Context: an optimization exercise on an open-source flow, tuned for small area and a short achievable clock period. The choices shown serve that exercise and are no tape-out recipe. In this exercise RTL edits were held to simulation tests only and were not proved equivalent to the original. Not every run is shown, and edits may drop behaviour that the tests do not exercise.

run_1/layer_met1.png
Scale: 3 px per um.
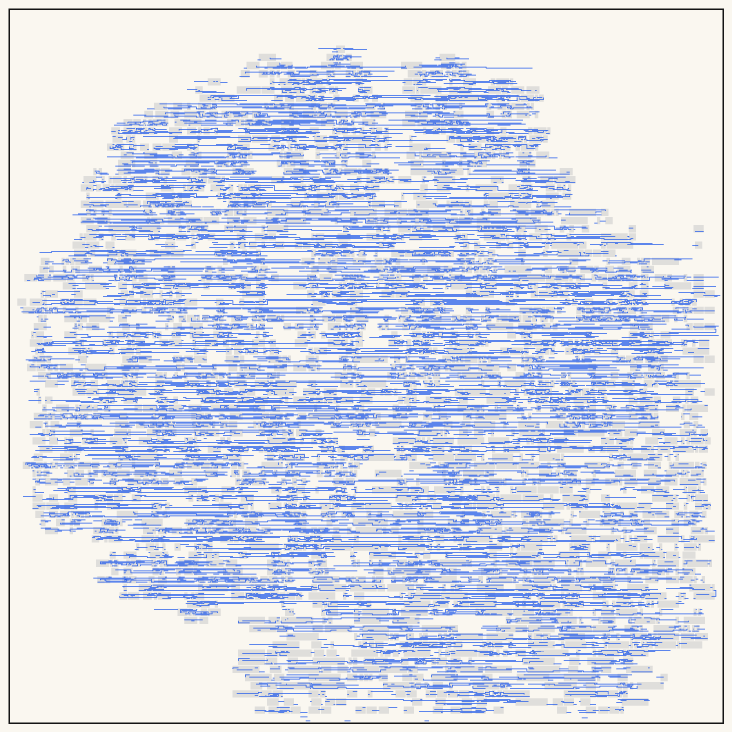
run_1/detail.png
Region (47, 166) to (72, 191) um. Cells in gray, sequential cells in the stronger gray; small squares are vias.
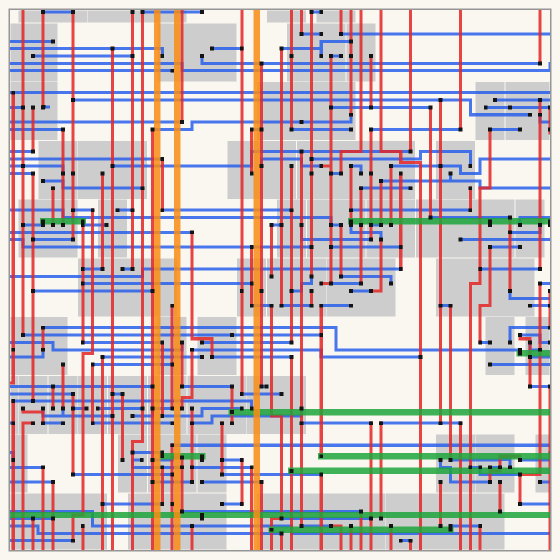
run_1/by_instance.png
Scale: 2 px per um. Other sequential cells in the stronger gray, the rest of the logic in the fainter gray.
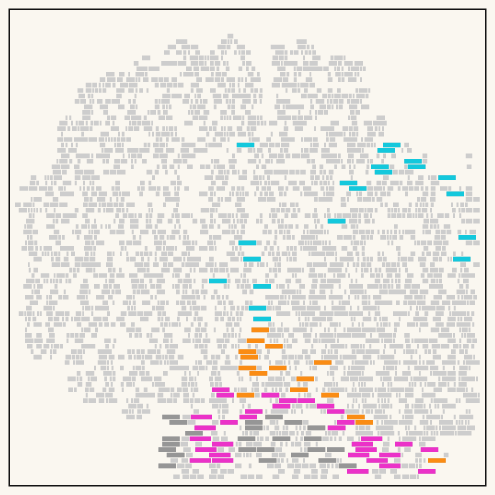
==> flow/design.v, too long to show whole: its modules and the start of the top module <==
// module ALU_ACC: 75 lines
// module mul16: 14 lines
// module div16: 681 lines
// module BR: 23 lines
// module IR: 23 lines
// module MAR: 28 lines
// module MBR: 33 lines
// module PC: 27 lines
// module bitcruncher_dp: 75 lines
module bitcruncher_dp(
    input         clk,
    input         rst_n,
    input  [21:0] ctrl,             
    input  [15:0] MBR_in_memory,
    output [7:0]  MAR_out_memory,
    output [15:0] MBR_out_memory,
    output [7:0]  IR_out,
    output [3:0]  ALUflags
    );
  // ...
==> flow/run.sh <==
#!/bin/bash
# synth_recipe.tcl (not shown) runs the flow's synth.tcl, then flattens the netlist and writes it again
# the make line also repeats each setting of config.mk as NAME=value (left out here)
make -C /OpenROAD-flow-scripts/flow DESIGN_CONFIG=/design/flow/config.mk WORK_HOME=/design/flow/orfs CLKGATE_MAP_FILE= SYNTH_SCRIPT=/design/flow/synth_recipe.tcl finish
==> flow/config.mk <==
export PLATFORM = sky130hd
export DESIGN_NAME = bitcruncher_dp
export DESIGN_NICKNAME = bitcruncher_dp
export VERILOG_FILES = /design/flow/design.v
export SDC_FILE = /design/flow/constraint.sdc
export NUM_CORES = 4
export LEC_CHECK = 0
export CAP_MARGIN = 20
export CORE_MARGIN = 2
export CORE_UTILIZATION = 40
export SLEW_MARGIN = 20
==> flow/constraint.sdc <==
create_clock -name core_clock -period 40.0 [get_ports {clk}]
set_input_delay 8.0000 -clock core_clock [delete_from_list [all_inputs] [get_ports {clk}]]
set_output_delay 8.0000 -clock core_clock [all_outputs]
set_load 0.01 [all_outputs]
==> impl_metrics.json, run 1 <==
{
  "antenna_found_initial": 1,
  "hold_class": "flop to flop",
  "yosysWarnings": 6,
  "max_stage_delay_ns": 0.88,
  "synthTopCellsByArea": "ha_1 20%, fa_1 11%, dfrtp_1 8.7%",
  "drv_cap": 0,
  "crit_type": "flop to flop",
  "path_clk_slew_ns": 0.09,
  "muxShareOfSynthArea_pct": 1.853,
  "synth-async-reset-ratio_pct": 82.61,
  "root_buffer": "clkbuf_16",
  "fillers": 5414,
  "via_per_inst": 6.084,
  "crit_path_end_kind": "flop",
  "period_needed_ns": 21.78,
  "required_ns": 40.29,
  "grt_usage_pct": 28.56,
  "antenna_left": 0,
  "synth_fa_ha_area_share_pct": 32.25,
  "synth.most_common_cell": "ha_1",
  "ys_ff_latch": 92,
  "htreeDepth": 3,
  "cp-start-kind": "flop",
  "grt_pass1_vias": 20800,
  "yosys-top-cells-count": "357 x ha_1, 314 x inv_1, 236 x nand2_1",
  "synth_ff_type": "dfrtp_1",
  "cp.arrival_ns": 22.07,
  "syn2layout_area_growth_pct": 9.112,
  "io-pin-count": 76,
  "syn_area_per_cell_um2": 8.088,
  "synth_simple_gate_area_share_pct": 17.34,
  "slowest_stage": "clkinv_1",
  "syn-cell-area_um2": 21800,
  "first_pass_iters": 6,
  "rsz0062_at_grt": "false",
  "cts_setup_buffers": 0,
  "gp_congestion": 0.9628,
  "final_nets": 3266,
  "layout_worst_path_cycle_share_pct": 54.45,
  "cts.sinks": 92,
  "setup_slack_ns": 18.22,
  "grt_pass1_wl_um": 124500,
  "gr-usage-met1_pct": 38.85,
  "die_y_um": 237.5,
  "cts_resized": 0,
  "num_vias": 20960,
  "wl_per_cell_um": 23.51,
  "core_um2": 53810,
  "regArea_um2": 2382,
  "final_hold_viol_count": 0,
  "grt-ovfl-total": 0,
  "relSlewSlack_pct": 26.54,
  "reg2reg_slack_ns": 18.22,
  "ff2ff_path_depth": 74,
  "drc": 0,
  "timing.fmax_ghz": 0.04591,
  "ys_types": 120,
  "yosysTopAreaCellShare_pct": 20.49,
  "yosysTopAreaCell": "ha_1",
  "dp_cells": 3428,
  "grt_use_met2_pct": 46.84,
  "busiest_layer": "met2",
  "setup_violations": 0,
  "multi_input_area_um2": 17800,
  "crit_fanout": 21,
  "synth-xor-area-share_pct": 8.074,
  "netlist_instances": 2696,
  "holdWs_ns": 0.5149,
  "status": "timing/DRC/antenna clean",
  "tns_ns": 0,
  "rows": 85,
  "seq_area_frac_synth_pct": 10.93,
  "grt_max_degree": 78,
  "hold_depth": 1,
  "drive_gt1_share_pct": 6.330,
  "tightest_slew_ns": 1.098,
  "drt-initial-drc-count": 2196,
  "dp_slack_ns": 18.76,
  "die_x_um": 237.5,
  "synth_compound_area_share_pct": 22.03,
  "syn_nets": 3218,
  "clockBufferDepth": 2,
  "postCtsHoldBufs": 0,
  "cts_tree": "yes",
  "gr-usage-met3_pct": 3.345,
  "drv_slew": 0,
  "wl_um": 80990,
  "synth_enable_flop_cells": 16,
  "dp_hpwl_um": 60500
}
Notes on layer_met1.png above:
nets with wire on the layer: 2973
longest straight run: 63.0 um

Notes on detail.png above:
| layer | color |
|---|---|
| metal 1 | blue |
| metal 2 | red |
| metal 4 | orange |
| metal 3 | green |
cells with their middle in the window: 45
most frequent: nor2_1 (10), ha_1 (7), inv_1 (3)
sequential cells in the window: 0

Notes on by_instance.png above:
| scope | color | flops |
|---|---|---|
| u_MBR | magenta | 32 |
| u_ALU_ACC | cyan | 20 |
| u_BR | orange | 16 |
die area: 56390 um^2
Finished Layout Cells: 3445
Layout Utilization: 44.21%

-- run 1: area by class of cell --
cell class,count,share of cell area [%]
clock buffers,9,0.9466
multi-input cells,2179,74.84
clock inverters,7,0.3366
well taps,696,3.660
inverters,324,5.112
repair buffers,138,5.096
flip-flops and latches,92,10.01
-- run 1: layout by cell type (no fill, tap or decap), types with 44 or more instances in the layout --
cell             instances
a21oi_1                164
buf_4                   65
clkdlybuf4s50_1         70
dfrtp_1                 76
fa_1                   125
ha_1                   357
inv_1                  314
nand2_1                236
nand3_1                 45
nor2_1                 219
nor3_1                  65
o21ai_0                133
o21bai_1                44
xnor2_1                138
xor2_1                  63
-- run 1: per-layer routing --
| layer | vias up | share of wire, % | wire length (um) |
|---|---|---|---|
| li1 | 9512 | - | - |
| met1 | 10280 | 43 | 34650 |
| met2 | 975 | 45 | 36790 |
| met3 | 188 | 7.9 | 6392 |
| met4 | 0 | 3.9 | 3155 |
| met5 | - | 0 | 0 |
-- run 1: stage by stage --
step / instance area (um^2)
floorplan: 21800
global placement: 23470
detailed placement: 23470
CTS: 23770
global route: 23790
finish: 23790
-- run 1: kinds of logic after synthesis --
family                   Yosys count
AND/OR/NAND/NOR                  779
AO/OA/AOI/OAI                    673
adder cells (fa/ha/maj)          488
buffers and inverters            425
XOR/XNOR                         201
flip-flops                        92
multiplexers                      38
-- run 1: critical path: cells and delay by family, from the launching register on --
kind	cells	cell delay [ns]
AND/OR/NAND/NOR	26	7.39
buffers and inverters	10	2.76
AO/OA/AOI/OAI	31	8.98
adder cells (fa/ha/maj)	7	2.20
flip-flops	1	0.33
run_1/congestion.png
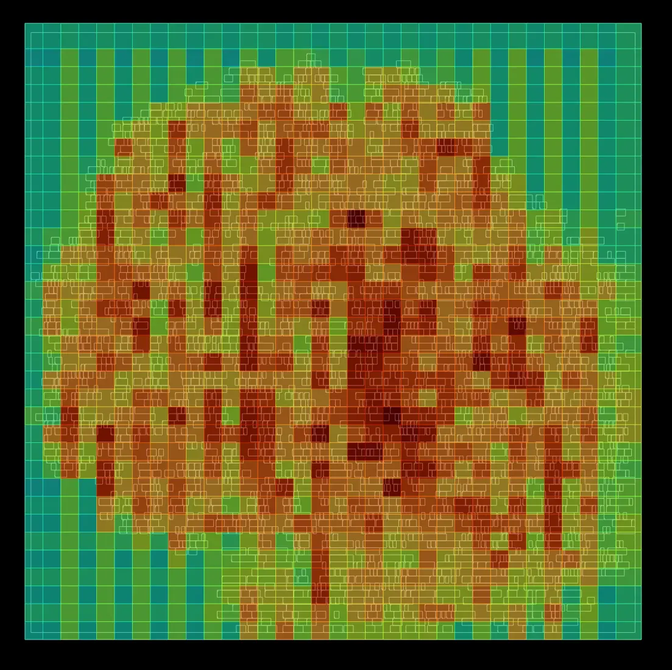

==> inputs of run 2 (changes only) <==
==> flow/flow/run.sh (new file) <==
#!/bin/bash
# The standard layout, with the standard synthesis, changed in two ways (the
# clock period and the constraints are the design's own):
#  - timing repair aims for 27 ns of setup slack instead of 0;
#  - after synthesis the delay cells (clkdlybuf4s*, dlygate*, dlymetal*) are
#    added to the platform's don't-use list, so the port buffers that
#    placement inserts are plain buffers instead of delay buffers.
# Each step's output goes to its own log.
set -euo pipefail
bash standard.sh synth > synth.log 2>&1
DONT_USE="sky130_fd_sc_hd__lpflow_bleeder_1 sky130_fd_sc_hd__lpflow_clkbufkapwr_1 sky130_fd_sc_hd__lpflow_clkbufkapwr_16 sky130_fd_sc_hd__lpflow_clkbufkapwr_2 sky130_fd_sc_hd__lpflow_clkbufkapwr_4 sky130_fd_sc_hd__lpflow_clkbufkapwr_8 sky130_fd_sc_hd__lpflow_clkinvkapwr_1 sky130_fd_sc_hd__lpflow_clkinvkapwr_16 sky130_fd_sc_hd__lpflow_clkinvkapwr_2 sky130_fd_sc_hd__lpflow_clkinvkapwr_4 sky130_fd_sc_hd__lpflow_clkinvkapwr_8 sky130_fd_sc_hd__lpflow_decapkapwr_12 sky130_fd_sc_hd__lpflow_decapkapwr_3 sky130_fd_sc_hd__lpflow_decapkapwr_4 sky130_fd_sc_hd__lpflow_decapkapwr_6 sky130_fd_sc_hd__lpflow_decapkapwr_8 sky130_fd_sc_hd__lpflow_inputiso0n_1 sky130_fd_sc_hd__lpflow_inputiso0p_1 sky130_fd_sc_hd__lpflow_inputiso1n_1 sky130_fd_sc_hd__lpflow_inputiso1p_1 sky130_fd_sc_hd__lpflow_inputisolatch_1 sky130_fd_sc_hd__lpflow_isobufsrc_1 sky130_fd_sc_hd__lpflow_isobufsrc_16 sky130_fd_sc_hd__lpflow_isobufsrc_2 sky130_fd_sc_hd__lpflow_isobufsrc_4 sky130_fd_sc_hd__lpflow_isobufsrc_8 sky130_fd_sc_hd__lpflow_isobufsrckapwr_16 sky130_fd_sc_hd__lpflow_lsbuf_lh_hl_isowell_tap_1 sky130_fd_sc_hd__lpflow_lsbuf_lh_hl_isowell_tap_2 sky130_fd_sc_hd__lpflow_lsbuf_lh_hl_isowell_tap_4 sky130_fd_sc_hd__lpflow_lsbuf_lh_isowell_4 sky130_fd_sc_hd__lpflow_lsbuf_lh_isowell_tap_1 sky130_fd_sc_hd__lpflow_lsbuf_lh_isowell_tap_2 sky130_fd_sc_hd__lpflow_lsbuf_lh_isowell_tap_4 sky130_fd_sc_hd__probe_p_8 sky130_fd_sc_hd__probec_p_8 sky130_fd_sc_hd__clkdlybuf4s15_1 sky130_fd_sc_hd__clkdlybuf4s15_2 sky130_fd_sc_hd__clkdlybuf4s18_1 sky130_fd_sc_hd__clkdlybuf4s18_2 sky130_fd_sc_hd__clkdlybuf4s25_1 sky130_fd_sc_hd__clkdlybuf4s25_2 sky130_fd_sc_hd__clkdlybuf4s50_1 sky130_fd_sc_hd__clkdlybuf4s50_2 sky130_fd_sc_hd__dlygate4sd1_1 sky130_fd_sc_hd__dlygate4sd2_1 sky130_fd_sc_hd__dlygate4sd3_1 sky130_fd_sc_hd__dlymetal6s2s_1 sky130_fd_sc_hd__dlymetal6s4s_1 sky130_fd_sc_hd__dlymetal6s6s_1 "
bash standard.sh SETUP_SLACK_MARGIN=27 "DONT_USE_CELLS=$DONT_USE" finish > layout.log 2>&1
==> flow/standard.sh (new file) <==
#!/bin/bash
# synth_recipe.tcl (not shown) runs the flow's synth.tcl, then flattens the netlist and writes it again
# the make line also repeats each setting of config.mk as NAME=value (left out here)
make -C /OpenROAD-flow-scripts/flow DESIGN_CONFIG=/design/flow/config.mk WORK_HOME=/design/flow/orfs CLKGATE_MAP_FILE= SYNTH_SCRIPT=/design/flow/synth_recipe.tcl "${@:-finish}"
--- a/flow/config.mk
+++ b/flow/config.mk
@@ -7,2 +7,3 @@
 export LEC_CHECK = 0
+export ABC_AREA = 1
 export CAP_MARGIN = 20
removed: flow/run.sh
run_2/congestion.png
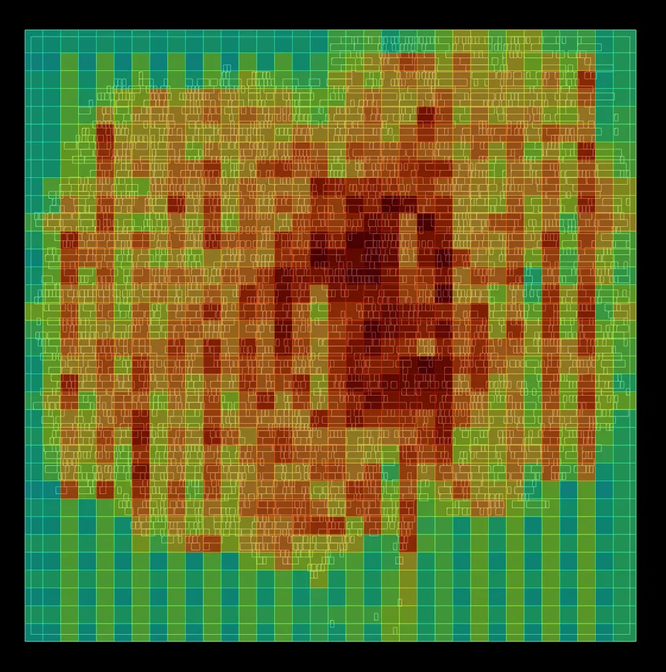
WL/cell: 19.64 um
routing usage on met2: 44.33%

run_2/by_instance.png
Scale: 2 px per um. Other sequential cells in the stronger gray, the rest of the logic in the fainter gray.
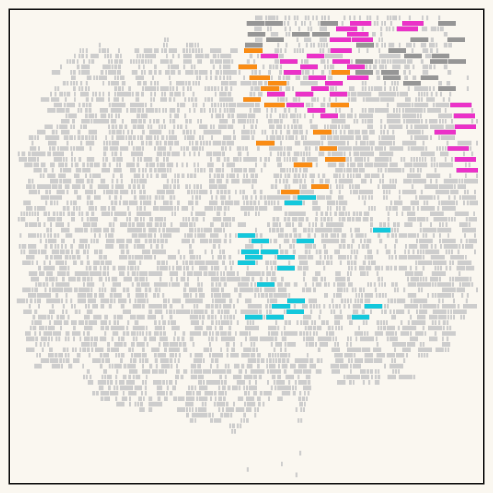
| scope | color | flops |
|---|---|---|
| u_BR | orange | 16 |
| u_ALU_ACC | cyan | 20 |
| u_MBR | magenta | 32 |
die area: 55950 um^2
Layout Utilization: 46.24%
Finished Layout Cells: 4016

==> run 2 against run 1 <==
Compared with the run above:
- cell count increased by 17%
- sequential share of layout area decreased by 0.30 points
- sequential cell count unchanged
- final area increased by 4.2%
- critical endpoint is now u_ALU_ACC.ALUflags[3]
==> impl_metrics.json, run 2 <==
{
  "status": "timing/DRC/antenna clean",
  "synth_enable_flop_cells": 16,
  "clockBufferDepth": 2,
  "tightest_slew_ns": 1.231,
  "die_x_um": 236.5,
  "crit_type": "primary input to flop",
  "timing.fmax_ghz": 0.07841,
  "yosysTopAreaCellShare_pct": 20.65,
  "relSlewSlack_pct": 17.22,
  "cp.arrival_ns": 13.04,
  "drt-initial-drc-count": 1994,
  "yosysWarnings": 6,
  "cts_tree": "yes",
  "grt-ovfl-total": 0,
  "path_clk_slew_ns": 0.09,
  "final_hold_viol_count": 0,
  "grt_max_degree": 65,
  "reg2reg_slack_ns": 27.55,
  "ys_types": 62,
  "hold_depth": 1,
  "max_stage_delay_ns": 0.50,
  "syn2layout_area_growth_pct": 14.60,
  "antenna_found_initial": 0,
  "crit_fanout": 6,
  "grt_pass1_wl_um": 119300,
  "syn_area_per_cell_um2": 6.993,
  "drc": 0,
  "syn-cell-area_um2": 21630,
  "postCtsHoldBufs": 0,
  "layout_worst_path_cycle_share_pct": 31.88,
  "setup_violations": 0,
  "synth-async-reset-ratio_pct": 82.61,
  "tns_ns": 0,
  "gp_congestion": 0.9462,
  "cts.sinks": 92,
  "hold_class": "flop to flop",
  "grt_usage_pct": 27.37,
  "fillers": 5592,
  "yosysTopAreaCell": "ha_1",
  "yosys-top-cells-count": "661 x nand2_1, 572 x inv_1, 357 x ha_1",
  "drv_slew": 0,
  "synth_ff_type": "dfrtp_1",
  "rsz0062_at_grt": "false",
  "synthTopCellsByArea": "ha_1 21%, fa_1 12%, nand2_1 11%",
  "crit_path_end_kind": "flop",
  "ys_ff_latch": 92,
  "first_pass_iters": 5,
  "core_um2": 53600,
  "ff2ff_path_depth": 88,
  "antenna_left": 0,
  "die_y_um": 236.5,
  "root_buffer": "clkbuf_16",
  "rows": 85,
  "via_per_inst": 5.384,
  "drv_cap": 0,
  "htreeDepth": 3,
  "final_common_cell": "nand2_1",
  "netlist_instances": 3093,
  "grt_pass1_vias": 20310,
  "clk_latency_ns": 0.37,
  "required_ns": 40.29,
  "slowest_stage": "a31oi_1",
  "cp-start-kind": "primary input",
  "final_nets": 3837,
  "io-pin-count": 76,
  "wl_um": 78890,
  "layout_common_cells": "640 x nand2_1, 546 x inv_1, 350 x ha_1, 206 x nor2_1, 160 x buf_1",
  "portBuffers": 72,
  "syn_nets": 3615,
  "synth.most_common_cell": "nand2_1",
  "dp_hpwl_um": 58070,
  "seq_area_frac_synth_pct": 11.01,
  "drive_gt1_share_pct": 13.13,
  "num_vias": 21620,
  "period_needed_ns": 12.75
}
-- run 2: cell types whose count changed in the layout (fill, tap and decap cells not counted), moves of 55 or more --
cell and change:
buf_1 +160, buf_2 +81, buf_4 -55, clkdlybuf4s50_1 -70, inv_1 +232, nand2_1 +404
nand2_2 +59, nand3_1 +75, xnor2_1 -61
-- run 2: per-layer routing --
layer	vias to the layer above	part of all wire [%]	global-route usage [%]
met4	0	4.2	9.935
met1	10070	44	37.49
met2	960	44	44.33
met3	227	8.2	3.276
li1	10370	-	-
met5	-	0	0
-- run 2: critical path, delay by kind of cell --
kind | cells | cell delay [ns]
buffers and inverters | 6 | 0.94
XOR/XNOR | 1 | 0.15
AND/OR/NAND/NOR | 19 | 2.11
adder cells (fa/ha/maj) | 1 | 0.32
AO/OA/AOI/OAI | 7 | 1.50
-- run 2: area by class of cell --
cell class | instances | area [um^2] | area share (%)
Inverter | 600 | 2345 | 9.460
Timing Repair Buffer | 279 | 1465 | 5.911
Multi-Input combinational cell | 2333 | 17380 | 70.11
Clock inverter | 7 | 93.84 | 0.3786
Sequential cell | 92 | 2409 | 9.717
Tap cell | 696 | 870.8 | 3.513
Clock buffer | 9 | 225.2 | 0.9086
-- run 2: metrics by stage --
step / instance area, um^2 / cells / hold WS [ns] / worst slack (ns) / utilization, %
global placement: 22700 / 3841 / 0.4897 / 23.28 / 42.36
global route: 24790 / 4016 / 0.5165 / 26.83 / 46.24
finish: 24790 / 4016 / 0.5066 / 27.25 / 46.24
CTS: 23660 / 3910 / 0.5110 / 27.01 / 44.15
floorplan: 21630 / 3093 / 0.4688 / 27.54 / -
detailed placement: 22700 / 3841 / 0.4940 / 23.33 / 42.36
-- run 2: cell families after synthesis --
group,Yosys count,synth area share (%)
XOR/XNOR,149,6.034
multiplexers,8,0.4165
AO/OA/AOI/OAI,438,12.25
adder cells (fa/ha/maj),482,32.22
flip-flops,92,11.01
AND/OR/NAND/NOR,1255,26.31
buffers and inverters,669,11.75
-- run 2: what timing repair did --
item,CTS,global route
gates resized for setup,97,151
cloned,2,3
setup endpoints to repair,6,4
pin swaps,15,49
setup buffers,51,101
run_2/layer_met1.png
Scale: 3 px per um.
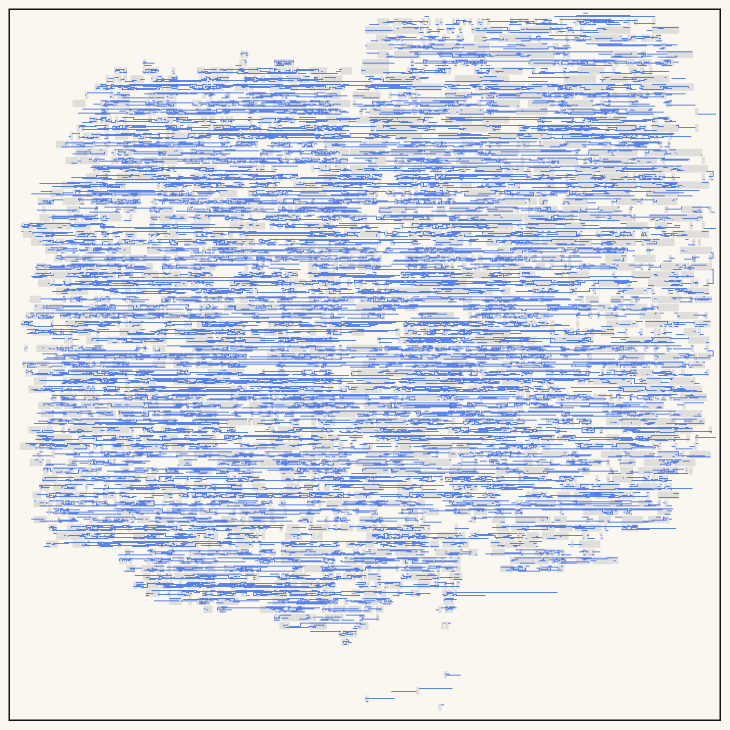

==> inputs of run 3 (changes only) <==
--- a/flow/design.v
+++ b/flow/design.v
@@ -77,3 +77,294 @@
 module mul16(input [15:0] a, input [15:0] b, output [15:0] p, output of);
-  wire [16:0] l = {a[15], a} * {b[15], b};
+  wire [17:0] ax = {a[15], a[15], a};       
+  wire [16:0] bx = {b, 1'b0};               
+  wire one0 = bx[1] ^ bx[0];
+  wire two0 = (bx[2] & ~bx[1] & ~bx[0]) | (~bx[2] & bx[1] & bx[0]);
+  wire neg0 = bx[2];
+  wire [16:0] pp0;
+  assign pp0[0] = (one0 & ax[0]) ^ neg0;
+  assign pp0[1] = ((one0 & ax[1]) | (two0 & ax[0])) ^ neg0;
+  assign pp0[2] = ((one0 & ax[2]) | (two0 & ax[1])) ^ neg0;
+  assign pp0[3] = ((one0 & ax[3]) | (two0 & ax[2])) ^ neg0;
+  assign pp0[4] = ((one0 & ax[4]) | (two0 & ax[3])) ^ neg0;
+  assign pp0[5] = ((one0 & ax[5]) | (two0 & ax[4])) ^ neg0;
+  assign pp0[6] = ((one0 & ax[6]) | (two0 & ax[5])) ^ neg0;
+  assign pp0[7] = ((one0 & ax[7]) | (two0 & ax[6])) ^ neg0;
+  assign pp0[8] = ((one0 & ax[8]) | (two0 & ax[7])) ^ neg0;
+  assign pp0[9] = ((one0 & ax[9]) | (two0 & ax[8])) ^ neg0;
+  assign pp0[10] = ((one0 & ax[10]) | (two0 & ax[9])) ^ neg0;
+  assign pp0[11] = ((one0 & ax[11]) | (two0 & ax[10])) ^ neg0;
+  assign pp0[12] = ((one0 & ax[12]) | (two0 & ax[11])) ^ neg0;
+  assign pp0[13] = ((one0 & ax[13]) | (two0 & ax[12])) ^ neg0;
+  assign pp0[14] = ((one0 & ax[14]) | (two0 & ax[13])) ^ neg0;
+  assign pp0[15] = ((one0 & ax[15]) | (two0 & ax[14])) ^ neg0;
+  assign pp0[16] = ((one0 & ax[16]) | (two0 & ax[15])) ^ neg0;
+  wire one1 = bx[3] ^ bx[2];
+  wire two1 = (bx[4] & ~bx[3] & ~bx[2]) | (~bx[4] & bx[3] & bx[2]);
+  wire neg1 = bx[4];
+  wire [14:0] pp1;
+  assign pp1[0] = (one1 & ax[0]) ^ neg1;
+  assign pp1[1] = ((one1 & ax[1]) | (two1 & ax[0])) ^ neg1;
+  assign pp1[2] = ((one1 & ax[2]) | (two1 & ax[1])) ^ neg1;
+  assign pp1[3] = ((one1 & ax[3]) | (two1 & ax[2])) ^ neg1;
+  assign pp1[4] = ((one1 & ax[4]) | (two1 & ax[3])) ^ neg1;
+  assign pp1[5] = ((one1 & ax[5]) | (two1 & ax[4])) ^ neg1;
+  assign pp1[6] = ((one1 & ax[6]) | (two1 & ax[5])) ^ neg1;
+  assign pp1[7] = ((one1 & ax[7]) | (two1 & ax[6])) ^ neg1;
+  assign pp1[8] = ((one1 & ax[8]) | (two1 & ax[7])) ^ neg1;
+  assign pp1[9] = ((one1 & ax[9]) | (two1 & ax[8])) ^ neg1;
+  assign pp1[10] = ((one1 & ax[10]) | (two1 & ax[9])) ^ neg1;
+  assign pp1[11] = ((one1 & ax[11]) | (two1 & ax[10])) ^ neg1;
+  assign pp1[12] = ((one1 & ax[12]) | (two1 & ax[11])) ^ neg1;
+  assign pp1[13] = ((one1 & ax[13]) | (two1 & ax[12])) ^ neg1;
+  assign pp1[14] = ((one1 & ax[14]) | (two1 & ax[13])) ^ neg1;
+  wire one2 = bx[5] ^ bx[4];
+  wire two2 = (bx[6] & ~bx[5] & ~bx[4]) | (~bx[6] & bx[5] & bx[4]);
+  wire neg2 = bx[6];
+  wire [12:0] pp2;
+  assign pp2[0] = (one2 & ax[0]) ^ neg2;
+  assign pp2[1] = ((one2 & ax[1]) | (two2 & ax[0])) ^ neg2;
+  assign pp2[2] = ((one2 & ax[2]) | (two2 & ax[1])) ^ neg2;
+  assign pp2[3] = ((one2 & ax[3]) | (two2 & ax[2])) ^ neg2;
+  assign pp2[4] = ((one2 & ax[4]) | (two2 & ax[3])) ^ neg2;
+  assign pp2[5] = ((one2 & ax[5]) | (two2 & ax[4])) ^ neg2;
+  assign pp2[6] = ((one2 & ax[6]) | (two2 & ax[5])) ^ neg2;
+  assign pp2[7] = ((one2 & ax[7]) | (two2 & ax[6])) ^ neg2;
+  assign pp2[8] = ((one2 & ax[8]) | (two2 & ax[7])) ^ neg2;
+  assign pp2[9] = ((one2 & ax[9]) | (two2 & ax[8])) ^ neg2;
+  assign pp2[10] = ((one2 & ax[10]) | (two2 & ax[9])) ^ neg2;
+  assign pp2[11] = ((one2 & ax[11]) | (two2 & ax[10])) ^ neg2;
+  assign pp2[12] = ((one2 & ax[12]) | (two2 & ax[11])) ^ neg2;
+  wire one3 = bx[7] ^ bx[6];
+  wire two3 = (bx[8] & ~bx[7] & ~bx[6]) | (~bx[8] & bx[7] & bx[6]);
+  wire neg3 = bx[8];
+  wire [10:0] pp3;
+  assign pp3[0] = (one3 & ax[0]) ^ neg3;
+  assign pp3[1] = ((one3 & ax[1]) | (two3 & ax[0])) ^ neg3;
+  assign pp3[2] = ((one3 & ax[2]) | (two3 & ax[1])) ^ neg3;
+  assign pp3[3] = ((one3 & ax[3]) | (two3 & ax[2])) ^ neg3;
+  assign pp3[4] = ((one3 & ax[4]) | (two3 & ax[3])) ^ neg3;
+  assign pp3[5] = ((one3 & ax[5]) | (two3 & ax[4])) ^ neg3;
+  assign pp3[6] = ((one3 & ax[6]) | (two3 & ax[5])) ^ neg3;
+  assign pp3[7] = ((one3 & ax[7]) | (two3 & ax[6])) ^ neg3;
+  assign pp3[8] = ((one3 & ax[8]) | (two3 & ax[7])) ^ neg3;
+  assign pp3[9] = ((one3 & ax[9]) | (two3 & ax[8])) ^ neg3;
+  assign pp3[10] = ((one3 & ax[10]) | (two3 & ax[9])) ^ neg3;
+  wire one4 = bx[9] ^ bx[8];
+  wire two4 = (bx[10] & ~bx[9] & ~bx[8]) | (~bx[10] & bx[9] & bx[8]);
+  wire neg4 = bx[10];
+  wire [8:0] pp4;
+  assign pp4[0] = (one4 & ax[0]) ^ neg4;
+  assign pp4[1] = ((one4 & ax[1]) | (two4 & ax[0])) ^ neg4;
+  assign pp4[2] = ((one4 & ax[2]) | (two4 & ax[1])) ^ neg4;
+  assign pp4[3] = ((one4 & ax[3]) | (two4 & ax[2])) ^ neg4;
+  assign pp4[4] = ((one4 & ax[4]) | (two4 & ax[3])) ^ neg4;
+  assign pp4[5] = ((one4 & ax[5]) | (two4 & ax[4])) ^ neg4;
+  assign pp4[6] = ((one4 & ax[6]) | (two4 & ax[5])) ^ neg4;
+  assign pp4[7] = ((one4 & ax[7]) | (two4 & ax[6])) ^ neg4;
+  assign pp4[8] = ((one4 & ax[8]) | (two4 & ax[7])) ^ neg4;
+  wire one5 = bx[11] ^ bx[10];
+  wire two5 = (bx[12] & ~bx[11] & ~bx[10]) | (~bx[12] & bx[11] & bx[10]);
+  wire neg5 = bx[12];
+  wire [6:0] pp5;
+  assign pp5[0] = (one5 & ax[0]) ^ neg5;
+  assign pp5[1] = ((one5 & ax[1]) | (two5 & ax[0])) ^ neg5;
+  assign pp5[2] = ((one5 & ax[2]) | (two5 & ax[1])) ^ neg5;
+  assign pp5[3] = ((one5 & ax[3]) | (two5 & ax[2])) ^ neg5;
+  assign pp5[4] = ((one5 & ax[4]) | (two5 & ax[3])) ^ neg5;
+  assign pp5[5] = ((one5 & ax[5]) | (two5 & ax[4])) ^ neg5;
+  assign pp5[6] = ((one5 & ax[6]) | (two5 & ax[5])) ^ neg5;
+  wire one6 = bx[13] ^ bx[12];
+  wire two6 = (bx[14] & ~bx[13] & ~bx[12]) | (~bx[14] & bx[13] & bx[12]);
+  wire neg6 = bx[14];
+  wire [4:0] pp6;
+  assign pp6[0] = (one6 & ax[0]) ^ neg6;
+  assign pp6[1] = ((one6 & ax[1]) | (two6 & ax[0])) ^ neg6;
+  assign pp6[2] = ((one6 & ax[2]) | (two6 & ax[1])) ^ neg6;
+  assign pp6[3] = ((one6 & ax[3]) | (two6 & ax[2])) ^ neg6;
+  assign pp6[4] = ((one6 & ax[4]) | (two6 & ax[3])) ^ neg6;
+  wire one7 = bx[15] ^ bx[14];
+  wire two7 = (bx[16] & ~bx[15] & ~bx[14]) | (~bx[16] & bx[15] & bx[14]);
+  wire neg7 = bx[16];
+  wire [2:0] pp7;
+  assign pp7[0] = (one7 & ax[0]) ^ neg7;
+  assign pp7[1] = ((one7 & ax[1]) | (two7 & ax[0])) ^ neg7;
+  assign pp7[2] = ((one7 & ax[2]) | (two7 & ax[1])) ^ neg7;
+  wire hs1 = pp0[10] ^ pp1[8];
+  wire hc1 = pp0[10] & pp1[8];
+  wire hs2 = pp0[11] ^ pp1[9];
+  wire hc2 = pp0[11] & pp1[9];
+  wire fs3 = pp0[12] ^ pp1[10] ^ pp2[8];
+  wire fc3 = (pp0[12] & pp1[10]) | (pp0[12] & pp2[8]) | (pp1[10] & pp2[8]);
+  wire hs4 = pp3[6] ^ pp4[4];
+  wire hc4 = pp3[6] & pp4[4];
+  wire fs5 = pp0[13] ^ pp1[11] ^ pp2[9];
+  wire fc5 = (pp0[13] & pp1[11]) | (pp0[13] & pp2[9]) | (pp1[11] & pp2[9]);
+  wire hs6 = pp3[7] ^ pp4[5];
+  wire hc6 = pp3[7] & pp4[5];
+  wire fs7 = pp0[14] ^ pp1[12] ^ pp2[10];
+  wire fc7 = (pp0[14] & pp1[12]) | (pp0[14] & pp2[10]) | (pp1[12] & pp2[10]);
+  wire fs8 = pp3[8] ^ pp4[6] ^ pp5[4];
+  wire fc8 = (pp3[8] & pp4[6]) | (pp3[8] & pp5[4]) | (pp4[6] & pp5[4]);
+  wire hs9 = pp6[2] ^ pp7[0];
+  wire hc9 = pp6[2] & pp7[0];
+  wire fs10 = pp0[15] ^ pp1[13] ^ pp2[11];
+  wire fc10 = (pp0[15] & pp1[13]) | (pp0[15] & pp2[11]) | (pp1[13] & pp2[11]);
+  wire fs11 = pp3[9] ^ pp4[7] ^ pp5[5];
+  wire fc11 = (pp3[9] & pp4[7]) | (pp3[9] & pp5[5]) | (pp4[7] & pp5[5]);
+  wire hs12 = pp6[3] ^ pp7[1];
+  wire hc12 = pp6[3] & pp7[1];
+  wire fs13 = pp0[16] ^ pp1[14] ^ pp2[12];
+  wire fc13 = (pp0[16] & pp1[14]) | (pp0[16] & pp2[12]) | (pp1[14] & pp2[12]);
+  wire fs14 = pp3[10] ^ pp4[8] ^ pp5[6];
+  wire fc14 = (pp3[10] & pp4[8]) | (pp3[10] & pp5[6]) | (pp4[8] & pp5[6]);
+  wire hs15 = pp6[4] ^ pp7[2];
+  wire hc15 = pp6[4] & pp7[2];
+  wire hs16 = pp0[6] ^ pp1[4];
+  wire hc16 = pp0[6] & pp1[4];
+  wire hs17 = pp0[7] ^ pp1[5];
+  wire hc17 = pp0[7] & pp1[5];
+  wire fs18 = pp0[8] ^ pp1[6] ^ pp2[4];
+  wire fc18 = (pp0[8] & pp1[6]) | (pp0[8] & pp2[4]) | (pp1[6] & pp2[4]);
+  wire hs19 = pp3[2] ^ pp4[0];
+  wire hc19 = pp3[2] & pp4[0];
+  wire fs20 = pp0[9] ^ pp1[7] ^ pp2[5];
+  wire fc20 = (pp0[9] & pp1[7]) | (pp0[9] & pp2[5]) | (pp1[7] & pp2[5]);
+  wire hs21 = pp3[3] ^ pp4[1];
+  wire hc21 = pp3[3] & pp4[1];
+  wire fs22 = pp2[6] ^ pp3[4] ^ pp4[2];
+  wire fc22 = (pp2[6] & pp3[4]) | (pp2[6] & pp4[2]) | (pp3[4] & pp4[2]);
+  wire fs23 = pp5[0] ^ neg5 ^ hs1;
+  wire fc23 = (pp5[0] & neg5) | (pp5[0] & hs1) | (neg5 & hs1);
+  wire fs24 = pp2[7] ^ pp3[5] ^ pp4[3];
+  wire fc24 = (pp2[7] & pp3[5]) | (pp2[7] & pp4[3]) | (pp3[5] & pp4[3]);
+  wire fs25 = pp5[1] ^ hc1 ^ hs2;
+  wire fc25 = (pp5[1] & hc1) | (pp5[1] & hs2) | (hc1 & hs2);
+  wire fs26 = pp5[2] ^ pp6[0] ^ neg6;
+  wire fc26 = (pp5[2] & pp6[0]) | (pp5[2] & neg6) | (pp6[0] & neg6);
+  wire fs27 = hc2 ^ fs3 ^ hs4;
+  wire fc27 = (hc2 & fs3) | (hc2 & hs4) | (fs3 & hs4);
+  wire fs28 = pp5[3] ^ pp6[1] ^ fc3;
+  wire fc28 = (pp5[3] & pp6[1]) | (pp5[3] & fc3) | (pp6[1] & fc3);
+  wire fs29 = hc4 ^ fs5 ^ hs6;
+  wire fc29 = (hc4 & fs5) | (hc4 & hs6) | (fs5 & hs6);
+  wire fs30 = neg7 ^ fc5 ^ hc6;
+  wire fc30 = (neg7 & fc5) | (neg7 & hc6) | (fc5 & hc6);
+  wire fs31 = fs7 ^ fs8 ^ hs9;
+  wire fc31 = (fs7 & fs8) | (fs7 & hs9) | (fs8 & hs9);
+  wire fs32 = fc7 ^ fc8 ^ hc9;
+  wire fc32 = (fc7 & fc8) | (fc7 & hc9) | (fc8 & hc9);
+  wire fs33 = fs10 ^ fs11 ^ hs12;
+  wire fc33 = (fs10 & fs11) | (fs10 & hs12) | (fs11 & hs12);
+  wire fs34 = fc10 ^ fc11 ^ hc12;
+  wire fc34 = (fc10 & fc11) | (fc10 & hc12) | (fc11 & hc12);
+  wire fs35 = fs13 ^ fs14 ^ hs15;
+  wire fc35 = (fs13 & fs14) | (fs13 & hs15) | (fs14 & hs15);
+  wire hs36 = pp0[4] ^ pp1[2];
+  wire hc36 = pp0[4] & pp1[2];
+  wire hs37 = pp0[5] ^ pp1[3];
+  wire hc37 = pp0[5] & pp1[3];
+  wire fs38 = pp2[2] ^ pp3[0] ^ neg3;
+  wire fc38 = (pp2[2] & pp3[0]) | (pp2[2] & neg3) | (pp3[0] & neg3);
+  wire fs39 = pp2[3] ^ pp3[1] ^ hc16;
+  wire fc39 = (pp2[3] & pp3[1]) | (pp2[3] & hc16) | (pp3[1] & hc16);
+  wire fs40 = neg4 ^ hc17 ^ fs18;
+  wire fc40 = (neg4 & hc17) | (neg4 & fs18) | (hc17 & fs18);
+  wire fs41 = fc18 ^ hc19 ^ fs20;
+  wire fc41 = (fc18 & hc19) | (fc18 & fs20) | (hc19 & fs20);
+  wire fs42 = fc20 ^ hc21 ^ fs22;
+  wire fc42 = (fc20 & hc21) | (fc20 & fs22) | (hc21 & fs22);
+  wire fs43 = fc22 ^ fc23 ^ fs24;
+  wire fc43 = (fc22 & fc23) | (fc22 & fs24) | (fc23 & fs24);
+  wire fs44 = fc24 ^ fc25 ^ fs26;
+  wire fc44 = (fc24 & fc25) | (fc24 & fs26) | (fc25 & fs26);
+  wire fs45 = fc26 ^ fc27 ^ fs28;
+  wire fc45 = (fc26 & fc27) | (fc26 & fs28) | (fc27 & fs28);
+  wire fs46 = fc28 ^ fc29 ^ fs30;
+  wire fc46 = (fc28 & fc29) | (fc28 & fs30) | (fc29 & fs30);
+  wire fs47 = fc30 ^ fc31 ^ fs32;
+  wire fc47 = (fc30 & fc31) | (fc30 & fs32) | (fc31 & fs32);
+  wire fs48 = fc32 ^ fc33 ^ fs34;
+  wire fc48 = (fc32 & fc33) | (fc32 & fs34) | (fc33 & fs34);
+  wire hs49 = pp0[2] ^ pp1[0];
+  wire hc49 = pp0[2] & pp1[0];
+  wire hs50 = pp0[3] ^ pp1[1];
+  wire hc50 = pp0[3] & pp1[1];
+  wire fs51 = pp2[0] ^ neg2 ^ hs36;
+  wire fc51 = (pp2[0] & neg2) | (pp2[0] & hs36) | (neg2 & hs36);
+  wire fs52 = pp2[1] ^ hc36 ^ hs37;
+  wire fc52 = (pp2[1] & hc36) | (pp2[1] & hs37) | (hc36 & hs37);
+  wire fs53 = hs16 ^ hc37 ^ fs38;
+  wire fc53 = (hs16 & hc37) | (hs16 & fs38) | (hc37 & fs38);
+  wire fs54 = hs17 ^ fc38 ^ fs39;
+  wire fc54 = (hs17 & fc38) | (hs17 & fs39) | (fc38 & fs39);
+  wire fs55 = hs19 ^ fc39 ^ fs40;
+  wire fc55 = (hs19 & fc39) | (hs19 & fs40) | (fc39 & fs40);
+  wire fs56 = hs21 ^ fc40 ^ fs41;
+  wire fc56 = (hs21 & fc40) | (hs21 & fs41) | (fc40 & fs41);
+  wire fs57 = fs23 ^ fc41 ^ fs42;
+  wire fc57 = (fs23 & fc41) | (fs23 & fs42) | (fc41 & fs42);
+  wire fs58 = fs25 ^ fc42 ^ fs43;
+  wire fc58 = (fs25 & fc42) | (fs25 & fs43) | (fc42 & fs43);
+  wire fs59 = fs27 ^ fc43 ^ fs44;
+  wire fc59 = (fs27 & fc43) | (fs27 & fs44) | (fc43 & fs44);
+  wire fs60 = fs29 ^ fc44 ^ fs45;
+  wire fc60 = (fs29 & fc44) | (fs29 & fs45) | (fc44 & fs45);
+  wire fs61 = fs31 ^ fc45 ^ fs46;
+  wire fc61 = (fs31 & fc45) | (fs31 & fs46) | (fc45 & fs46);
+  wire fs62 = fs33 ^ fc46 ^ fs47;
+  wire fc62 = (fs33 & fc46) | (fs33 & fs47) | (fc46 & fs47);
+  wire fs63 = fs35 ^ fc47 ^ fs48;
+  wire fc63 = (fs35 & fc47) | (fs35 & fs48) | (fc47 & fs48);
+  wire [16:0] l;
+  wire hs64 = pp0[0] ^ neg0;
+  wire hc64 = pp0[0] & neg0;
+  assign l[0] = hs64;
+  wire hs65 = pp0[1] ^ hc64;
+  wire hc65 = pp0[1] & hc64;
+  assign l[1] = hs65;
+  wire fs66 = neg1 ^ hs49 ^ hc65;
+  wire fc66 = (neg1 & hs49) | (neg1 & hc65) | (hs49 & hc65);
+  assign l[2] = fs66;
+  wire fs67 = hc49 ^ hs50 ^ fc66;
+  wire fc67 = (hc49 & hs50) | (hc49 & fc66) | (hs50 & fc66);
+  assign l[3] = fs67;
+  wire fs68 = hc50 ^ fs51 ^ fc67;
+  wire fc68 = (hc50 & fs51) | (hc50 & fc67) | (fs51 & fc67);
+  assign l[4] = fs68;
+  wire fs69 = fc51 ^ fs52 ^ fc68;
+  wire fc69 = (fc51 & fs52) | (fc51 & fc68) | (fs52 & fc68);
+  assign l[5] = fs69;
+  wire fs70 = fc52 ^ fs53 ^ fc69;
+  wire fc70 = (fc52 & fs53) | (fc52 & fc69) | (fs53 & fc69);
+  assign l[6] = fs70;
+  wire fs71 = fc53 ^ fs54 ^ fc70;
+  wire fc71 = (fc53 & fs54) | (fc53 & fc70) | (fs54 & fc70);
+  assign l[7] = fs71;
+  wire fs72 = fc54 ^ fs55 ^ fc71;
+  wire fc72 = (fc54 & fs55) | (fc54 & fc71) | (fs55 & fc71);
+  assign l[8] = fs72;
+  wire fs73 = fc55 ^ fs56 ^ fc72;
+  wire fc73 = (fc55 & fs56) | (fc55 & fc72) | (fs56 & fc72);
+  assign l[9] = fs73;
+  wire fs74 = fc56 ^ fs57 ^ fc73;
+  wire fc74 = (fc56 & fs57) | (fc56 & fc73) | (fs57 & fc73);
+  assign l[10] = fs74;
+  wire fs75 = fc57 ^ fs58 ^ fc74;
+  wire fc75 = (fc57 & fs58) | (fc57 & fc74) | (fs58 & fc74);
+  assign l[11] = fs75;
+  wire fs76 = fc58 ^ fs59 ^ fc75;
+  wire fc76 = (fc58 & fs59) | (fc58 & fc75) | (fs59 & fc75);
+  assign l[12] = fs76;
+  wire fs77 = fc59 ^ fs60 ^ fc76;
+  wire fc77 = (fc59 & fs60) | (fc59 & fc76) | (fs60 & fc76);
+  assign l[13] = fs77;
+  wire fs78 = fc60 ^ fs61 ^ fc77;
+  wire fc78 = (fc60 & fs61) | (fc60 & fc77) | (fs61 & fc77);
+  assign l[14] = fs78;
+  wire fs79 = fc61 ^ fs62 ^ fc78;
+  wire fc79 = (fc61 & fs62) | (fc61 & fc78) | (fs62 & fc78);
+  assign l[15] = fs79;
+  wire fs80 = fc62 ^ fs63 ^ fc79;
+  wire fc80 = (fc62 & fs63) | (fc62 & fc79) | (fs63 & fc79);
+  assign l[16] = fs80;
   assign p = l[15:0];
==> flow/flow/run.sh (replaced) <==
#!/bin/bash
# The standard layout, with the standard synthesis, but with timing repair
# aiming for 24 ns of setup slack instead of 0 (the clock period and the
# constraints are the design's own). Each step's output goes to its own log.
set -euo pipefail
bash standard.sh synth > synth.log 2>&1
bash standard.sh SETUP_SLACK_MARGIN=24 finish > layout.log 2>&1
--- a/flow/config.mk
+++ b/flow/config.mk
@@ -7,3 +7,2 @@
 export LEC_CHECK = 0
-export ABC_AREA = 1
 export CAP_MARGIN = 20
run_3/layer_met1.png
Scale: 3 px per um.
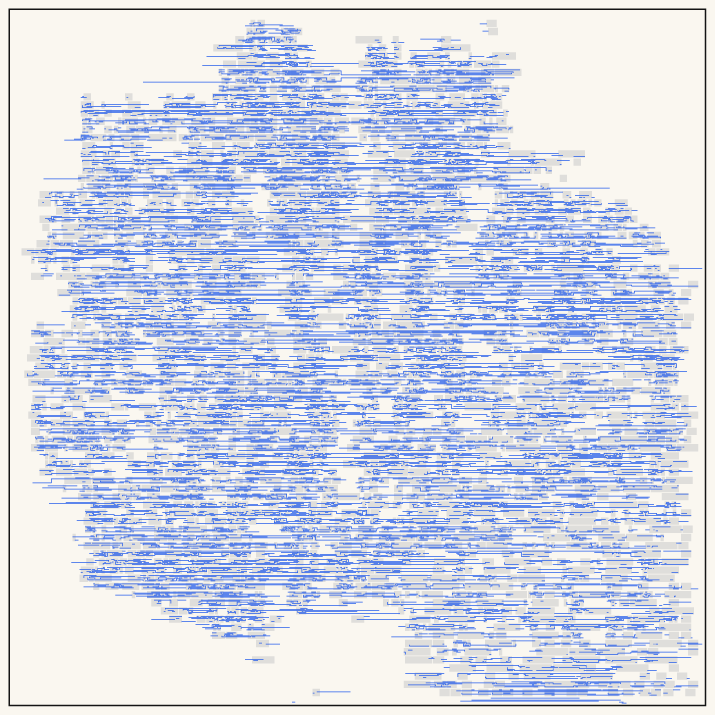
share of all routed wire: 40%
wire length on this layer: 34.1 mm
longest straight run: 70.4 um

run_3/ir_drop.png
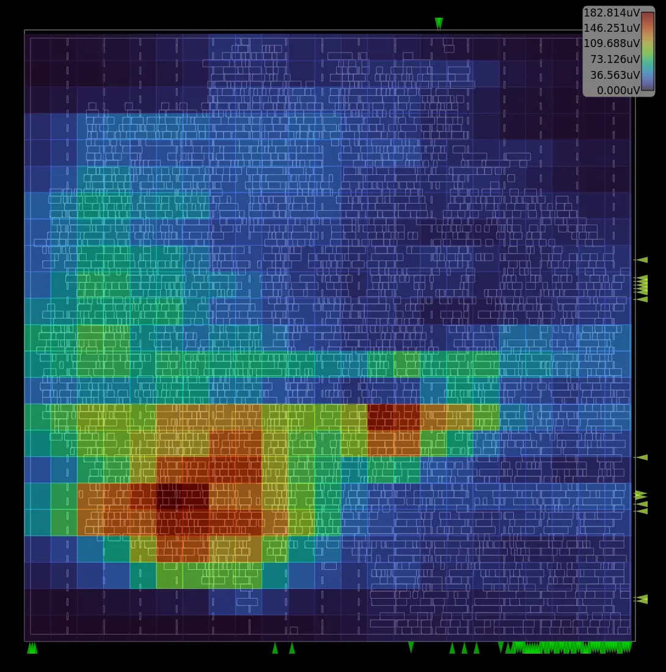

==> run 3 against run 2 <==
Compared with the run above:
- synthesized area decreased by 4.2%
- via count increased by 0.23%
- worst hold slack got worse by 0.0058 ns
- setup slack got worse by 2.9 ns
- clock skew increased by 0.024 ns
- still clean
- largest cell class unchanged
- critical endpoint is now u_ALU_ACC.ACC[1]
- global-route usage increased by 2.6 points
- critical path depth increased by 43
- first-iteration DRC count increased by 20%
- sequential share of layout area decreased by 0.53 points
==> impl_metrics.json, run 3 <==
{
  "synth_enable_flop_cells": 16,
  "antenna_found_initial": 3,
  "syn-cell-area_um2": 20720,
  "wl_per_cell_um": 24.85,
  "path_clk_slew_ns": 0.08,
  "fillers": 4849,
  "drive_gt1_share_pct": 22.11,
  "yosys-top-cells-count": "312 x ha_1, 234 x inv_1, 191 x xnor2_1",
  "final_hold_viol_count": 0,
  "gp_congestion": 0.9534,
  "post-route-util_pct": 50.73,
  "grt_pass1_wl_um": 124300,
  "root_buffer": "clkbuf_16",
  "synth.most_common_cell": "ha_1",
  "seq_area_frac_synth_pct": 11.50,
  "synth_ff_type": "dfrtp_1",
  "layout_worst_path_cycle_share_pct": 39.14,
  "crit_type": "flop to flop",
  "tns_ns": 0,
  "synthTopCellsByArea": "ha_1 19%, dfrtp_1 9.2%, xnor2_1 8.1%",
  "rows": 83,
  "clockBufferDepth": 2,
  "dp_hpwl_um": 59220,
  "first_pass_iters": 7,
  "drc": 0,
  "tightest_slew_ns": 1.235,
  "wl_um": 85600,
  "reg2reg_slack_ns": 24.34,
  "drt-initial-drc-count": 2388,
  "drv_cap": 0,
  "cts_buffers": 9,
  "ys_ff_latch": 92,
  "hold_depth": 2,
  "rsz0062_at_grt": "false",
  "period_needed_ns": 15.66,
  "cts.sinks": 92,
  "htreeDepth": 3,
  "final_nets": 3189,
  "ys_types": 120,
  "yosysTopAreaCell": "ha_1",
  "layout_common_cells": "286 x ha_1, 225 x buf_4, 207 x inv_1, 190 x xnor2_1, 174 x nand2_1",
  "synth-async-reset-ratio_pct": 82.61,
  "ff2ff_path_depth": 77,
  "num_vias": 21670,
  "final_common_cell": "ha_1",
  "status": "timing/DRC/antenna clean",
  "grt_max_degree": 60,
  "required_ns": 40.13,
  "crit_fanout": 25,
  "hold_class": "flop to flop",
  "core_um2": 51300,
  "syn2layout_area_growth_pct": 25.62,
  "grt_pass1_vias": 20760,
  "clk_latency_ns": 0.38,
  "start_util_pct": 40.38,
  "io-pin-count": 76,
  "yosysWarnings": 6,
  "relSlewSlack_pct": 17.47,
  "portBuffers": 72,
  "fin_skew_ns": 0.03540,
  "cpMostUsedCell": "nor2_1",
  "via_per_inst": 6.291,
  "cp-start-kind": "flop",
  "grt_usage_pct": 30.00,
  "yosysTopAreaCellShare_pct": 18.84,
  "crit_path_end_kind": "flop",
  "max_stage_delay_ns": 0.56,
  "cp.arrival_ns": 15.78,
  "holdWs_ns": 0.5008,
  "slowest_stage": "or4_4",
  "antenna_left": 0,
  "drv_slew": 0,
  "die_y_um": 231.6,
  "setup_violations": 0,
  "die_area_um2": 53630,
  "syn_area_per_cell_um2": 8.182,
  "timing.fmax_ghz": 0.06387,
  "cts_tree": "yes",
  "netlist_instances": 2532,
  "die_x_um": 231.6,
  "grt-ovfl-total": 0,
  "syn_nets": 2967
}
## run 3: changes by cell type after synthesis, moves of 23 or more
cell,previous run,this run
nand2_1,661,181
inv_1,572,234
xnor2_1,78,191
nand3_1,137,47
a22oi_1,1,83
nor2_1,216,141
nand4_1,68,16
nand2_2,51,2
ha_1,357,312
fa_1,125,83
mux2i_1,0,32
clkbuf_1,50,79
o21ai_0,93,121
or3_1,0,23
## run 3: per-stage QoR
step / std cells / area (um^2) / setup WS (ns)
6_report: 3445 / 26030 / 24.34
5_1_grt: 3439 / 26010 / 23.81
2_1_floorplan: 2532 / 20740 / 24.07
3_5_place_dp: 3225 / 22240 / 20.00
3_3_place_gp: 3225 / 22240 / 19.94
4_1_cts: 3307 / 23870 / 24.01
## run 3: area by class of cell
cell class	instances	area [um^2]	area share, %
well taps	680	850.8	3.269
multi-input cells	2081	18530	71.18
inverters	245	1015	3.899
flip-flops and latches	92	2390	9.183
clock inverters	7	81.33	0.3125
diodes	6	15.01	0.05769
clock buffers	9	225.2	0.8654
repair buffers	325	2923	11.23
## run 3: worst max-delay path: cells and delay by family (launching register included)
kind                     cells  cell delay [ns]
multiplexers                 1             0.13
flip-flops                   1             0.48
adder cells (fa/ha/maj)      8             1.84
AND/OR/NAND/NOR             26             5.07
AO/OA/AOI/OAI               29             6.05
buffers and inverters       13             1.78
## run 3: logic make-up after synthesis
family,synth area share (%)
compound gates,26.40
simple gates,14.81
fa+ha+maj,27.30
buf+inv,6.806
xor+xnor,10.48
flops,11.50
mux,2.700
## run 3: per-layer routing
layer | track usage (%) | vias to the layer above | wire length (um)
met5 | 0 | - | 13
met4 | 13.28 | 2 | 4220
met3 | 4.441 | 289 | 8241
met2 | 49.20 | 1177 | 39010
met1 | 39.04 | 10580 | 34120
li1 | - | 9623 | -
## run 3: what timing repair did
item	in CTS	in global routing
pin swaps	35	121
cloned	2	3
endpoints found under the setup margin	4	2
gates resized for setup	182	241
buffers inserted	64	128
hold buffers	0	0
run_3/by_instance.png
Scale: 2 px per um. Other sequential cells in the stronger gray, the rest of the logic in the fainter gray.
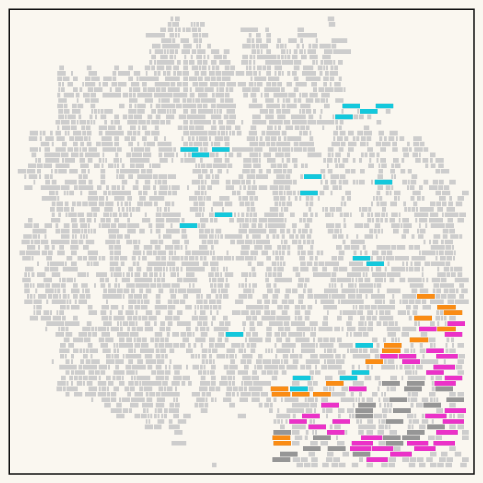

==> inputs of run 4 (changes only) <==
==> flow/flow/run.sh (replaced) <==
#!/bin/bash
# The standard layout, with the standard synthesis, but with timing repair
# aiming for 22 ns of setup slack instead of 0 (the clock period and the
# constraints are the design's own). Each step's output goes to its own log.
set -euo pipefail
bash standard.sh synth > synth.log 2>&1
bash standard.sh SETUP_SLACK_MARGIN=22 finish > layout.log 2>&1
--- a/flow/config.mk
+++ b/flow/config.mk
@@ -7,2 +7,3 @@
 export LEC_CHECK = 0
+export ABC_AREA = 1
 export CAP_MARGIN = 20
run_4/by_instance.png
Scale: 2 px per um. Other sequential cells in the stronger gray, the rest of the logic in the fainter gray.
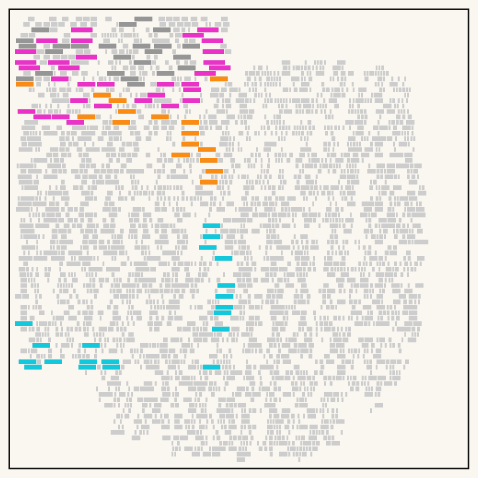
| scope | color | flops |
|---|---|---|
| u_ALU_ACC | cyan | 20 |
| u_MBR | magenta | 32 |
| u_BR | orange | 16 |
not colored: 24

==> run 4 against run 3 <==
Compared with the run above:
- sequential cell count is the same
- critical path depth grew 5
- setup slack worse by 0.55 ns
- routed wire length down 14%
- sequential share of layout area up 1.6 points
- synthesized area down 2.3%
- worst hold slack worse by 0.0078 ns
- synthesized cell count grew 13%
- via count decreased by 7.4%
==> impl_metrics.json, run 4 <==
{
  "drv_slew": 0,
  "num_vias": 20060,
  "setup_slack_ns": 23.80,
  "grt_usage_pct": 27.78,
  "netlist_instances": 2873,
  "synthTopCellsByArea": "ha_1 19%, nand2_1 9.9%, dfrtp_1 9.4%",
  "start_util_pct": 40.41,
  "crit_type": "flop to flop",
  "die_y_um": 228.9,
  "n_antenna_cell": 0,
  "drv_cap": 0,
  "period_needed_ns": 16.20,
  "cp-start-kind": "flop",
  "tightest_slew_ns": 1.158,
  "cpMostUsedCell": "nand2_1",
  "setup_violations": 0,
  "layout_worst_path_cycle_share_pct": 40.51,
  "dp_slack_ns": 23.80,
  "final_common_cell": "nand2_1",
  "rsz0062_at_grt": "false",
  "drc": 0,
  "synth_ff_type": "dfrtp_1",
  "crit_fanout": 23,
  "path_clk_slew_ns": 0.07,
  "io-pin-count": 76,
  "holdWs_ns": 0.4930,
  "cts.sinks": 92,
  "layout_common_cells": "535 x nand2_1, 414 x inv_1, 312 x ha_1, 203 x nor2_1, 174 x a21oi_1",
  "postCtsHoldBufs": 0,
  "synth_enable_flop_cells": 16,
  "root_buffer": "clkbuf_16",
  "clockBufferDepth": 2,
  "wl_um": 73660,
  "required_ns": 40.21,
  "core_um2": 50070,
  "status": "timing/DRC/antenna clean",
  "slowest_stage": "a21oi_2",
  "cp.arrival_ns": 16.41,
  "max_stage_delay_ns": 0.64,
  "htreeDepth": 3,
  "timing.fmax_ghz": 0.06172,
  "clk_latency_ns": 0.36,
  "hold_class": "flop to flop",
  "final_nets": 3359,
  "fin_skew_ns": 0.01072,
  "syn_nets": 3308,
  "dp_hpwl_um": 56210,
  "ys_types": 64,
  "via_per_inst": 5.571,
  "drive_gt1_share_pct": 8.330,
  "grt_pass1_wl_um": 113500,
  "gp_congestion": 0.9762,
  "antenna_left": 0,
  "final_hold_viol_count": 0,
  "cts_tree": "yes",
  "reg2reg_slack_ns": 23.80,
  "yosysTopAreaCell": "ha_1",
  "drt-initial-drc-count": 1737,
  "cts_buffers": 9,
  "syn2layout_area_growth_pct": 9.240,
  "portBuffers": 72,
  "ys_ff_latch": 92,
  "synth.most_common_cell": "nand2_1",
  "tns_ns": 0,
  "seq_area_frac_synth_pct": 11.78,
  "hold_depth": 2
}
run_4/congestion.png
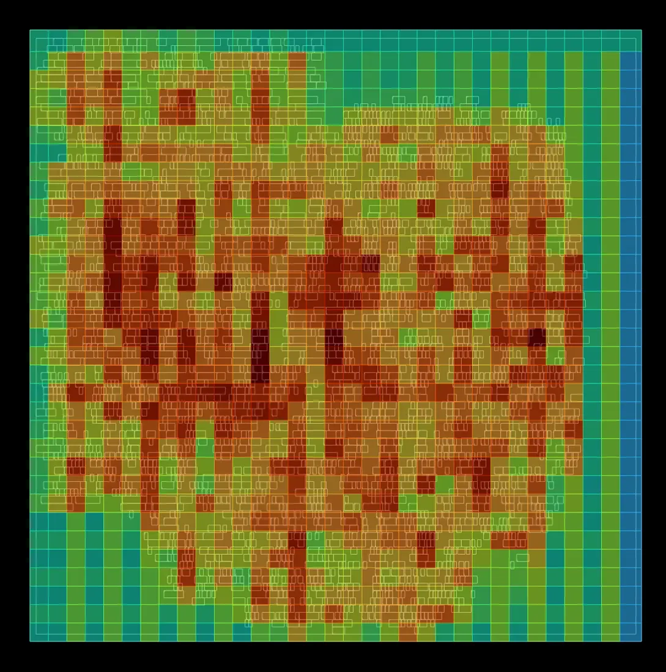
Layout Utilization: 44.14%
WL/cell: 20.45 um
GRT busiest layer: met2
met3 Track Usage GR: 3.505%
global routing usage on met1: 36.61%

==> run 4: cell count changes after synthesis, sizes merged, moves of 26 or more <==
cell    previous run  this run
o22ai             20        77
nand2            183       594
mux2i             33         4
xor2              57       149
clkbuf            79        53
inv              243       443
nor2             144       216
xnor2            191        60
nand4             16        76
a22oi             85         0
nand3             47       169
==> run 4: metal layers <==
metal	up-vias	routed length, um	global-route usage [%]
met5	-	0	0
met4	0	3256	11.63
met3	201	5107	3.505
met2	823	33620	45.87
met1	9501	31680	36.61
li1	9535	-	-
==> run 4: critical path, delay by kind of cell, from the launching register on <==
kind                     cells  cell delay (ns)
AO/OA/AOI/OAI               11             3.15
flip-flops                   1             0.32
buffers and inverters       17             3.66
AND/OR/NAND/NOR             47             7.10
adder cells (fa/ha/maj)      7             1.73
==> run 4: per-stage QoR <==
stage | utilization, % | area, um^2
after floorplan | - | 20230
after global placement | 43.52 | 21790
after detailed placement | 43.53 | 21790
after CTS | 44.11 | 22080
after global routing | 44.14 | 22100
final | 44.14 | 22100
==> run 4: kinds of logic (layout without fill, tap and decap cells) <==
| logic type | after synthesis | after routing | synth area share, % |
|---|---|---|---|
| compound gates | 494 | 494 | 14.68 |
| xor+xnor | 209 | 209 | 9.048 |
| fa+ha+maj | 395 | 395 | 27.51 |
| buf+inv | 535 | 591 | 10.14 |
| flops | 92 | 92 | 11.78 |
| mux | 14 | 14 | 0.7545 |
| simple gates | 1134 | 1134 | 26.09 |
==> run 4: final cells by class <==
type	count	area (um^2)
flip-flops and latches	92	2384
inverters	460	1730
well taps	672	840.8
clock inverters	7	67.56
repair buffers	115	1045
clock buffers	9	225.2
fillers	5264	27970
multi-input cells	2246	15810
run_4/layer_met1.png
Scale: 3 px per um.
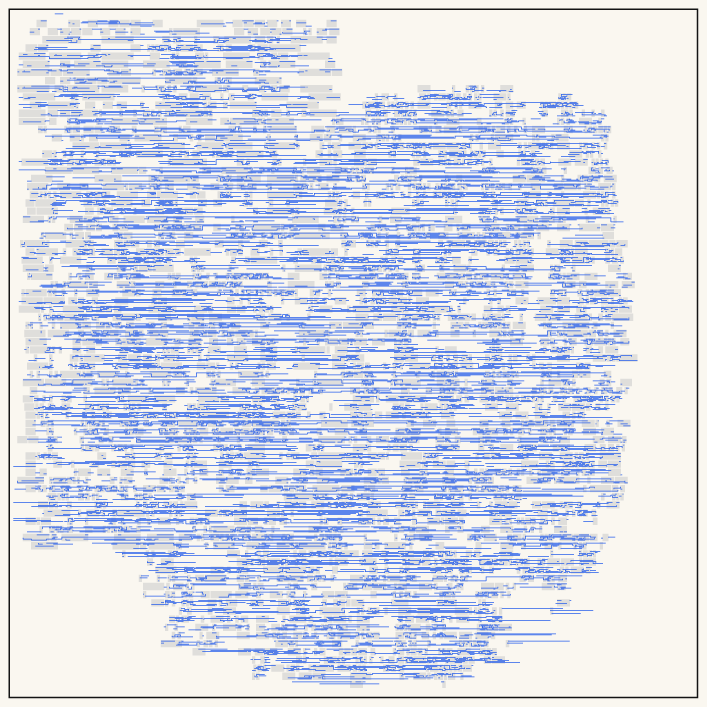

==> inputs of run 5 (changes only) <==
--- a/flow/config.mk
+++ b/flow/config.mk
@@ -7,3 +7,2 @@
 export LEC_CHECK = 0
-export ABC_AREA = 1
 export CAP_MARGIN = 20
run_5/layer_met1.png
Scale: 3 px per um.
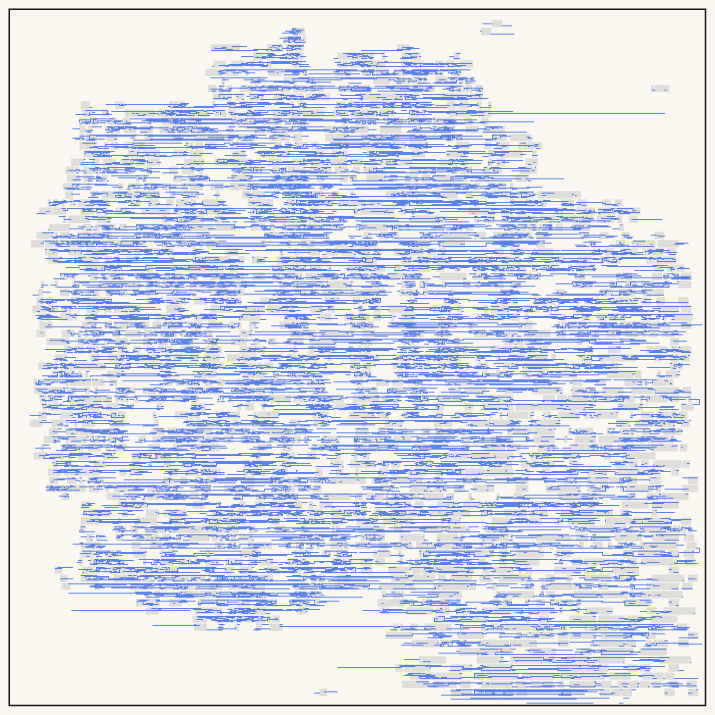
wire length on this layer: 33.8 mm
main direction: horizontal
nets with wire on the layer: 2745
longest straight run: 82.8 um
DR vias: 20800
routed wire length: 81910 um
global routing usage on met1: 39.41%

run_5/clk_routes.png
Scale: 1.5 px per um.
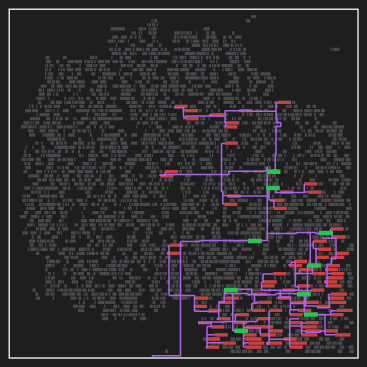
[flip-flops] red | count: 92
[clock wires] purple | length: 1410 um
[clock drivers] green | count: 9
routed clock nets: 10

==> run 5 against run 4 <==
Compared with the run above:
- synthesized area grew 2.4%
- die area grew 2.4%
- first-iteration DRC count grew 40%
- sequential share of layout area shrank 0.55 points
- count of clock-buffer cells in the layout grew 1
- fmax shrank 6.5%
- clock skew grew 0.018 ns
- utilization grew 1.3 points
- non-clock buffer count grew 54
- critical endpoint unchanged
==> impl_metrics.json, run 5 <==
{
  "status": "timing/DRC/antenna clean",
  "grt_pass1_wl_um": 123600,
  "dp_hpwl_um": 59470,
  "io-pin-count": 76,
  "drt-initial-drc-count": 2426,
  "syn_area_per_cell_um2": 8.182,
  "cp-start-kind": "flop",
  "setup_violations": 0,
  "postCtsHoldBufs": 0,
  "synthTopCellsByArea": "ha_1 19%, dfrtp_1 9.2%, xnor2_1 8.1%",
  "ys_ff_latch": 92,
  "ff2ff_path_depth": 69,
  "fillers": 5142,
  "yosys-top-cells-count": "312 x ha_1, 234 x inv_1, 191 x xnor2_1",
  "synth_enable_flop_cells": 16,
  "die_y_um": 231.6,
  "htreeDepth": 3,
  "reg2reg_slack_ns": 22.67,
  "crit_fanout": 17,
  "wl_per_cell_um": 24.94,
  "antenna_left": 0,
  "dp_cells": 3228,
  "rsz0062_at_grt": "false",
  "cts_tree": "yes",
  "yosysTopAreaCellShare_pct": 18.84,
  "path_clk_slew_ns": 0.07,
  "slowest_stage": "or4_1",
  "drv_slew": 0,
  "ys_types": 120,
  "period_needed_ns": 17.33,
  "syn-cell-area_um2": 20720,
  "post-route-util_pct": 45.40,
  "crit_path_end_kind": "flop",
  "final_hold_viol_count": 0,
  "final_nets": 3033,
  "synth_ff_type": "dfrtp_1",
  "synth-async-reset-ratio_pct": 82.61,
  "netlist_instances": 2532,
  "yosysTopAreaCell": "ha_1",
  "tightest_slew_ns": 1.110,
  "layout_worst_path_cycle_share_pct": 43.32,
  "seq_area_frac_synth_pct": 11.50,
  "gp_congestion": 0.9451,
  "cp.arrival_ns": 17.52,
  "regArea_um2": 2385,
  "synth.most_common_cell": "ha_1",
  "cts_buffers": 9,
  "yosysWarnings": 6,
  "grt_max_degree": 60,
  "hold_depth": 2,
  "relSlewSlack_pct": 25.82,
  "antenna_found_initial": 0,
  "fin_skew_ns": 0.02873,
  "syn_nets": 2967,
  "root_buffer": "clkbuf_16",
  "layout_common_cells": "309 x ha_1, 227 x inv_1, 191 x xnor2_1, 179 x nand2_1, 160 x a21oi_1",
  "portBuffers": 72,
  "rows": 83,
  "syn2layout_area_growth_pct": 12.42,
  "required_ns": 40.19,
  "clockBufferDepth": 2,
  "grt-ovfl-total": 0,
  "stdcell_count": 3284,
  "drc": 0,
  "tns_ns": 0,
  "core_um2": 51300,
  "cts.sinks": 92,
  "final_common_cell": "ha_1",
  "grt_usage_pct": 29.93,
  "multi_input_area_um2": 17350,
  "drive_gt1_share_pct": 10.83,
  "first_pass_iters": 6,
  "clk_latency_ns": 0.37,
  "start_util_pct": 40.38,
  "die_x_um": 231.6,
  "hold_class": "flop to flop",
  "die_area_um2": 53630,
  "via_per_inst": 6.335,
  "crit_type": "flop to flop",
  "max_stage_delay_ns": 0.60,
  "drv_cap": 0,
  "grt_pass1_vias": 20350,
  "timing.fmax_ghz": 0.05771
}
[run 5: stage by stage]
| stage | cell area, um^2 | setup slack [ns] | hold WS, ns |
|---|---|---|---|
| after detailed placement | 22250 | 19.43 | 0.4736 |
| after global routing | 23290 | 22.00 | 0.5085 |
| after global placement | 22250 | 19.59 | 0.4686 |
| final | 23290 | 22.67 | 0.4913 |
| after CTS | 22830 | 22.02 | 0.4890 |
| after floorplan | 20720 | 23.08 | 0.4673 |
[run 5: cells by family (layout without fill, tap and decap cells)]
group,Yosys count,after routing,share of synthesized area (%)
buf+inv,360,430,6.806
fa+ha+maj,404,404,27.30
other cells,0,1,0
mux,53,53,2.700
xor+xnor,248,248,10.48
simple gates,619,620,14.81
flops,92,92,11.50
compound gates,756,756,26.40
[run 5: metal layers]
layer | up-vias | track usage (%) | part of all wire [%]
met5 | - | 0 | 0
met4 | 0 | 13.32 | 4.5
met3 | 232 | 4.183 | 8.7
met2 | 1056 | 48.63 | 45
met1 | 10220 | 39.41 | 41
li1 | 9295 | - | -
[run 5: repair_timing]
action	CTS	global route
buffers inserted	16	22
pin swaps	5	10
gates resized for setup	40	71
setup endpoints to repair	4	3
gates cloned	0	1
[run 5: area by class of cell]
type,instances,share of cell area [%]
Antenna cell,1,0.01074
Inverter,245,4.072
Timing Repair Buffer,169,6.334
Tap cell,680,3.653
Sequential cell,92,10.24
Clock inverter,6,0.2041
Clock buffer,10,0.9831
Multi-Input combinational cell,2081,74.50
[run 5: worst max-delay path, delay by kind of cell, from the launching register on]
| kind | cells | cell delay (ns) |
|---|---|---|
| AO/OA/AOI/OAI | 27 | 7.16 |
| adder cells (fa/ha/maj) | 8 | 2.03 |
| buffers and inverters | 11 | 1.77 |
| flip-flops | 1 | 0.33 |
| AND/OR/NAND/NOR | 23 | 5.84 |
run_5/by_instance.png
Scale: 2 px per um. Other sequential cells in the stronger gray, the rest of the logic in the fainter gray.
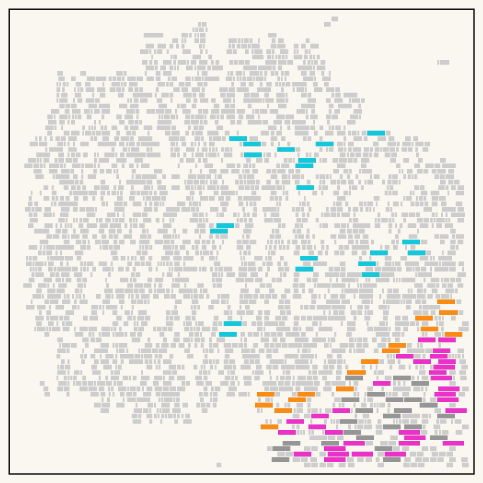

==> inputs of run 6 (changes only) <==
==> flow/flow/run.sh (replaced) <==
#!/bin/bash
# The standard layout, with the standard synthesis, but with timing repair
# aiming for 28 ns of setup slack instead of 0 (the clock period and the
# constraints are the design's own). Each step's output goes to its own log.
set -euo pipefail
bash standard.sh synth > synth.log 2>&1
bash standard.sh SETUP_SLACK_MARGIN=28 finish > layout.log 2>&1
--- a/flow/config.mk
+++ b/flow/config.mk
@@ -7,2 +7,3 @@
 export LEC_CHECK = 0
+export ABC_AREA = 1
 export CAP_MARGIN = 20
run_6/by_instance.png
Scale: 2 px per um. Other sequential cells in the stronger gray, the rest of the logic in the fainter gray.
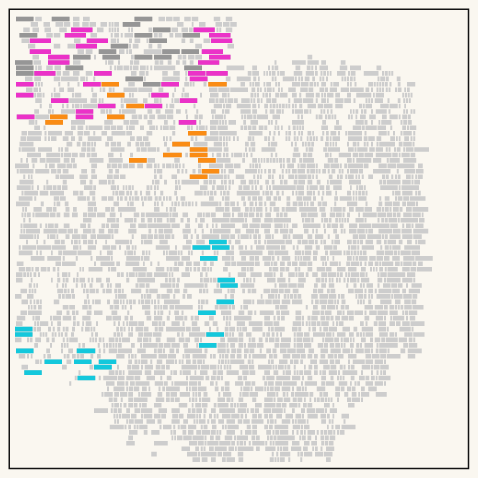
| scope | color | flops |
|---|---|---|
| u_MBR | magenta | 32 |
| u_BR | orange | 16 |
| u_ALU_ACC | cyan | 20 |

run_6/congestion.png
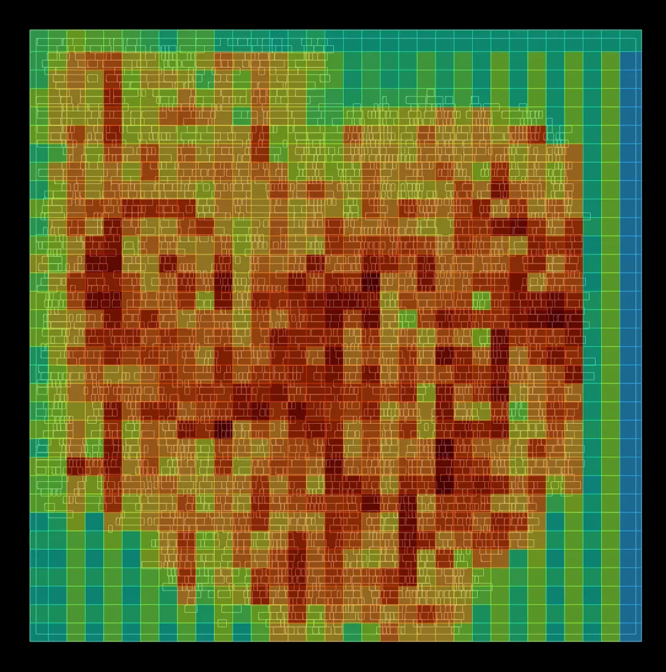
routing usage on met2: 48.01%
met3 Track Usage GR: 4.117%
Tot GR Track Use: 29.29%
WL/cell: 21.15 um
global routing usage on met1: 37.62%

==> run 6 against run 5 <==
Compared with the run above:
- still clean on timing, DRC and antenna
- cell count grew 17%
- register-to-register slack gained 5.6 ns
- final area grew 14%
- worst hold slack is essentially flat
==> impl_metrics.json, run 6 <==
{
  "syn_nets": 3308,
  "hold_class": "flop to flop",
  "drv_cap": 0,
  "grt_pass1_wl_um": 119900,
  "multi_input_area_um2": 17850,
  "fillers": 4775,
  "dp_hpwl_um": 55710,
  "placed_cell_area_um2": 21810,
  "clk_latency_ns": 0.37,
  "seq_area_frac_synth_pct": 11.78,
  "fin_skew_ns": 0.01158,
  "rsz0062_at_grt": "true",
  "postCtsHoldBufs": 0,
  "num_vias": 21690,
  "die_y_um": 228.9,
  "stdcell_count": 3829,
  "ys_ff_latch": 92,
  "cp.arrival_ns": 11.96,
  "final_common_cell": "nand2_1",
  "regArea_um2": 2387,
  "ff2ff_path_depth": 84,
  "synth.most_common_cell": "nand2_1",
  "synth_ff_type": "dfrtp_1",
  "yosys-top-cells-count": "535 x nand2_1, 415 x inv_1, 312 x ha_1",
  "tightest_slew_ns": 1.121,
  "gp_congestion": 0.9754,
  "die_x_um": 228.9,
  "antenna_found_initial": 0,
  "period_needed_ns": 11.75,
  "final_hold_viol_count": 0,
  "setup_violations": 0,
  "clockBufferDepth": 2,
  "drc": 0,
  "yosysWarnings": 6,
  "start_util_pct": 40.41,
  "yosysTopAreaCellShare_pct": 19.30,
  "portBuffers": 72,
  "max_stage_delay_ns": 0.40,
  "root_buffer": "clkbuf_16",
  "cpMostUsedCell": "nand2_2",
  "layout_worst_path_cycle_share_pct": 29.38,
  "core_um2": 50070,
  "grt_max_degree": 78,
  "netlist_instances": 2873,
  "syn_area_per_cell_um2": 7.042,
  "crit_type": "flop to flop",
  "layout_common_cells": "474 x nand2_1, 347 x inv_1, 260 x ha_1, 212 x buf_4, 158 x nor2_1",
  "worst-path-buf-inv": 17,
  "path_clk_slew_ns": 0.08,
  "cts_tree": "yes",
  "crit_fanout": 7,
  "grt_pass1_vias": 20730,
  "status": "timing/DRC/antenna clean",
  "syn2layout_area_growth_pct": 31.31,
  "fin_area_um2": 26570,
  "grt-ovfl-total": 0,
  "first_pass_iters": 6,
  "reg2reg_slack_ns": 28.25,
  "holdWs_ns": 0.4913,
  "cp-start-kind": "flop",
  "synth-async-reset-ratio_pct": 82.61,
  "cts_buffers": 9,
  "die_area_um2": 52390,
  "wl_um": 80980,
  "drive_gt1_share_pct": 26.83,
  "cp_top_family": "simple AND/OR/NAND/NOR gates",
  "via_per_inst": 5.664,
  "htreeDepth": 3,
  "crit_path_end_kind": "flop",
  "cts.sinks": 92,
  "n_antenna_cell": 0,
  "synth_enable_flop_cells": 16,
  "yosysTopAreaCell": "ha_1",
  "drv_slew": 0,
  "hold_depth": 2,
  "rows": 82,
  "required_ns": 40.21,
  "tns_ns": 0,
  "timing.fmax_ghz": 0.08510,
  "synthTopCellsByArea": "ha_1 19%, nand2_1 9.9%, dfrtp_1 9.4%",
  "ys_types": 64,
  "final_nets": 3587,
  "dp_cells": 3584,
  "antenna_left": 0,
  "cp.depth": 84,
  "io-pin-count": 76,
  "slowest_stage": "dfrtp_1",
  "syn-cell-area_um2": 20230,
  "drt-initial-drc-count": 1851,
  "relSlewSlack_pct": 25.04
}
## run 6: cell count changes in the layout (fill, tap and decap cells not counted), moves of 49 or more
cell and change:
xnor2_1 -135, nand4_1 +55, ha_1 -49, xor2_1 +91, inv_1 +120, inv_2 +64
nand2_1 +295, nand3_1 +56, o22ai_1 +54, buf_4 +119, nand2_2 +74, a22oi_1 -83
## run 6: per-stage QoR
stage	setup WS [ns]	util (%)
after floorplan	28.02	-
after global placement	24.47	43.56
final	28.25	53.06
after global routing	27.66	53.06
after CTS	27.97	47.62
after detailed placement	24.30	43.56
## run 6: worst min-delay path, cell delays in order (launching register included)
cell and delay [ns]:
dfrtp_1 0.35, nand2_1 0.05, nand2_1 0.06
## run 6: area by class of cell
cell class / count / share of cell area, %
multi-input combinational: 2248 / 67.20
timing repair buffer: 341 / 12.50
clock buffer: 9 / 0.8478
sequential: 92 / 8.986
tap: 672 / 3.165
inverter: 460 / 6.952
clock inverter: 7 / 0.3532
## run 6: cells by family after synthesis
group / after synthesis / share of synthesized area (%)
compound gates: 494 / 14.68
xor+xnor: 209 / 9.048
fa+ha+maj: 395 / 27.51
buf+inv: 535 / 10.14
flops: 92 / 11.78
mux: 14 / 0.7545
simple gates: 1134 / 26.09
## run 6: routing by layer
layer / vias to the layer above / global-route usage, % / wire, um
li1: 10030 / - / -
met1: 10470 / 37.62 / 33060
met2: 939 / 48.01 / 37000
met3: 244 / 4.117 / 6280
met4: 0 / 14.91 / 4646
met5: - / 0 / 0
## run 6: timing repair
item,CTS,global route
buffers inserted,86,133
endpoints found under the setup margin,7,6
gates cloned,5,5
pin swaps,57,186
hold endpoints to repair,0,0
resized for setup,215,435
run_6/layer_met1.png
Scale: 3 px per um.
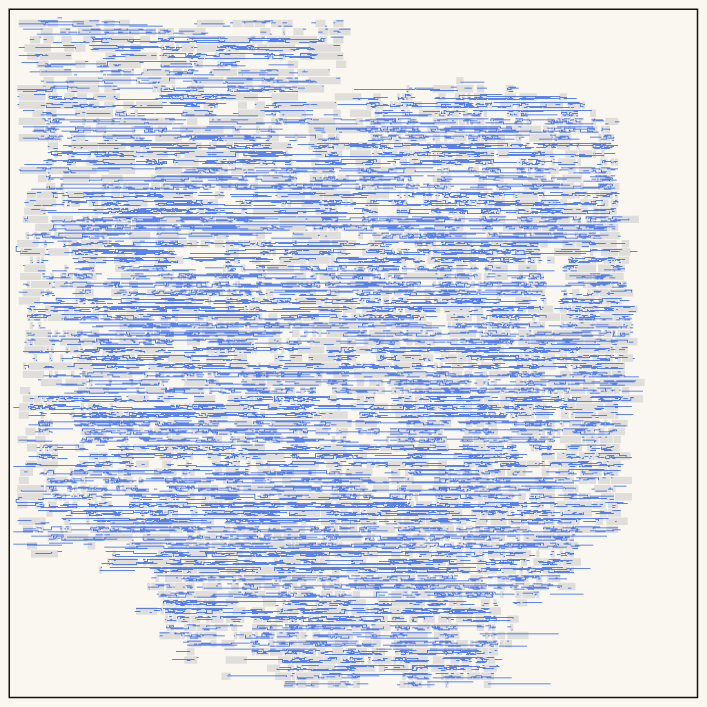

==> inputs of run 7 (changes only) <==
==> flow/flow/run.sh (replaced) <==
#!/bin/bash
# The standard layout, with the standard synthesis, but with timing repair
# aiming for 25 ns of setup slack instead of 0 (the clock period and the
# constraints are the design's own). Each step's output goes to its own log.
set -euo pipefail
bash standard.sh synth > synth.log 2>&1
bash standard.sh SETUP_SLACK_MARGIN=25 finish > layout.log 2>&1
run_7/layer_met1.png
Scale: 3 px per um.
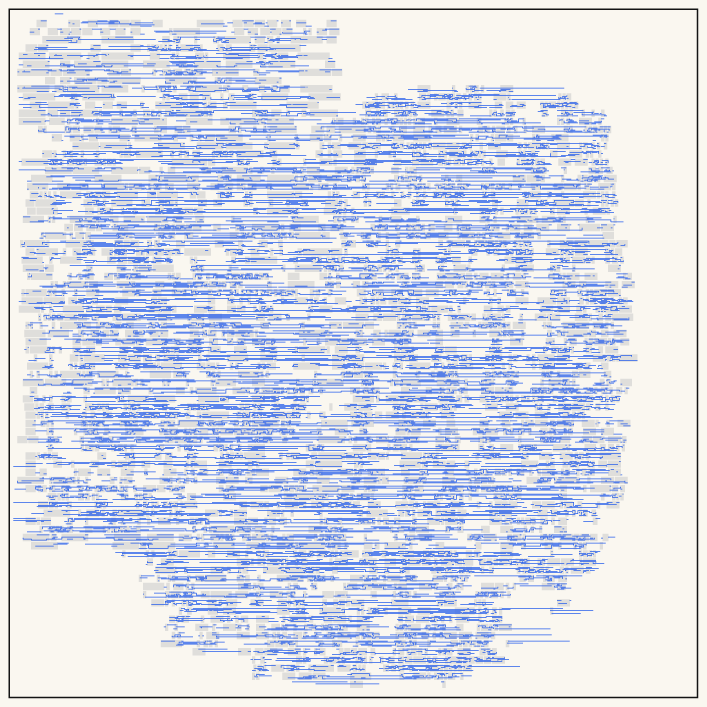
longest straight run: 59.8 um
share of all routed wire: 43%
wire length on this layer: 31.8 mm
main direction: horizontal
DR vias: 20190
global routing usage on met1: 36.72%
routed wire length: 73950 um

==> run 7 against run 6 <==
Compared with the run above:
- via count shrank 6.9%
- register-to-register slack lost 2.1 ns
- synthesized cell count unchanged
- utilization decreased by 8.2 points
- setup slack lost 2.1 ns
- critical path depth decreased by 2
- worst hold slack barely moved
- first-iteration DRC count increased by 4.1%
- critical path type unchanged
- largest cell class unchanged
==> impl_metrics.json, run 7 <==
{
  "status": "timing/DRC/antenna clean",
  "timing.fmax_ghz": 0.07234,
  "relSlewSlack_pct": 21.46,
  "grt_pass1_vias": 19490,
  "tightest_slew_ns": 1.145,
  "first_pass_iters": 6,
  "yosysWarnings": 6,
  "crit_type": "flop to flop",
  "grt_pass1_wl_um": 113500,
  "reg2reg_slack_ns": 26.18,
  "fillers": 5255,
  "ff2ff_path_depth": 82,
  "rows": 82,
  "antenna_left": 0,
  "htreeDepth": 3,
  "final_common_cell": "nand2_1",
  "rsz0062_at_grt": "false",
  "drv_cap": 0,
  "drv_slew": 0,
  "postCtsHoldBufs": 0,
  "crit_path_end_kind": "flop",
  "cpMostUsedCell": "nand2_1",
  "netlist_instances": 2873,
  "synth-async-reset-ratio_pct": 82.61,
  "drc": 0,
  "root_buffer": "clkbuf_16",
  "required_ns": 40.21,
  "seq_area_frac_synth_pct": 11.78,
  "holdWs_ns": 0.4914,
  "setup_slack_ns": 26.18,
  "syn_area_per_cell_um2": 7.042,
  "period_needed_ns": 13.82,
  "ys_ff_latch": 92,
  "n_antenna_cell": 0,
  "tns_ns": 0,
  "die_x_um": 228.9,
  "path_clk_slew_ns": 0.08,
  "grt-ovfl-total": 0,
  "slowest_stage": "nor3_1",
  "syn_nets": 3308,
  "die_y_um": 228.9
}
run_7/ir_drop.png
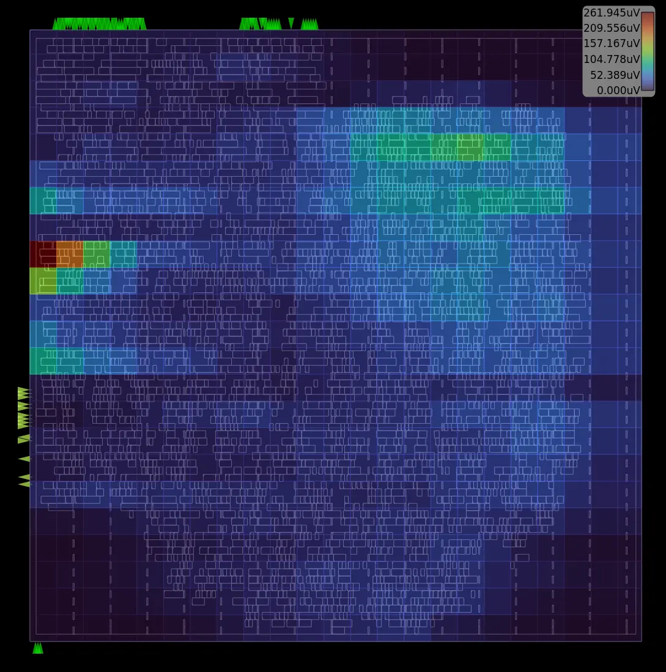

run 7: cell count changes in the layout (fill, tap and decap cells not counted), sizes merged:
cell	previous run	this run
buf	262	70
clkinvlp	13	7
bufbuf	5	0
clkinv	16	20
clkbuf	12	9
inv	437	440
nand2	596	594
bufinv	1	0
clkdlybuf4s50	70	71
dlymetal6s2s	1	0
run 7: what timing repair did:
action,CTS,global route
pin swaps,0,7
gates resized for setup,13,31
buffers inserted,1,25
hold endpoints to repair,0,0
endpoints found under the setup margin,4,4
run 7: final cells by class:
type	instances	share of cell area [%]
multi-input cells	2246	70.89
flip-flops and latches	92	10.61
inverters	460	7.800
repair buffers	141	5.651
well taps	672	3.741
clock buffers	9	1.002
clock inverters	7	0.3007
run 7: metrics by stage:
step                      instances  utilization [%]
after floorplan                2873                -
after global placement         3585            43.52
after detailed placement       3585            43.53
after CTS                      3602            44.25
after global routing           3627            44.88
final                          3627            44.88
run 7: kinds of logic after synthesis:
kind of cell | count (synthesis) | synth area share, %
multiplexers | 14 | 0.7545
buffers and inverters | 535 | 10.14
AND/OR/NAND/NOR | 1134 | 26.09
AO/OA/AOI/OAI | 494 | 14.68
XOR/XNOR | 209 | 9.048
adder cells (fa/ha/maj) | 395 | 27.51
flip-flops | 92 | 11.78
run 7: layer usage:
metal	vias up	routed length (um)	global-route usage, %
met5	-	0	0
met4	0	3471	11.40
met3	200	5140	3.431
met2	831	33550	45.94
met1	9565	31790	36.72
li1	9593	-	-
run 7: critical path: cells and delay by family (launching register included):
family,cells,cell delay (ns)
flops,1,0.47
fa+ha+maj,8,1.85
xor+xnor,1,0.17
simple gates,49,7.11
compound gates,7,1.37
buf+inv,17,2.65
run_7/clk_routes.png
Scale: 1.5 px per um.
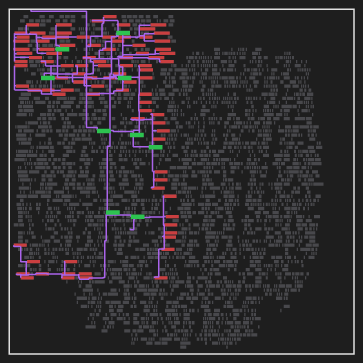

==> inputs of run 8 (changes only) <==
==> flow/flow/run.sh (replaced) <==
#!/bin/bash
# The standard layout, with the standard synthesis, but with timing repair
# aiming for 27 ns of setup slack instead of 0 (the clock period and the
# constraints are the design's own). Each step's output goes to its own log.
set -euo pipefail
bash standard.sh synth > synth.log 2>&1
bash standard.sh SETUP_SLACK_MARGIN=27 finish > layout.log 2>&1
run_8/clk_routes.png
Scale: 1.5 px per um.
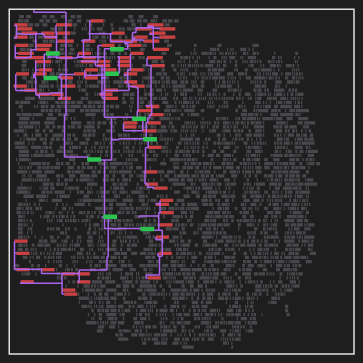
[flip-flops] red | count: 92
[clock wires] purple | length: 1370 um
[clock drivers] green | count: 9
routed clock nets: 10
Clk Latency, worst-skew pair: 0.36 ns

==> run 8 against run 7 <==
Compared with the run above:
- setup slack gained 1.4 ns
- cell count is 2.6% higher
- sequential share of layout area decreased by 0.70 points
- register-to-register slack improved by 1.4 ns
- clock skew about the same
- worst hold slack improved by 0.0038 ns
- via count rose by 3.3%
- synthesized cell count unchanged
- critical path depth is 54 lower
- count of clock-buffer cells in the layout is the same
- critical endpoint is now u_ALU_ACC.ALUflags[3]
- highest routed layer is now met5
==> impl_metrics.json, run 8 <==
{
  "status": "timing/DRC/antenna clean",
  "cp.depth": 28,
  "dr_wl_met2_um": 34390,
  "ys_ff_latch": 92,
  "htreeDepth": 3,
  "worst-path-buf-inv": 5,
  "path_clk_slew_ns": 0.08,
  "relSlewSlack_pct": 13.39,
  "drv_slew": 0,
  "cpMostUsedCell": "nor2_1",
  "route.met3.wl_um": 5712,
  "crit_type": "primary input to flop",
  "synth-async-reset-ratio_pct": 82.61,
  "rows": 82,
  "tns_ns": 0,
  "grt-ovfl-total": 0,
  "cp_top_family": "simple AND/OR/NAND/NOR gates",
  "slowest_stage": "a2111oi_2",
  "layout_worst_path_cycle_share_pct": 31.15,
  "wl_um": 76240,
  "yosysWarnings": 6,
  "period_needed_ns": 12.46,
  "setup_slack_ns": 27.54,
  "grt_pass1_wl_um": 115000,
  "holdWs_ns": 0.4952,
  "netlist_instances": 2873,
  "ff2ff_path_depth": 85,
  "wl_met1_um": 31690,
  "reg2reg_slack_ns": 27.59,
  "syn_nets": 3308,
  "crit_path_end_kind": "flop",
  "rsz0062_at_grt": "true",
  "maxUsedRoutingLayer": "met5",
  "final_common_cell": "nand2_1",
  "num_vias": 20860,
  "tightest_slew_ns": 1.263,
  "seq_area_frac_synth_pct": 11.78,
  "grt_pass1_vias": 19990,
  "drv_cap": 0,
  "timing.fmax_ghz": 0.08025,
  "antenna_left": 0,
  "root_buffer": "clkbuf_16",
  "die_x_um": 228.9,
  "drc": 0,
  "required_ns": 40.28
}
run_8/by_instance.png
Scale: 2 px per um. Other sequential cells in the stronger gray, the rest of the logic in the fainter gray.
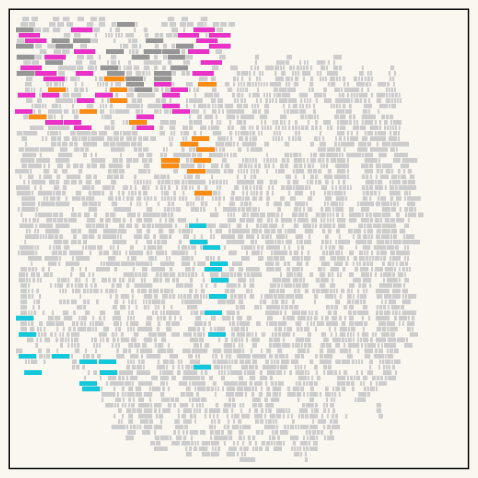
| scope | color | flops |
|---|---|---|
| u_ALU_ACC | cyan | 20 |
| u_MBR | magenta | 32 |
| u_BR | orange | 16 |
Layout Utilization: 48.17%
Finished Layout Cells: 3721
die area: 52390 um^2

==> run 8: area by class of cell <==
type | count | area, um^2
Antenna cell | 1 | 2.502
Clock buffer | 9 | 225.2
Clock inverter | 6 | 73.82
Fill cell | 5033 | 25950
Inverter | 460 | 1789
Multi-Input combinational cell | 2248 | 16580
Sequential cell | 92 | 2391
Tap cell | 672 | 840.8
Timing Repair Buffer | 233 | 2212
==> run 8: tightest hold or removal path: stages (launching register included) <==
cell,delay (ns)
dfrtp_1,0.36
nand2_1,0.06
nand2_1,0.05
==> run 8: timing repair <==
action	CTS	global route
pin swaps	11	73
setup endpoints to repair	6	5
resized for setup	74	199
setup buffers	30	85
hold buffers	0	0
cloned	0	6
==> run 8: cell families (layout without fill, tap and decap cells) <==
| group | count (synthesis) | after routing | share of synthesized area, % |
|---|---|---|---|
| compound gates | 494 | 494 | 14.68 |
| xor+xnor | 209 | 209 | 9.048 |
| fa+ha+maj | 395 | 395 | 27.51 |
| buf+inv | 535 | 708 | 10.14 |
| flops | 92 | 92 | 11.78 |
| mux | 14 | 14 | 0.7545 |
| other cells | 0 | 1 | 0 |
| simple gates | 1134 | 1136 | 26.09 |
==> run 8: per-layer routing <==
metal	up-vias	global-route usage (%)
li1	9787	-
met1	9950	36.22
met2	858	45.75
met3	264	4.029
met4	2	13.90
met5	-	0
==> run 8: stage by stage <==
step / instances / area, um^2
final: 3721 / 24120
after global routing: 3720 / 24110
after CTS: 3628 / 22610
after detailed placement: 3583 / 21770
after global placement: 3583 / 21770
after floorplan: 2873 / 20240
run_8/layer_met1.png
Scale: 3 px per um.
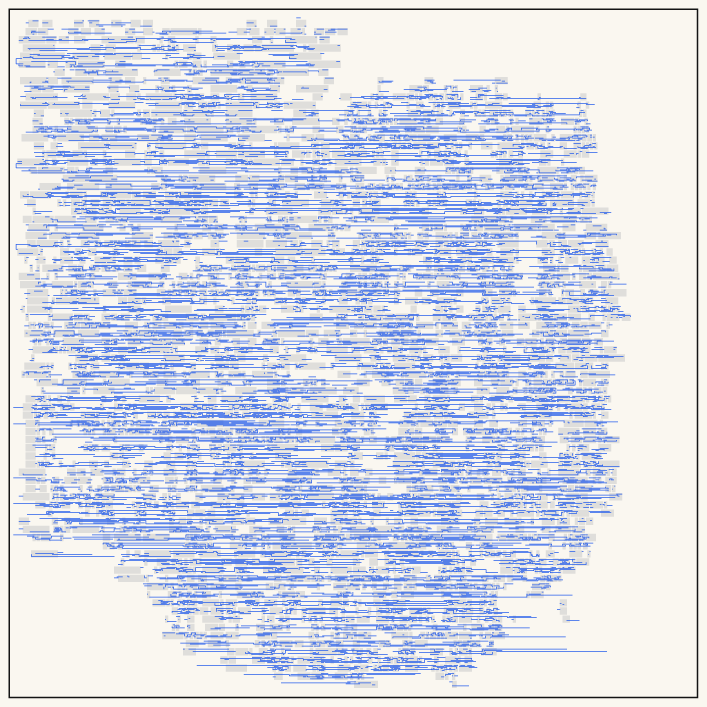

==> inputs of run 9 (changes only) <==
==> flow/flow/run.sh (replaced) <==
#!/bin/bash
# The standard layout, with the standard synthesis, but with timing repair
# aiming for 26 ns of setup slack instead of 0 (the clock period and the
# constraints are the design's own). Each step's output goes to its own log.
set -euo pipefail
bash standard.sh synth > synth.log 2>&1
bash standard.sh SETUP_SLACK_MARGIN=26 finish > layout.log 2>&1
run_9/layer_met1.png
Scale: 3 px per um.
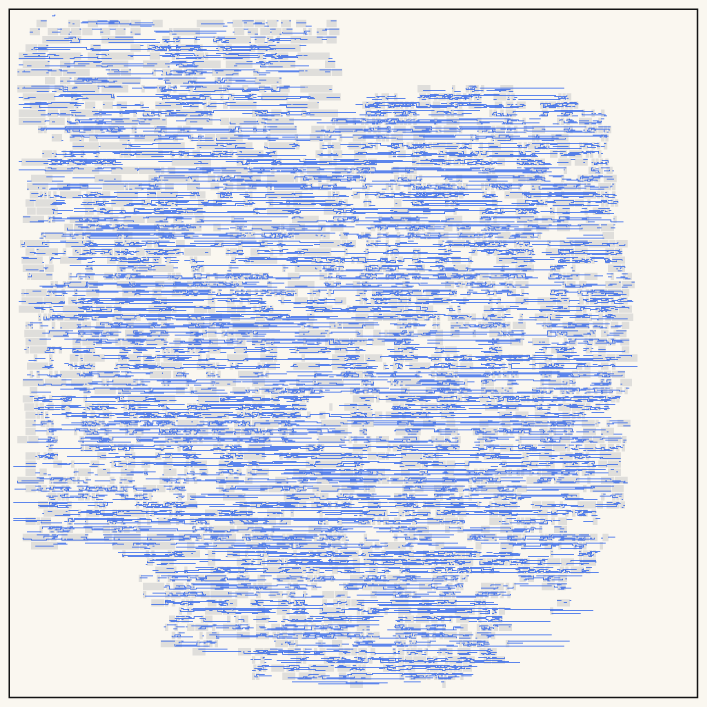
longest straight run: 68.1 um
share of all routed wire: 42%
main direction: horizontal
nets with wire on the layer: 3103
wire length on this layer: 31.6 mm

run_9/by_instance.png
Scale: 2 px per um. Other sequential cells in the stronger gray, the rest of the logic in the fainter gray.
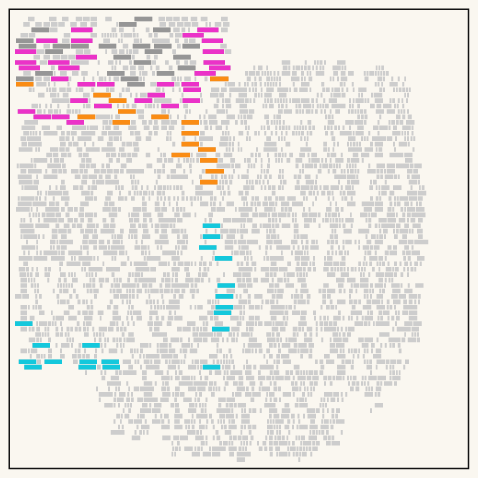
| scope | color | flops |
|---|---|---|
| u_ALU_ACC | cyan | 20 |
| u_MBR | magenta | 32 |
| u_BR | orange | 16 |
Layout Utilization: 45.65%
Finished Layout Cells: 3646

==> run 9 against run 8 <==
Compared with the run above:
- non-clock buffer count is 73 lower
- register-to-register slack worse by 0.55 ns
- via count is 2.4% lower
- critical path depth stayed put
- synthesized cell count stayed put
- highest routed layer is now met4
==> impl_metrics.json, run 9 <==
{
  "cpMostUsedCell": "nor2_1",
  "ys_types": 64,
  "cp_top_family": "simple AND/OR/NAND/NOR gates",
  "max_stage_delay_ns": 0.75,
  "final_common_cell": "nand2_1",
  "multi_input_area_um2": 16080,
  "grt_pass1_wl_um": 113900,
  "wl_um": 74790,
  "cts.sinks": 92,
  "final_hold_viol_count": 0,
  "grt-ovfl-total": 0,
  "first_pass_iters": 7,
  "synth_enable_flop_cells": 16,
  "synth.most_common_cell": "nand2_1",
  "htreeDepth": 3,
  "tns_ns": 0,
  "dp_hpwl_um": 56210,
  "die_x_um": 228.9,
  "crit_path_end_kind": "flop",
  "wl_per_cell_um": 20.51,
  "yosys-top-cells-count": "535 x nand2_1, 415 x inv_1, 312 x ha_1",
  "die_area_um2": 52390,
  "syn_nets": 3308,
  "cts_tree": "yes",
  "cp.depth": 28,
  "ys_ff_latch": 92,
  "via_per_inst": 5.583,
  "rsz0062_at_grt": "false",
  "synth-async-reset-ratio_pct": 82.61,
  "holdWs_ns": 0.4932,
  "drc": 0,
  "status": "timing/DRC/antenna clean",
  "required_ns": 40.28,
  "layout_worst_path_cycle_share_pct": 32.50,
  "synthTopCellsByArea": "ha_1 19%, nand2_1 9.9%, dfrtp_1 9.4%",
  "die_y_um": 228.9,
  "yosysWarnings": 6,
  "hold_depth": 2,
  "portBuffers": 72,
  "grt_usage_pct": 27.90,
  "layout_common_cells": "529 x nand2_1, 399 x inv_1, 310 x ha_1, 200 x nor2_1, 170 x a21oi_1",
  "syn_area_per_cell_um2": 7.042,
  "fin_skew_ns": 0.01257,
  "grt_pass1_vias": 19580,
  "n_antenna_cell": 0,
  "grt_max_degree": 78,
  "relSlewSlack_pct": 22.68,
  "postCtsHoldBufs": 0,
  "reg2reg_slack_ns": 27.04,
  "final_nets": 3404,
  "slowest_stage": "nor4b_1",
  "period_needed_ns": 13.00,
  "antenna_left": 0,
  "drt-initial-drc-count": 1907,
  "timing.fmax_ghz": 0.07692,
  "seq_area_frac_synth_pct": 11.78,
  "root_buffer": "clkbuf_16",
  "crit_type": "primary input to flop",
  "clk_latency_ns": 0.36,
  "yosysTopAreaCellShare_pct": 19.30,
  "crit_fanout": 18,
  "cts_buffers": 9,
  "drv_cap": 0,
  "clockBufferDepth": 2,
  "ff2ff_path_depth": 90,
  "tightest_slew_ns": 1.128,
  "regArea_um2": 2386,
  "num_vias": 20360,
  "core_um2": 50070,
  "synth_ff_type": "dfrtp_1",
  "rows": 82,
  "fillers": 5232,
  "gp_congestion": 0.9762,
  "drv_slew": 0,
  "path_clk_slew_ns": 0.08,
  "netlist_instances": 2873,
  "setup_violations": 0,
  "worst-path-buf-inv": 5
}
run 9: worst min-delay path: stages (launching register included):
cell     delay, ns
dfrtp_1       0.35
nand2_1       0.05
nand2_1       0.06
run 9: stage by stage:
step	cell area [um^2]	setup WS (ns)	cells
2_1_floorplan	20230	26.78	2873
3_3_place_gp	21790	23.92	3585
3_5_place_dp	21790	23.80	3585
4_1_cts	22320	26.01	3615
5_1_grt	22860	25.94	3646
6_report	22860	27.00	3646
run 9: kinds of logic after synthesis:
family | share of synthesized area [%]
simple gates | 26.09
fa+ha+maj | 27.51
flops | 11.78
xor+xnor | 9.048
buf+inv | 10.14
mux | 0.7545
compound gates | 14.68
run 9: area by class of cell:
class,instances,area share [%]
clock buffers,9,0.9853
clock inverters,7,0.2956
inverters,460,7.734
multi-input cells,2246,70.33
flip-flops and latches,92,10.44
well taps,672,3.678
repair buffers,160,6.541
run 9: metal layers:
layer / up-vias / track usage, % / routed length [um]
li1: 9645 / - / -
met1: 9656 / 36.59 / 31570
met2: 848 / 46.22 / 34430
met3: 206 / 3.568 / 5377
met4: 0 / 11.69 / 3405
met5: - / 0 / 0
run 9: timing repair:
| action | CTS | global route |
|---|---|---|
| buffers inserted | 14 | 30 |
| pin swaps | 4 | 12 |
| gates cloned | 0 | 1 |
| gates resized for setup | 29 | 73 |
| hold endpoints to repair | 0 | 0 |
| setup endpoints to repair | 4 | 4 |
run_9/detail.png
Region (45, 159) to (70, 184) um. Cells in gray, sequential cells in the stronger gray; small squares are vias.
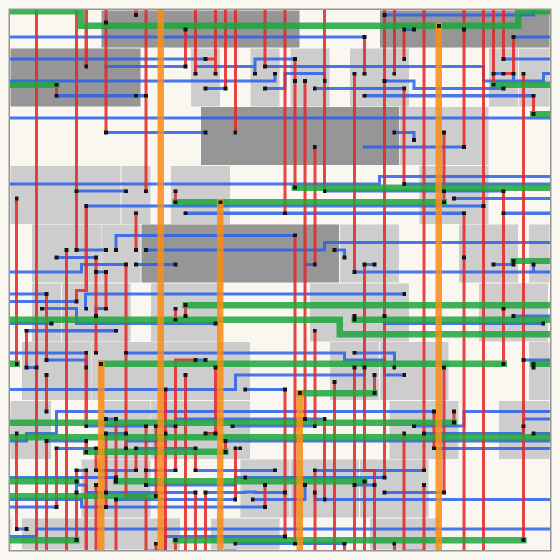

==> inputs of run 10 (changes only) <==
--- a/flow/config.mk
+++ b/flow/config.mk
@@ -11,2 +11,3 @@
 export CORE_UTILIZATION = 40
+export PLACE_DENSITY = 0.75
 export SLEW_MARGIN = 20
run_10/detail.png
Region (45, 159) to (70, 184) um. Cells in gray, sequential cells in the stronger gray; small squares are vias.
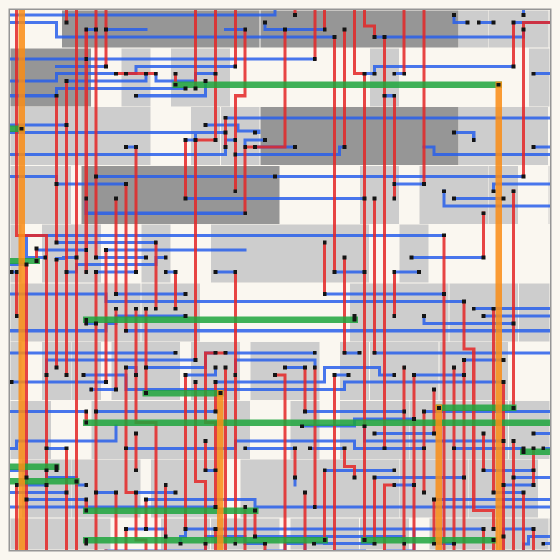
| layer | color |
|---|---|
| metal 4 | orange |
| metal 1 | blue |
| metal 2 | red |
| metal 3 | green |
cells with their middle in the window: 51
most frequent: xor2_1 (10), o22ai_1 (6), nand2_1 (6)
sequential cells in the window: 4

==> run 10 against run 9 <==
Compared with the run above:
- sequential share of layout area increased by 0.084 points
- synthesized cell count unchanged
- synthesized area unchanged
- non-clock buffer count decreased by 15
- utilization decreased by 0.25 points
- sequential cell count unchanged
- cell count decreased by 0.41%
- via count about the same
- register-to-register slack got worse by 0.50 ns
- critical endpoint is now u_ALU_ACC.ACC[0]
==> impl_metrics.json, run 10 <==
{
  "layout_common_cells": "530 x nand2_1, 403 x inv_1, 309 x ha_1, 200 x nor2_1, 170 x a21oi_1",
  "stdcell_count": 3631,
  "fin_skew_ns": 0.02049,
  "period_needed_ns": 13.46,
  "grt_pass1_vias": 19060,
  "htreeDepth": 3,
  "rows": 82,
  "synth_top_family_by_area": "adder cells",
  "timing.fmax_ghz": 0.07432,
  "first_pass_iters": 6,
  "crit_type": "flop to flop",
  "fillers": 5115,
  "n_antenna_cell": 0,
  "num_vias": 20360,
  "seq_area_frac_synth_pct": 11.78,
  "final_hold_viol_count": 0,
  "max_stage_delay_ns": 0.79,
  "layout_worst_path_cycle_share_pct": 33.64,
  "synthTopCellsByArea": "ha_1 19%, nand2_1 9.9%, dfrtp_1 9.4%",
  "drv_slew": 0,
  "cts.sinks": 92,
  "root_buffer": "clkbuf_16",
  "final_nets": 3389,
  "rsz0062_at_grt": "false",
  "ys_ff_latch": 92,
  "netlist_instances": 2873,
  "syn_area_per_cell_um2": 7.042,
  "syn_nets": 3308,
  "cpMostUsedCell": "nand2_1",
  "muxShareOfSynthArea_pct": 0.7545,
  "yosysWarnings": 6,
  "dp_hpwl_um": 51700,
  "ys_types": 64,
  "grt_max_degree": 60,
  "tns_ns": 0,
  "die_y_um": 228.9,
  "status": "timing/DRC/antenna clean",
  "synth_compound_area_share_pct": 14.68,
  "relSlewSlack_pct": 25.14,
  "required_ns": 40.23,
  "hold_depth": 2,
  "crit_fanout": 11,
  "gp_congestion": 1.002,
  "grt-ovfl-total": 0
}
run_10/congestion.png
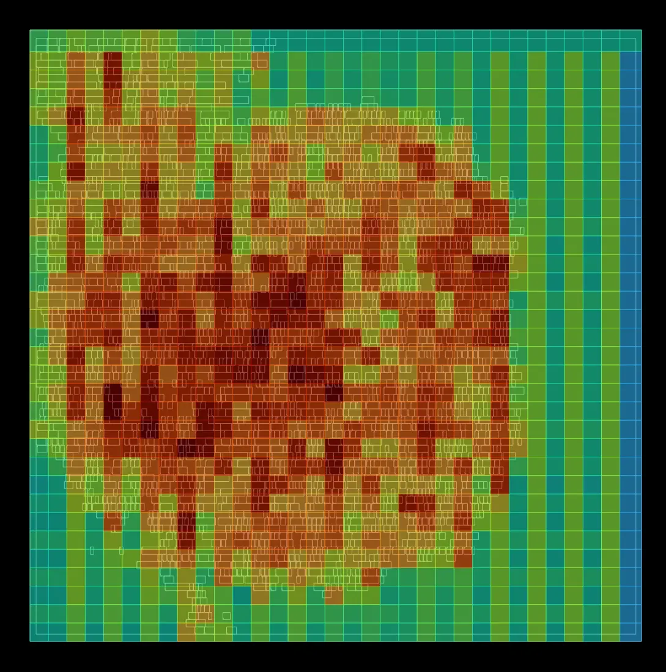
global routing usage on met1: 33.58%
WL/cell: 19.31 um
routing usage on met2: 41.37%

## run 10: repair_timing
| item | CTS | global route |
|---|---|---|
| pin swaps | 3 | 12 |
| setup endpoints to repair | 4 | 4 |
| resized for setup | 35 | 61 |
| buffers inserted | 9 | 25 |
| cloned | 0 | 1 |
## run 10: stage by stage
step                hold slack (ns)  instance area [um^2]  setup WS [ns]  util, %
CTS                          0.4995                 22260          26.04    44.45
detailed placement           0.4823                 21750          23.52    43.45
global route                 0.5246                 22730          25.94    45.41
floorplan                    0.4688                 20230          26.78        -
global placement             0.4734                 21750          23.67    43.45
finish                       0.5079                 22730          26.54    45.41
## run 10: per-layer routing
layer	GRT usage [%]	routed length (um)	part of all wire (%)	up-vias
met5	0	0	0	-
met4	14.98	4698	6.7	0
met3	4.117	6806	9.7	292
met2	41.37	30490	43	1071
met1	33.58	28110	40	9380
li1	-	-	-	9613
## run 10: worst max-delay path: cells and delay by family (launching register included)
| kind | cells | cell delay (ns) |
|---|---|---|
| adders and majority gates | 8 | 1.99 |
| buffers and inverters | 19 | 2.58 |
| DFF | 1 | 0.57 |
| xor gates and xnor gates | 1 | 0.79 |
| AOI/OAI and AO/OA | 10 | 1.64 |
| and+or+nand+nor | 43 | 5.67 |
## run 10: layout make-up
type / instances / area (um^2) / area share [%]
clock buffers: 9 / 225.2 / 0.9906
multi-input cells: 2246 / 16080 / 70.71
well taps: 672 / 840.8 / 3.698
clock inverters: 7 / 67.56 / 0.2972
flip-flops and latches: 92 / 2392 / 10.52
inverters: 460 / 1760 / 7.744
repair buffers: 145 / 1373 / 6.037
## run 10: kinds of logic (layout without fill, tap and decap cells)
family | count (synthesis) | after routing
AOI/OAI and AO/OA | 494 | 494
adders and majority gates | 395 | 395
DFF | 92 | 92
and+or+nand+nor | 1134 | 1134
xor gates and xnor gates | 209 | 209
buffers and inverters | 535 | 621
muxes | 14 | 14
run_10/by_instance.png
Scale: 2 px per um. Other sequential cells in the stronger gray, the rest of the logic in the fainter gray.
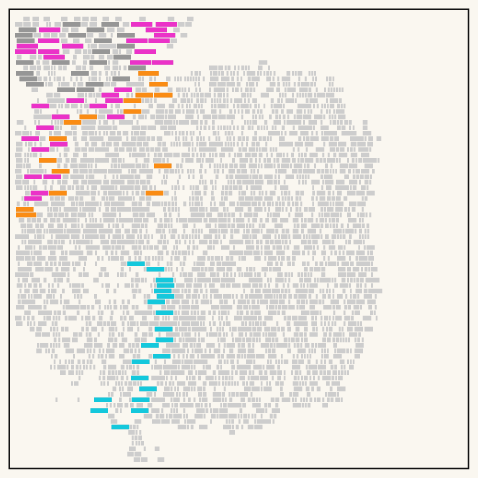

==> inputs of run 11 (changes only) <==
--- a/flow/config.mk
+++ b/flow/config.mk
@@ -11,3 +11,3 @@
 export CORE_UTILIZATION = 40
-export PLACE_DENSITY = 0.75
 export SLEW_MARGIN = 20
+export SYNTH_HIERARCHICAL = 1
run_11/by_instance.png
Scale: 2 px per um. Other sequential cells in the stronger gray, the rest of the logic in the fainter gray.
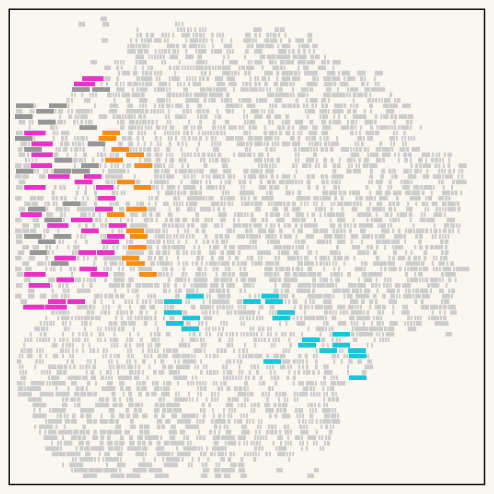
| scope | color | flops |
|---|---|---|
| u_BR | orange | 16 |
| u_MBR | magenta | 32 |
| u_ALU_ACC | cyan | 20 |
not colored: 24

==> run 11 against run 10 <==
Compared with the run above:
- die area grew 7.2%
- first-iteration DRC count shrank 13%
- sequential cell count is the same
- via count grew 5.3%
- worst hold slack lost 0.023 ns
==> impl_metrics.json, run 11 <==
{
  "crit_path_end_kind": "flop",
  "ys_types": 65,
  "placed_cell_area_um2": 23100,
  "reg2reg_slack_ns": 27.02,
  "final_hold_viol_count": 0,
  "fillers": 5609,
  "timing.fmax_ghz": 0.07702,
  "synth_ff_type": "dfrtp_1",
  "fin_skew_ns": 0.01563,
  "hold_depth": 2,
  "relSlewSlack_pct": 44.57,
  "fin_area_um2": 24040,
  "rows": 85,
  "crit_type": "flop to flop",
  "grt-ovfl-total": 0,
  "tns_ns": 0,
  "root_buffer": "clkbuf_16",
  "regArea_um2": 2389,
  "layout_common_cells": "841 x nand2_1, 471 x inv_1, 291 x ha_1, 279 x nand3_1, 227 x nor2_1",
  "cts.sinks": 92,
  "status": "timing/DRC/antenna clean",
  "holdWs_ns": 0.4849,
  "syn_nets": 3693,
  "wl_per_cell_um": 17.67,
  "ys_ff_latch": 92,
  "rsz0062_at_grt": "false",
  "yosysWarnings": 12,
  "gp_congestion": 0.9024,
  "dp_hpwl_um": 54160,
  "netlist_instances": 3276,
  "grt_max_degree": 53,
  "seq_area_frac_synth_pct": 10.98,
  "crit_fanout": 26,
  "multi_input_area_um2": 17010,
  "first_pass_iters": 6,
  "period_needed_ns": 12.98,
  "required_ns": 40.24,
  "cpMostUsedCell": "nand2_1",
  "n_antenna_cell": 0,
  "htreeDepth": 3,
  "syn_area_per_cell_um2": 6.625,
  "max_stage_delay_ns": 0.51,
  "synthTopCellsByArea": "ha_1 17%, nand2_1 15%, dfrtp_1 8.8%",
  "layout_worst_path_cycle_share_pct": 32.46,
  "drv_slew": 0,
  "num_vias": 21430
}
run_11/ir_drop.png
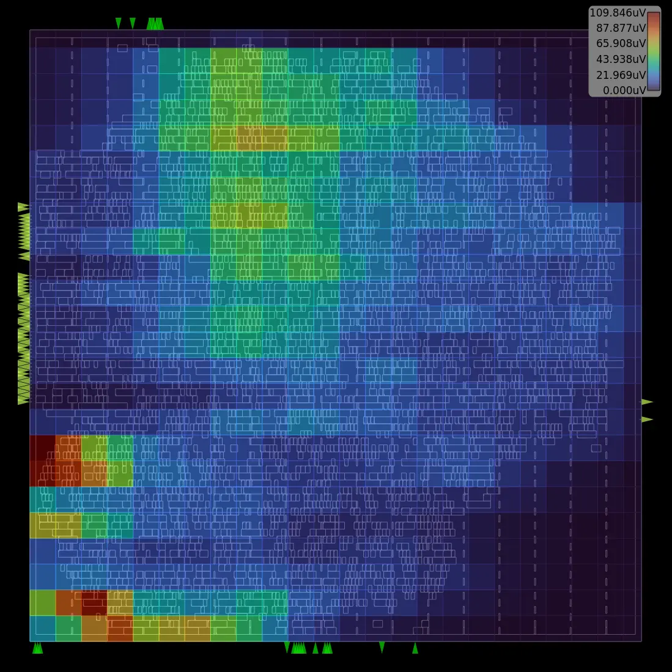

run 11: changes by cell type after synthesis, moves of 34 or more:
cell	before	now
a21oi_1	174	140
nand3_1	145	282
o21ai_0	111	57
inv_1	415	488
nand2_1	535	852
clkbuf_1	53	17
run 11: cell type report:
type / instances / share of cell area [%]
clock buffers: 9 / 0.9370
clock inverters: 7 / 0.3331
inverters: 536 / 8.584
multi-input cells: 2576 / 70.76
flip-flops and latches: 92 / 9.937
well taps: 696 / 3.623
repair buffers: 159 / 5.830
run 11: stage by stage:
step / cells / setup slack, ns / utilization (%)
2_1_floorplan: 3276 / 27.98 / -
3_3_place_gp: 4017 / 24.31 / 43.02
3_5_place_dp: 4017 / 24.37 / 43.02
4_1_cts: 4039 / 26.03 / 43.82
5_1_grt: 4075 / 26.00 / 44.75
6_report: 4075 / 27.02 / 44.75
run 11: cells by family after synthesis:
kind of cell               count (synthesis)  synth area share, %
AOI/OAI and AO/OA                        369                10.23
xor gates and xnor gates                 193                7.892
adders and majority gates                377                24.61
buffers and inverters                    609                11.82
DFF                                       92                10.98
muxes                                      2              0.09224
and+or+nand+nor                         1634                34.38
run 11: critical path, delay by kind of cell, from the launching register on:
kind	cells	cell delay (ns)
xor gates and xnor gates	1	0.16
and+or+nand+nor	53	6.79
adders and majority gates	8	1.86
DFF	1	0.33
AOI/OAI and AO/OA	10	1.31
buffers and inverters	16	2.35
run 11: timing repair:
action / in CTS / in global routing
endpoints found under the setup margin: 4 / 4
cloned: 0 / 1
resized for setup: 21 / 59
endpoints found under the hold margin: 0 / 0
pin swaps: 2 / 15
setup buffers: 6 / 35
run 11: routing by layer:
metal	wire, um	vias to the layer above	part of all wire (%)	track usage [%]
met2	31760	673	44	40.58
met1	33560	9939	47	35.48
li1	-	10710	-	-
met4	2327	0	3.2	8.170
met5	0	-	0	0
met3	4348	110	6.0	2.588
run_11/congestion.png
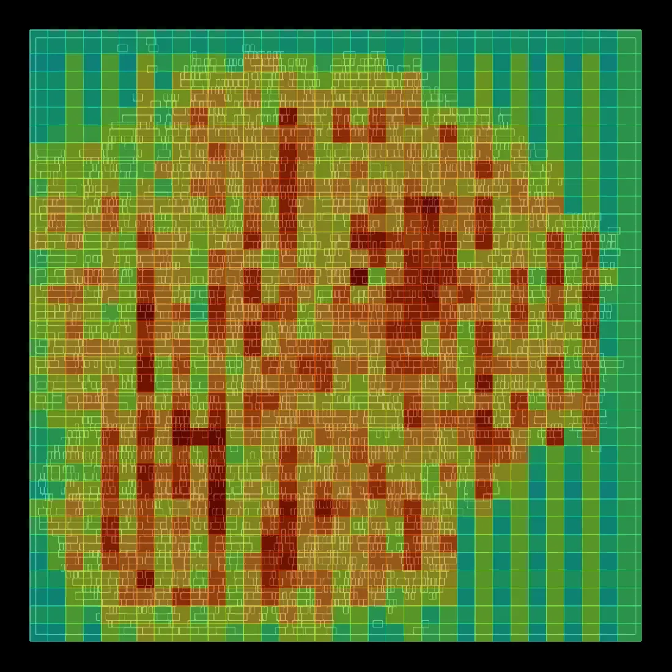

==> inputs of run 12 (changes only) <==
--- a/flow/config.mk
+++ b/flow/config.mk
@@ -10,4 +10,3 @@
 export CORE_MARGIN = 2
-export CORE_UTILIZATION = 40
+export CORE_UTILIZATION = 55
 export SLEW_MARGIN = 20
-export SYNTH_HIERARCHICAL = 1
run_12/congestion.png
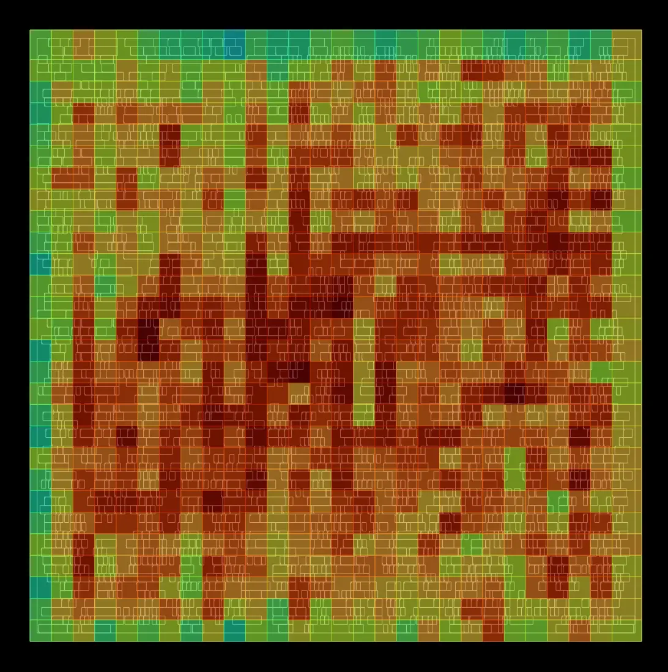
met3 Track Usage GR: 5.278%
Tot GR Track Use: 39.22%
WL/cell: 21.85 um

run_12/clk_routes.png
Scale: 2 px per um.
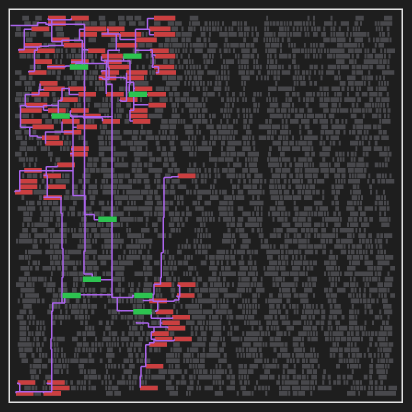
[flip-flops] red | count: 92
[clock wires] purple | length: 1430 um
[clock drivers] green | count: 9
routed clock nets: 10

==> run 12 against run 11 <==
Compared with the run above:
- via count fell by 2.8%
- synthesized area is 6.8% lower
- sequential cell count did not move
- register-to-register slack got worse by 0.18 ns
- final area is 4.3% lower
- die area shrank 32%
- fmax shrank 2.0%
- critical path depth is 61 lower
- utilization increased by 18 points
- sequential share of layout area up 0.50 points
- critical path type is now primary input to flop
- critical endpoint is now u_ALU_ACC.ALUflags[3]
- largest cell class unchanged
- highest routed layer is now met5
==> impl_metrics.json, run 12 <==
{
  "seq_share_pct": 10.43,
  "synth_ff_type": "dfrtp_1",
  "final_nets": 3432,
  "num-nonclk-buffers": 186,
  "crit_fanout": 18,
  "synth-async-reset-ratio_pct": 82.61,
  "io-pin-count": 76,
  "multi_input_area_um2": 16210,
  "syn_nets": 3308,
  "crit_path_end_kind": "flop",
  "layout_common_cells": "525 x nand2_1, 400 x inv_1, 310 x ha_1, 195 x nor2_1, 166 x a21oi_1",
  "fin_skew_ns": 0.01516,
  "fillers": 3395,
  "seq_area_frac_synth_pct": 11.78,
  "buf_share_pct": 7.471,
  "drt-initial-drc-count": 2014,
  "yosysWarnings": 6,
  "core_um2": 36430,
  "dominant_cells": "multi-input combinational cells",
  "taps": 468,
  "drc": 0,
  "period_needed_ns": 13.25,
  "portBuffers": 72,
  "status": "timing/DRC/antenna clean",
  "drive_gt1_share_pct": 13.02,
  "syn_area_per_cell_um2": 7.042,
  "hold_depth": 2,
  "htreeDepth": 3,
  "cp-start-kind": "primary input",
  "wl_um": 75840,
  "syn-cell-area_um2": 20230,
  "antenna_found_initial": 1,
  "nNonClkInverters": 460,
  "syn2layout_area_growth_pct": 13.75,
  "path_clk_slew_ns": 0.08,
  "grt_pass1_vias": 20310,
  "first_pass_iters": 8,
  "dp_hpwl_um": 55240,
  "yosys-top-cells-count": "535 x nand2_1, 415 x inv_1, 312 x ha_1",
  "num_vias": 20830,
  "dp_slack_ns": 22.79,
  "area_share_clock_buf_inv_pct": 1.283,
  "grt_pass1_wl_um": 115900,
  "tightest_slew_ns": 1.213,
  "yosysTopAreaCell": "ha_1",
  "yosysTopAreaCellShare_pct": 19.30,
  "synth_enable_flop_cells": 16,
  "synthTopCellsByArea": "ha_1 19%, nand2_1 9.9%, dfrtp_1 9.4%",
  "netlist_instances": 2873,
  "clk_latency_ns": 0.37,
  "final_common_cell": "nand2_1",
  "die_area_um2": 38330,
  "clkbuf_count": 11,
  "nFlopsAndLatches": 92,
  "root_buffer": "clkbuf_16",
  "layout_worst_path_cycle_share_pct": 33.13,
  "ys_ff_latch": 92,
  "drv_slew": 0,
  "multi_input_cells": 2248,
  "die_y_um": 195.8,
  "gp_congestion": 0.9871,
  "drv_cap": 0,
  "synth.most_common_cell": "nand2_1",
  "ys_types": 64,
  "cp.arrival_ns": 13.54,
  "relSlewSlack_pct": 17.06,
  "final_hold_viol_count": 0,
  "multi_input_area_share_pct": 70.45,
  "hold_class": "flop to flop",
  "regArea_um2": 2401,
  "via_per_inst": 6.002,
  "cts.sinks": 92,
  "ff2ff_path_depth": 91,
  "n_antenna_cell": 0,
  "setup_slack_ns": 26.75,
  "cts_buffers": 9,
  "grt_max_degree": 41,
  "required_ns": 40.29,
  "setup_violations": 0,
  "clockBufferDepth": 2,
  "start_util_pct": 55.53,
  "antenna_left": 0,
  "timing.fmax_ghz": 0.07545,
  "reg2reg_slack_ns": 26.84,
  "die_x_um": 195.8,
  "cts_tree": "yes",
  "tns_ns": 0,
  "grt-ovfl-total": 0,
  "rows": 70,
  "crit_type": "primary input to flop",
  "rsz0062_at_grt": "false"
}
run 12: layer usage:
metal  global-route usage, %  vias to the layer above  share of wire (%)  wire length, um
met3                   5.278                      293                8.3             6278
met1                   50.03                     9813                 41            30740
met4                   23.06                        2                7.1             5359
met5                       0                        -              0.017               13
li1                        -                     9702                  -                -
met2                   63.78                     1017                 44            33440
run 12: per-stage QoR:
| stage | hold WS [ns] | cells | area [um^2] | utilization (%) |
|---|---|---|---|---|
| final | 0.4954 | 3470 | 23010 | 63.16 |
| after floorplan | 0.4688 | 2873 | 20230 | - |
| after global routing | 0.5362 | 3470 | 23010 | 63.16 |
| after detailed placement | 0.4748 | 3374 | 21480 | 58.96 |
| after global placement | 0.4767 | 3374 | 21480 | 58.96 |
| after CTS | 0.4994 | 3403 | 22070 | 60.57 |
run 12: timing repair:
item / in CTS / in global routing
hold buffers: 0 / 0
setup endpoints to repair: 4 / 4
setup buffers: 13 / 65
gates cloned: 0 / 2
resized for setup: 49 / 107
hold endpoints to repair: 0 / 0
pin swaps: 4 / 22
run 12: kinds of logic (layout without fill, tap and decap cells):
| family | count (synthesis) | in the layout | synth area share, % |
|---|---|---|---|
| fa+ha+maj | 395 | 395 | 27.51 |
| xor+xnor | 209 | 209 | 9.048 |
| simple gates | 1134 | 1136 | 26.09 |
| flops | 92 | 92 | 11.78 |
| buf+inv | 535 | 662 | 10.14 |
| compound gates | 494 | 494 | 14.68 |
| mux | 14 | 14 | 0.7545 |
run 12: critical path: stages:
cell and delay [ns]:
clkdlybuf4s50_1 0.94, xnor2_1 0.54, fa_1 0.29, nand3_1 0.08, nand2_1 0.08, nand2_1 0.05
inv_1 0.07, nor2_1 0.04, o21ai_0 0.18, inv_1 0.06, nor2_1 0.13, nor2_1 0.05
o21ai_0 0.20, inv_1 0.06, nor2_1 0.11, nor2_1 0.04, o21ai_0 0.12, o21ai_0 0.13
a21oi_1 0.15, o221ai_1 0.12, a2111oi_0 0.84, nand4_1 0.21, nor4b_1 0.38, nand4_1 0.14
nor2_1 0.18, nand4_1 0.15, a31oi_1 0.17

[static timing again, ports no longer ideal]
Ports are ideal in the flow. The routed layouts listed here were re-timed in OpenROAD.
Step 1 sets driving cells, clkbuf_16 on the clock port and buf_2 on the other inputs (assumed; they add their load-dependent delay and slew).
Step 2, shift: input delay + t, output delay - t, t = (earliest + latest rising clock arrival at the registers) / 2. This alone moves slack from input paths to output paths.
Three values: no drivers, after step 1, after step 2; two values: the first two.
| run | t, ns | setup WS [ns] | worst hold slack (ns) | worst data-port slew with drivers (ns) |
|---|---|---|---|---|
| run 1 | 0.414 | 18.219 / 18.219 / 18.219 | 0.515 / 0.515 / 0.515 | 0.05 |
| run 2 | 0.396 | 27.246 / 27.254 / 26.858 | 0.507 / 0.507 / 0.507 | 0.04 |
| run 3 | 0.414 | 24.344 / 24.344 / 24.344 | 0.501 / 0.501 / 0.501 | 0.07 |
| run 4 | 0.399 | 23.797 / 23.797 / 23.797 | 0.493 / 0.493 / 0.493 | 0.09 |
| run 5 | 0.404 | 22.673 / 22.673 / 22.673 | 0.491 / 0.491 / 0.491 | 0.07 |
| run 6 | 0.414 | 28.248 / 28.248 / 27.961 | 0.491 / 0.491 / 0.491 | 0.07 |
| run 7 | 0.402 | 26.177 / 26.177 / 26.177 | 0.491 / 0.491 / 0.491 | 0.08 |
| run 8 | 0.406 | 27.539 / 27.562 / 27.156 | 0.495 / 0.495 / 0.495 | 0.06 |
| run 9 | 0.402 | 26.999 / 27.019 / 26.617 | 0.493 / 0.493 / 0.493 | 0.09 |
| run 10 | 0.405 | 26.544 / 26.544 / 26.544 | 0.508 / 0.508 / 0.508 | 0.07 |
| run 11 | 0.397 | 27.016 / 27.016 / 27.016 | 0.485 / 0.485 / 0.485 | 0.05 |
| run 12 | 0.408 | 26.747 / 26.772 / 26.364 | 0.495 / 0.495 / 0.495 | 0.06 |
After both steps every run listed still meets setup and hold. For run 2, which loses most, drivers alone change the setup slack by +0.008 ns; drivers and shift together by -0.388 ns.
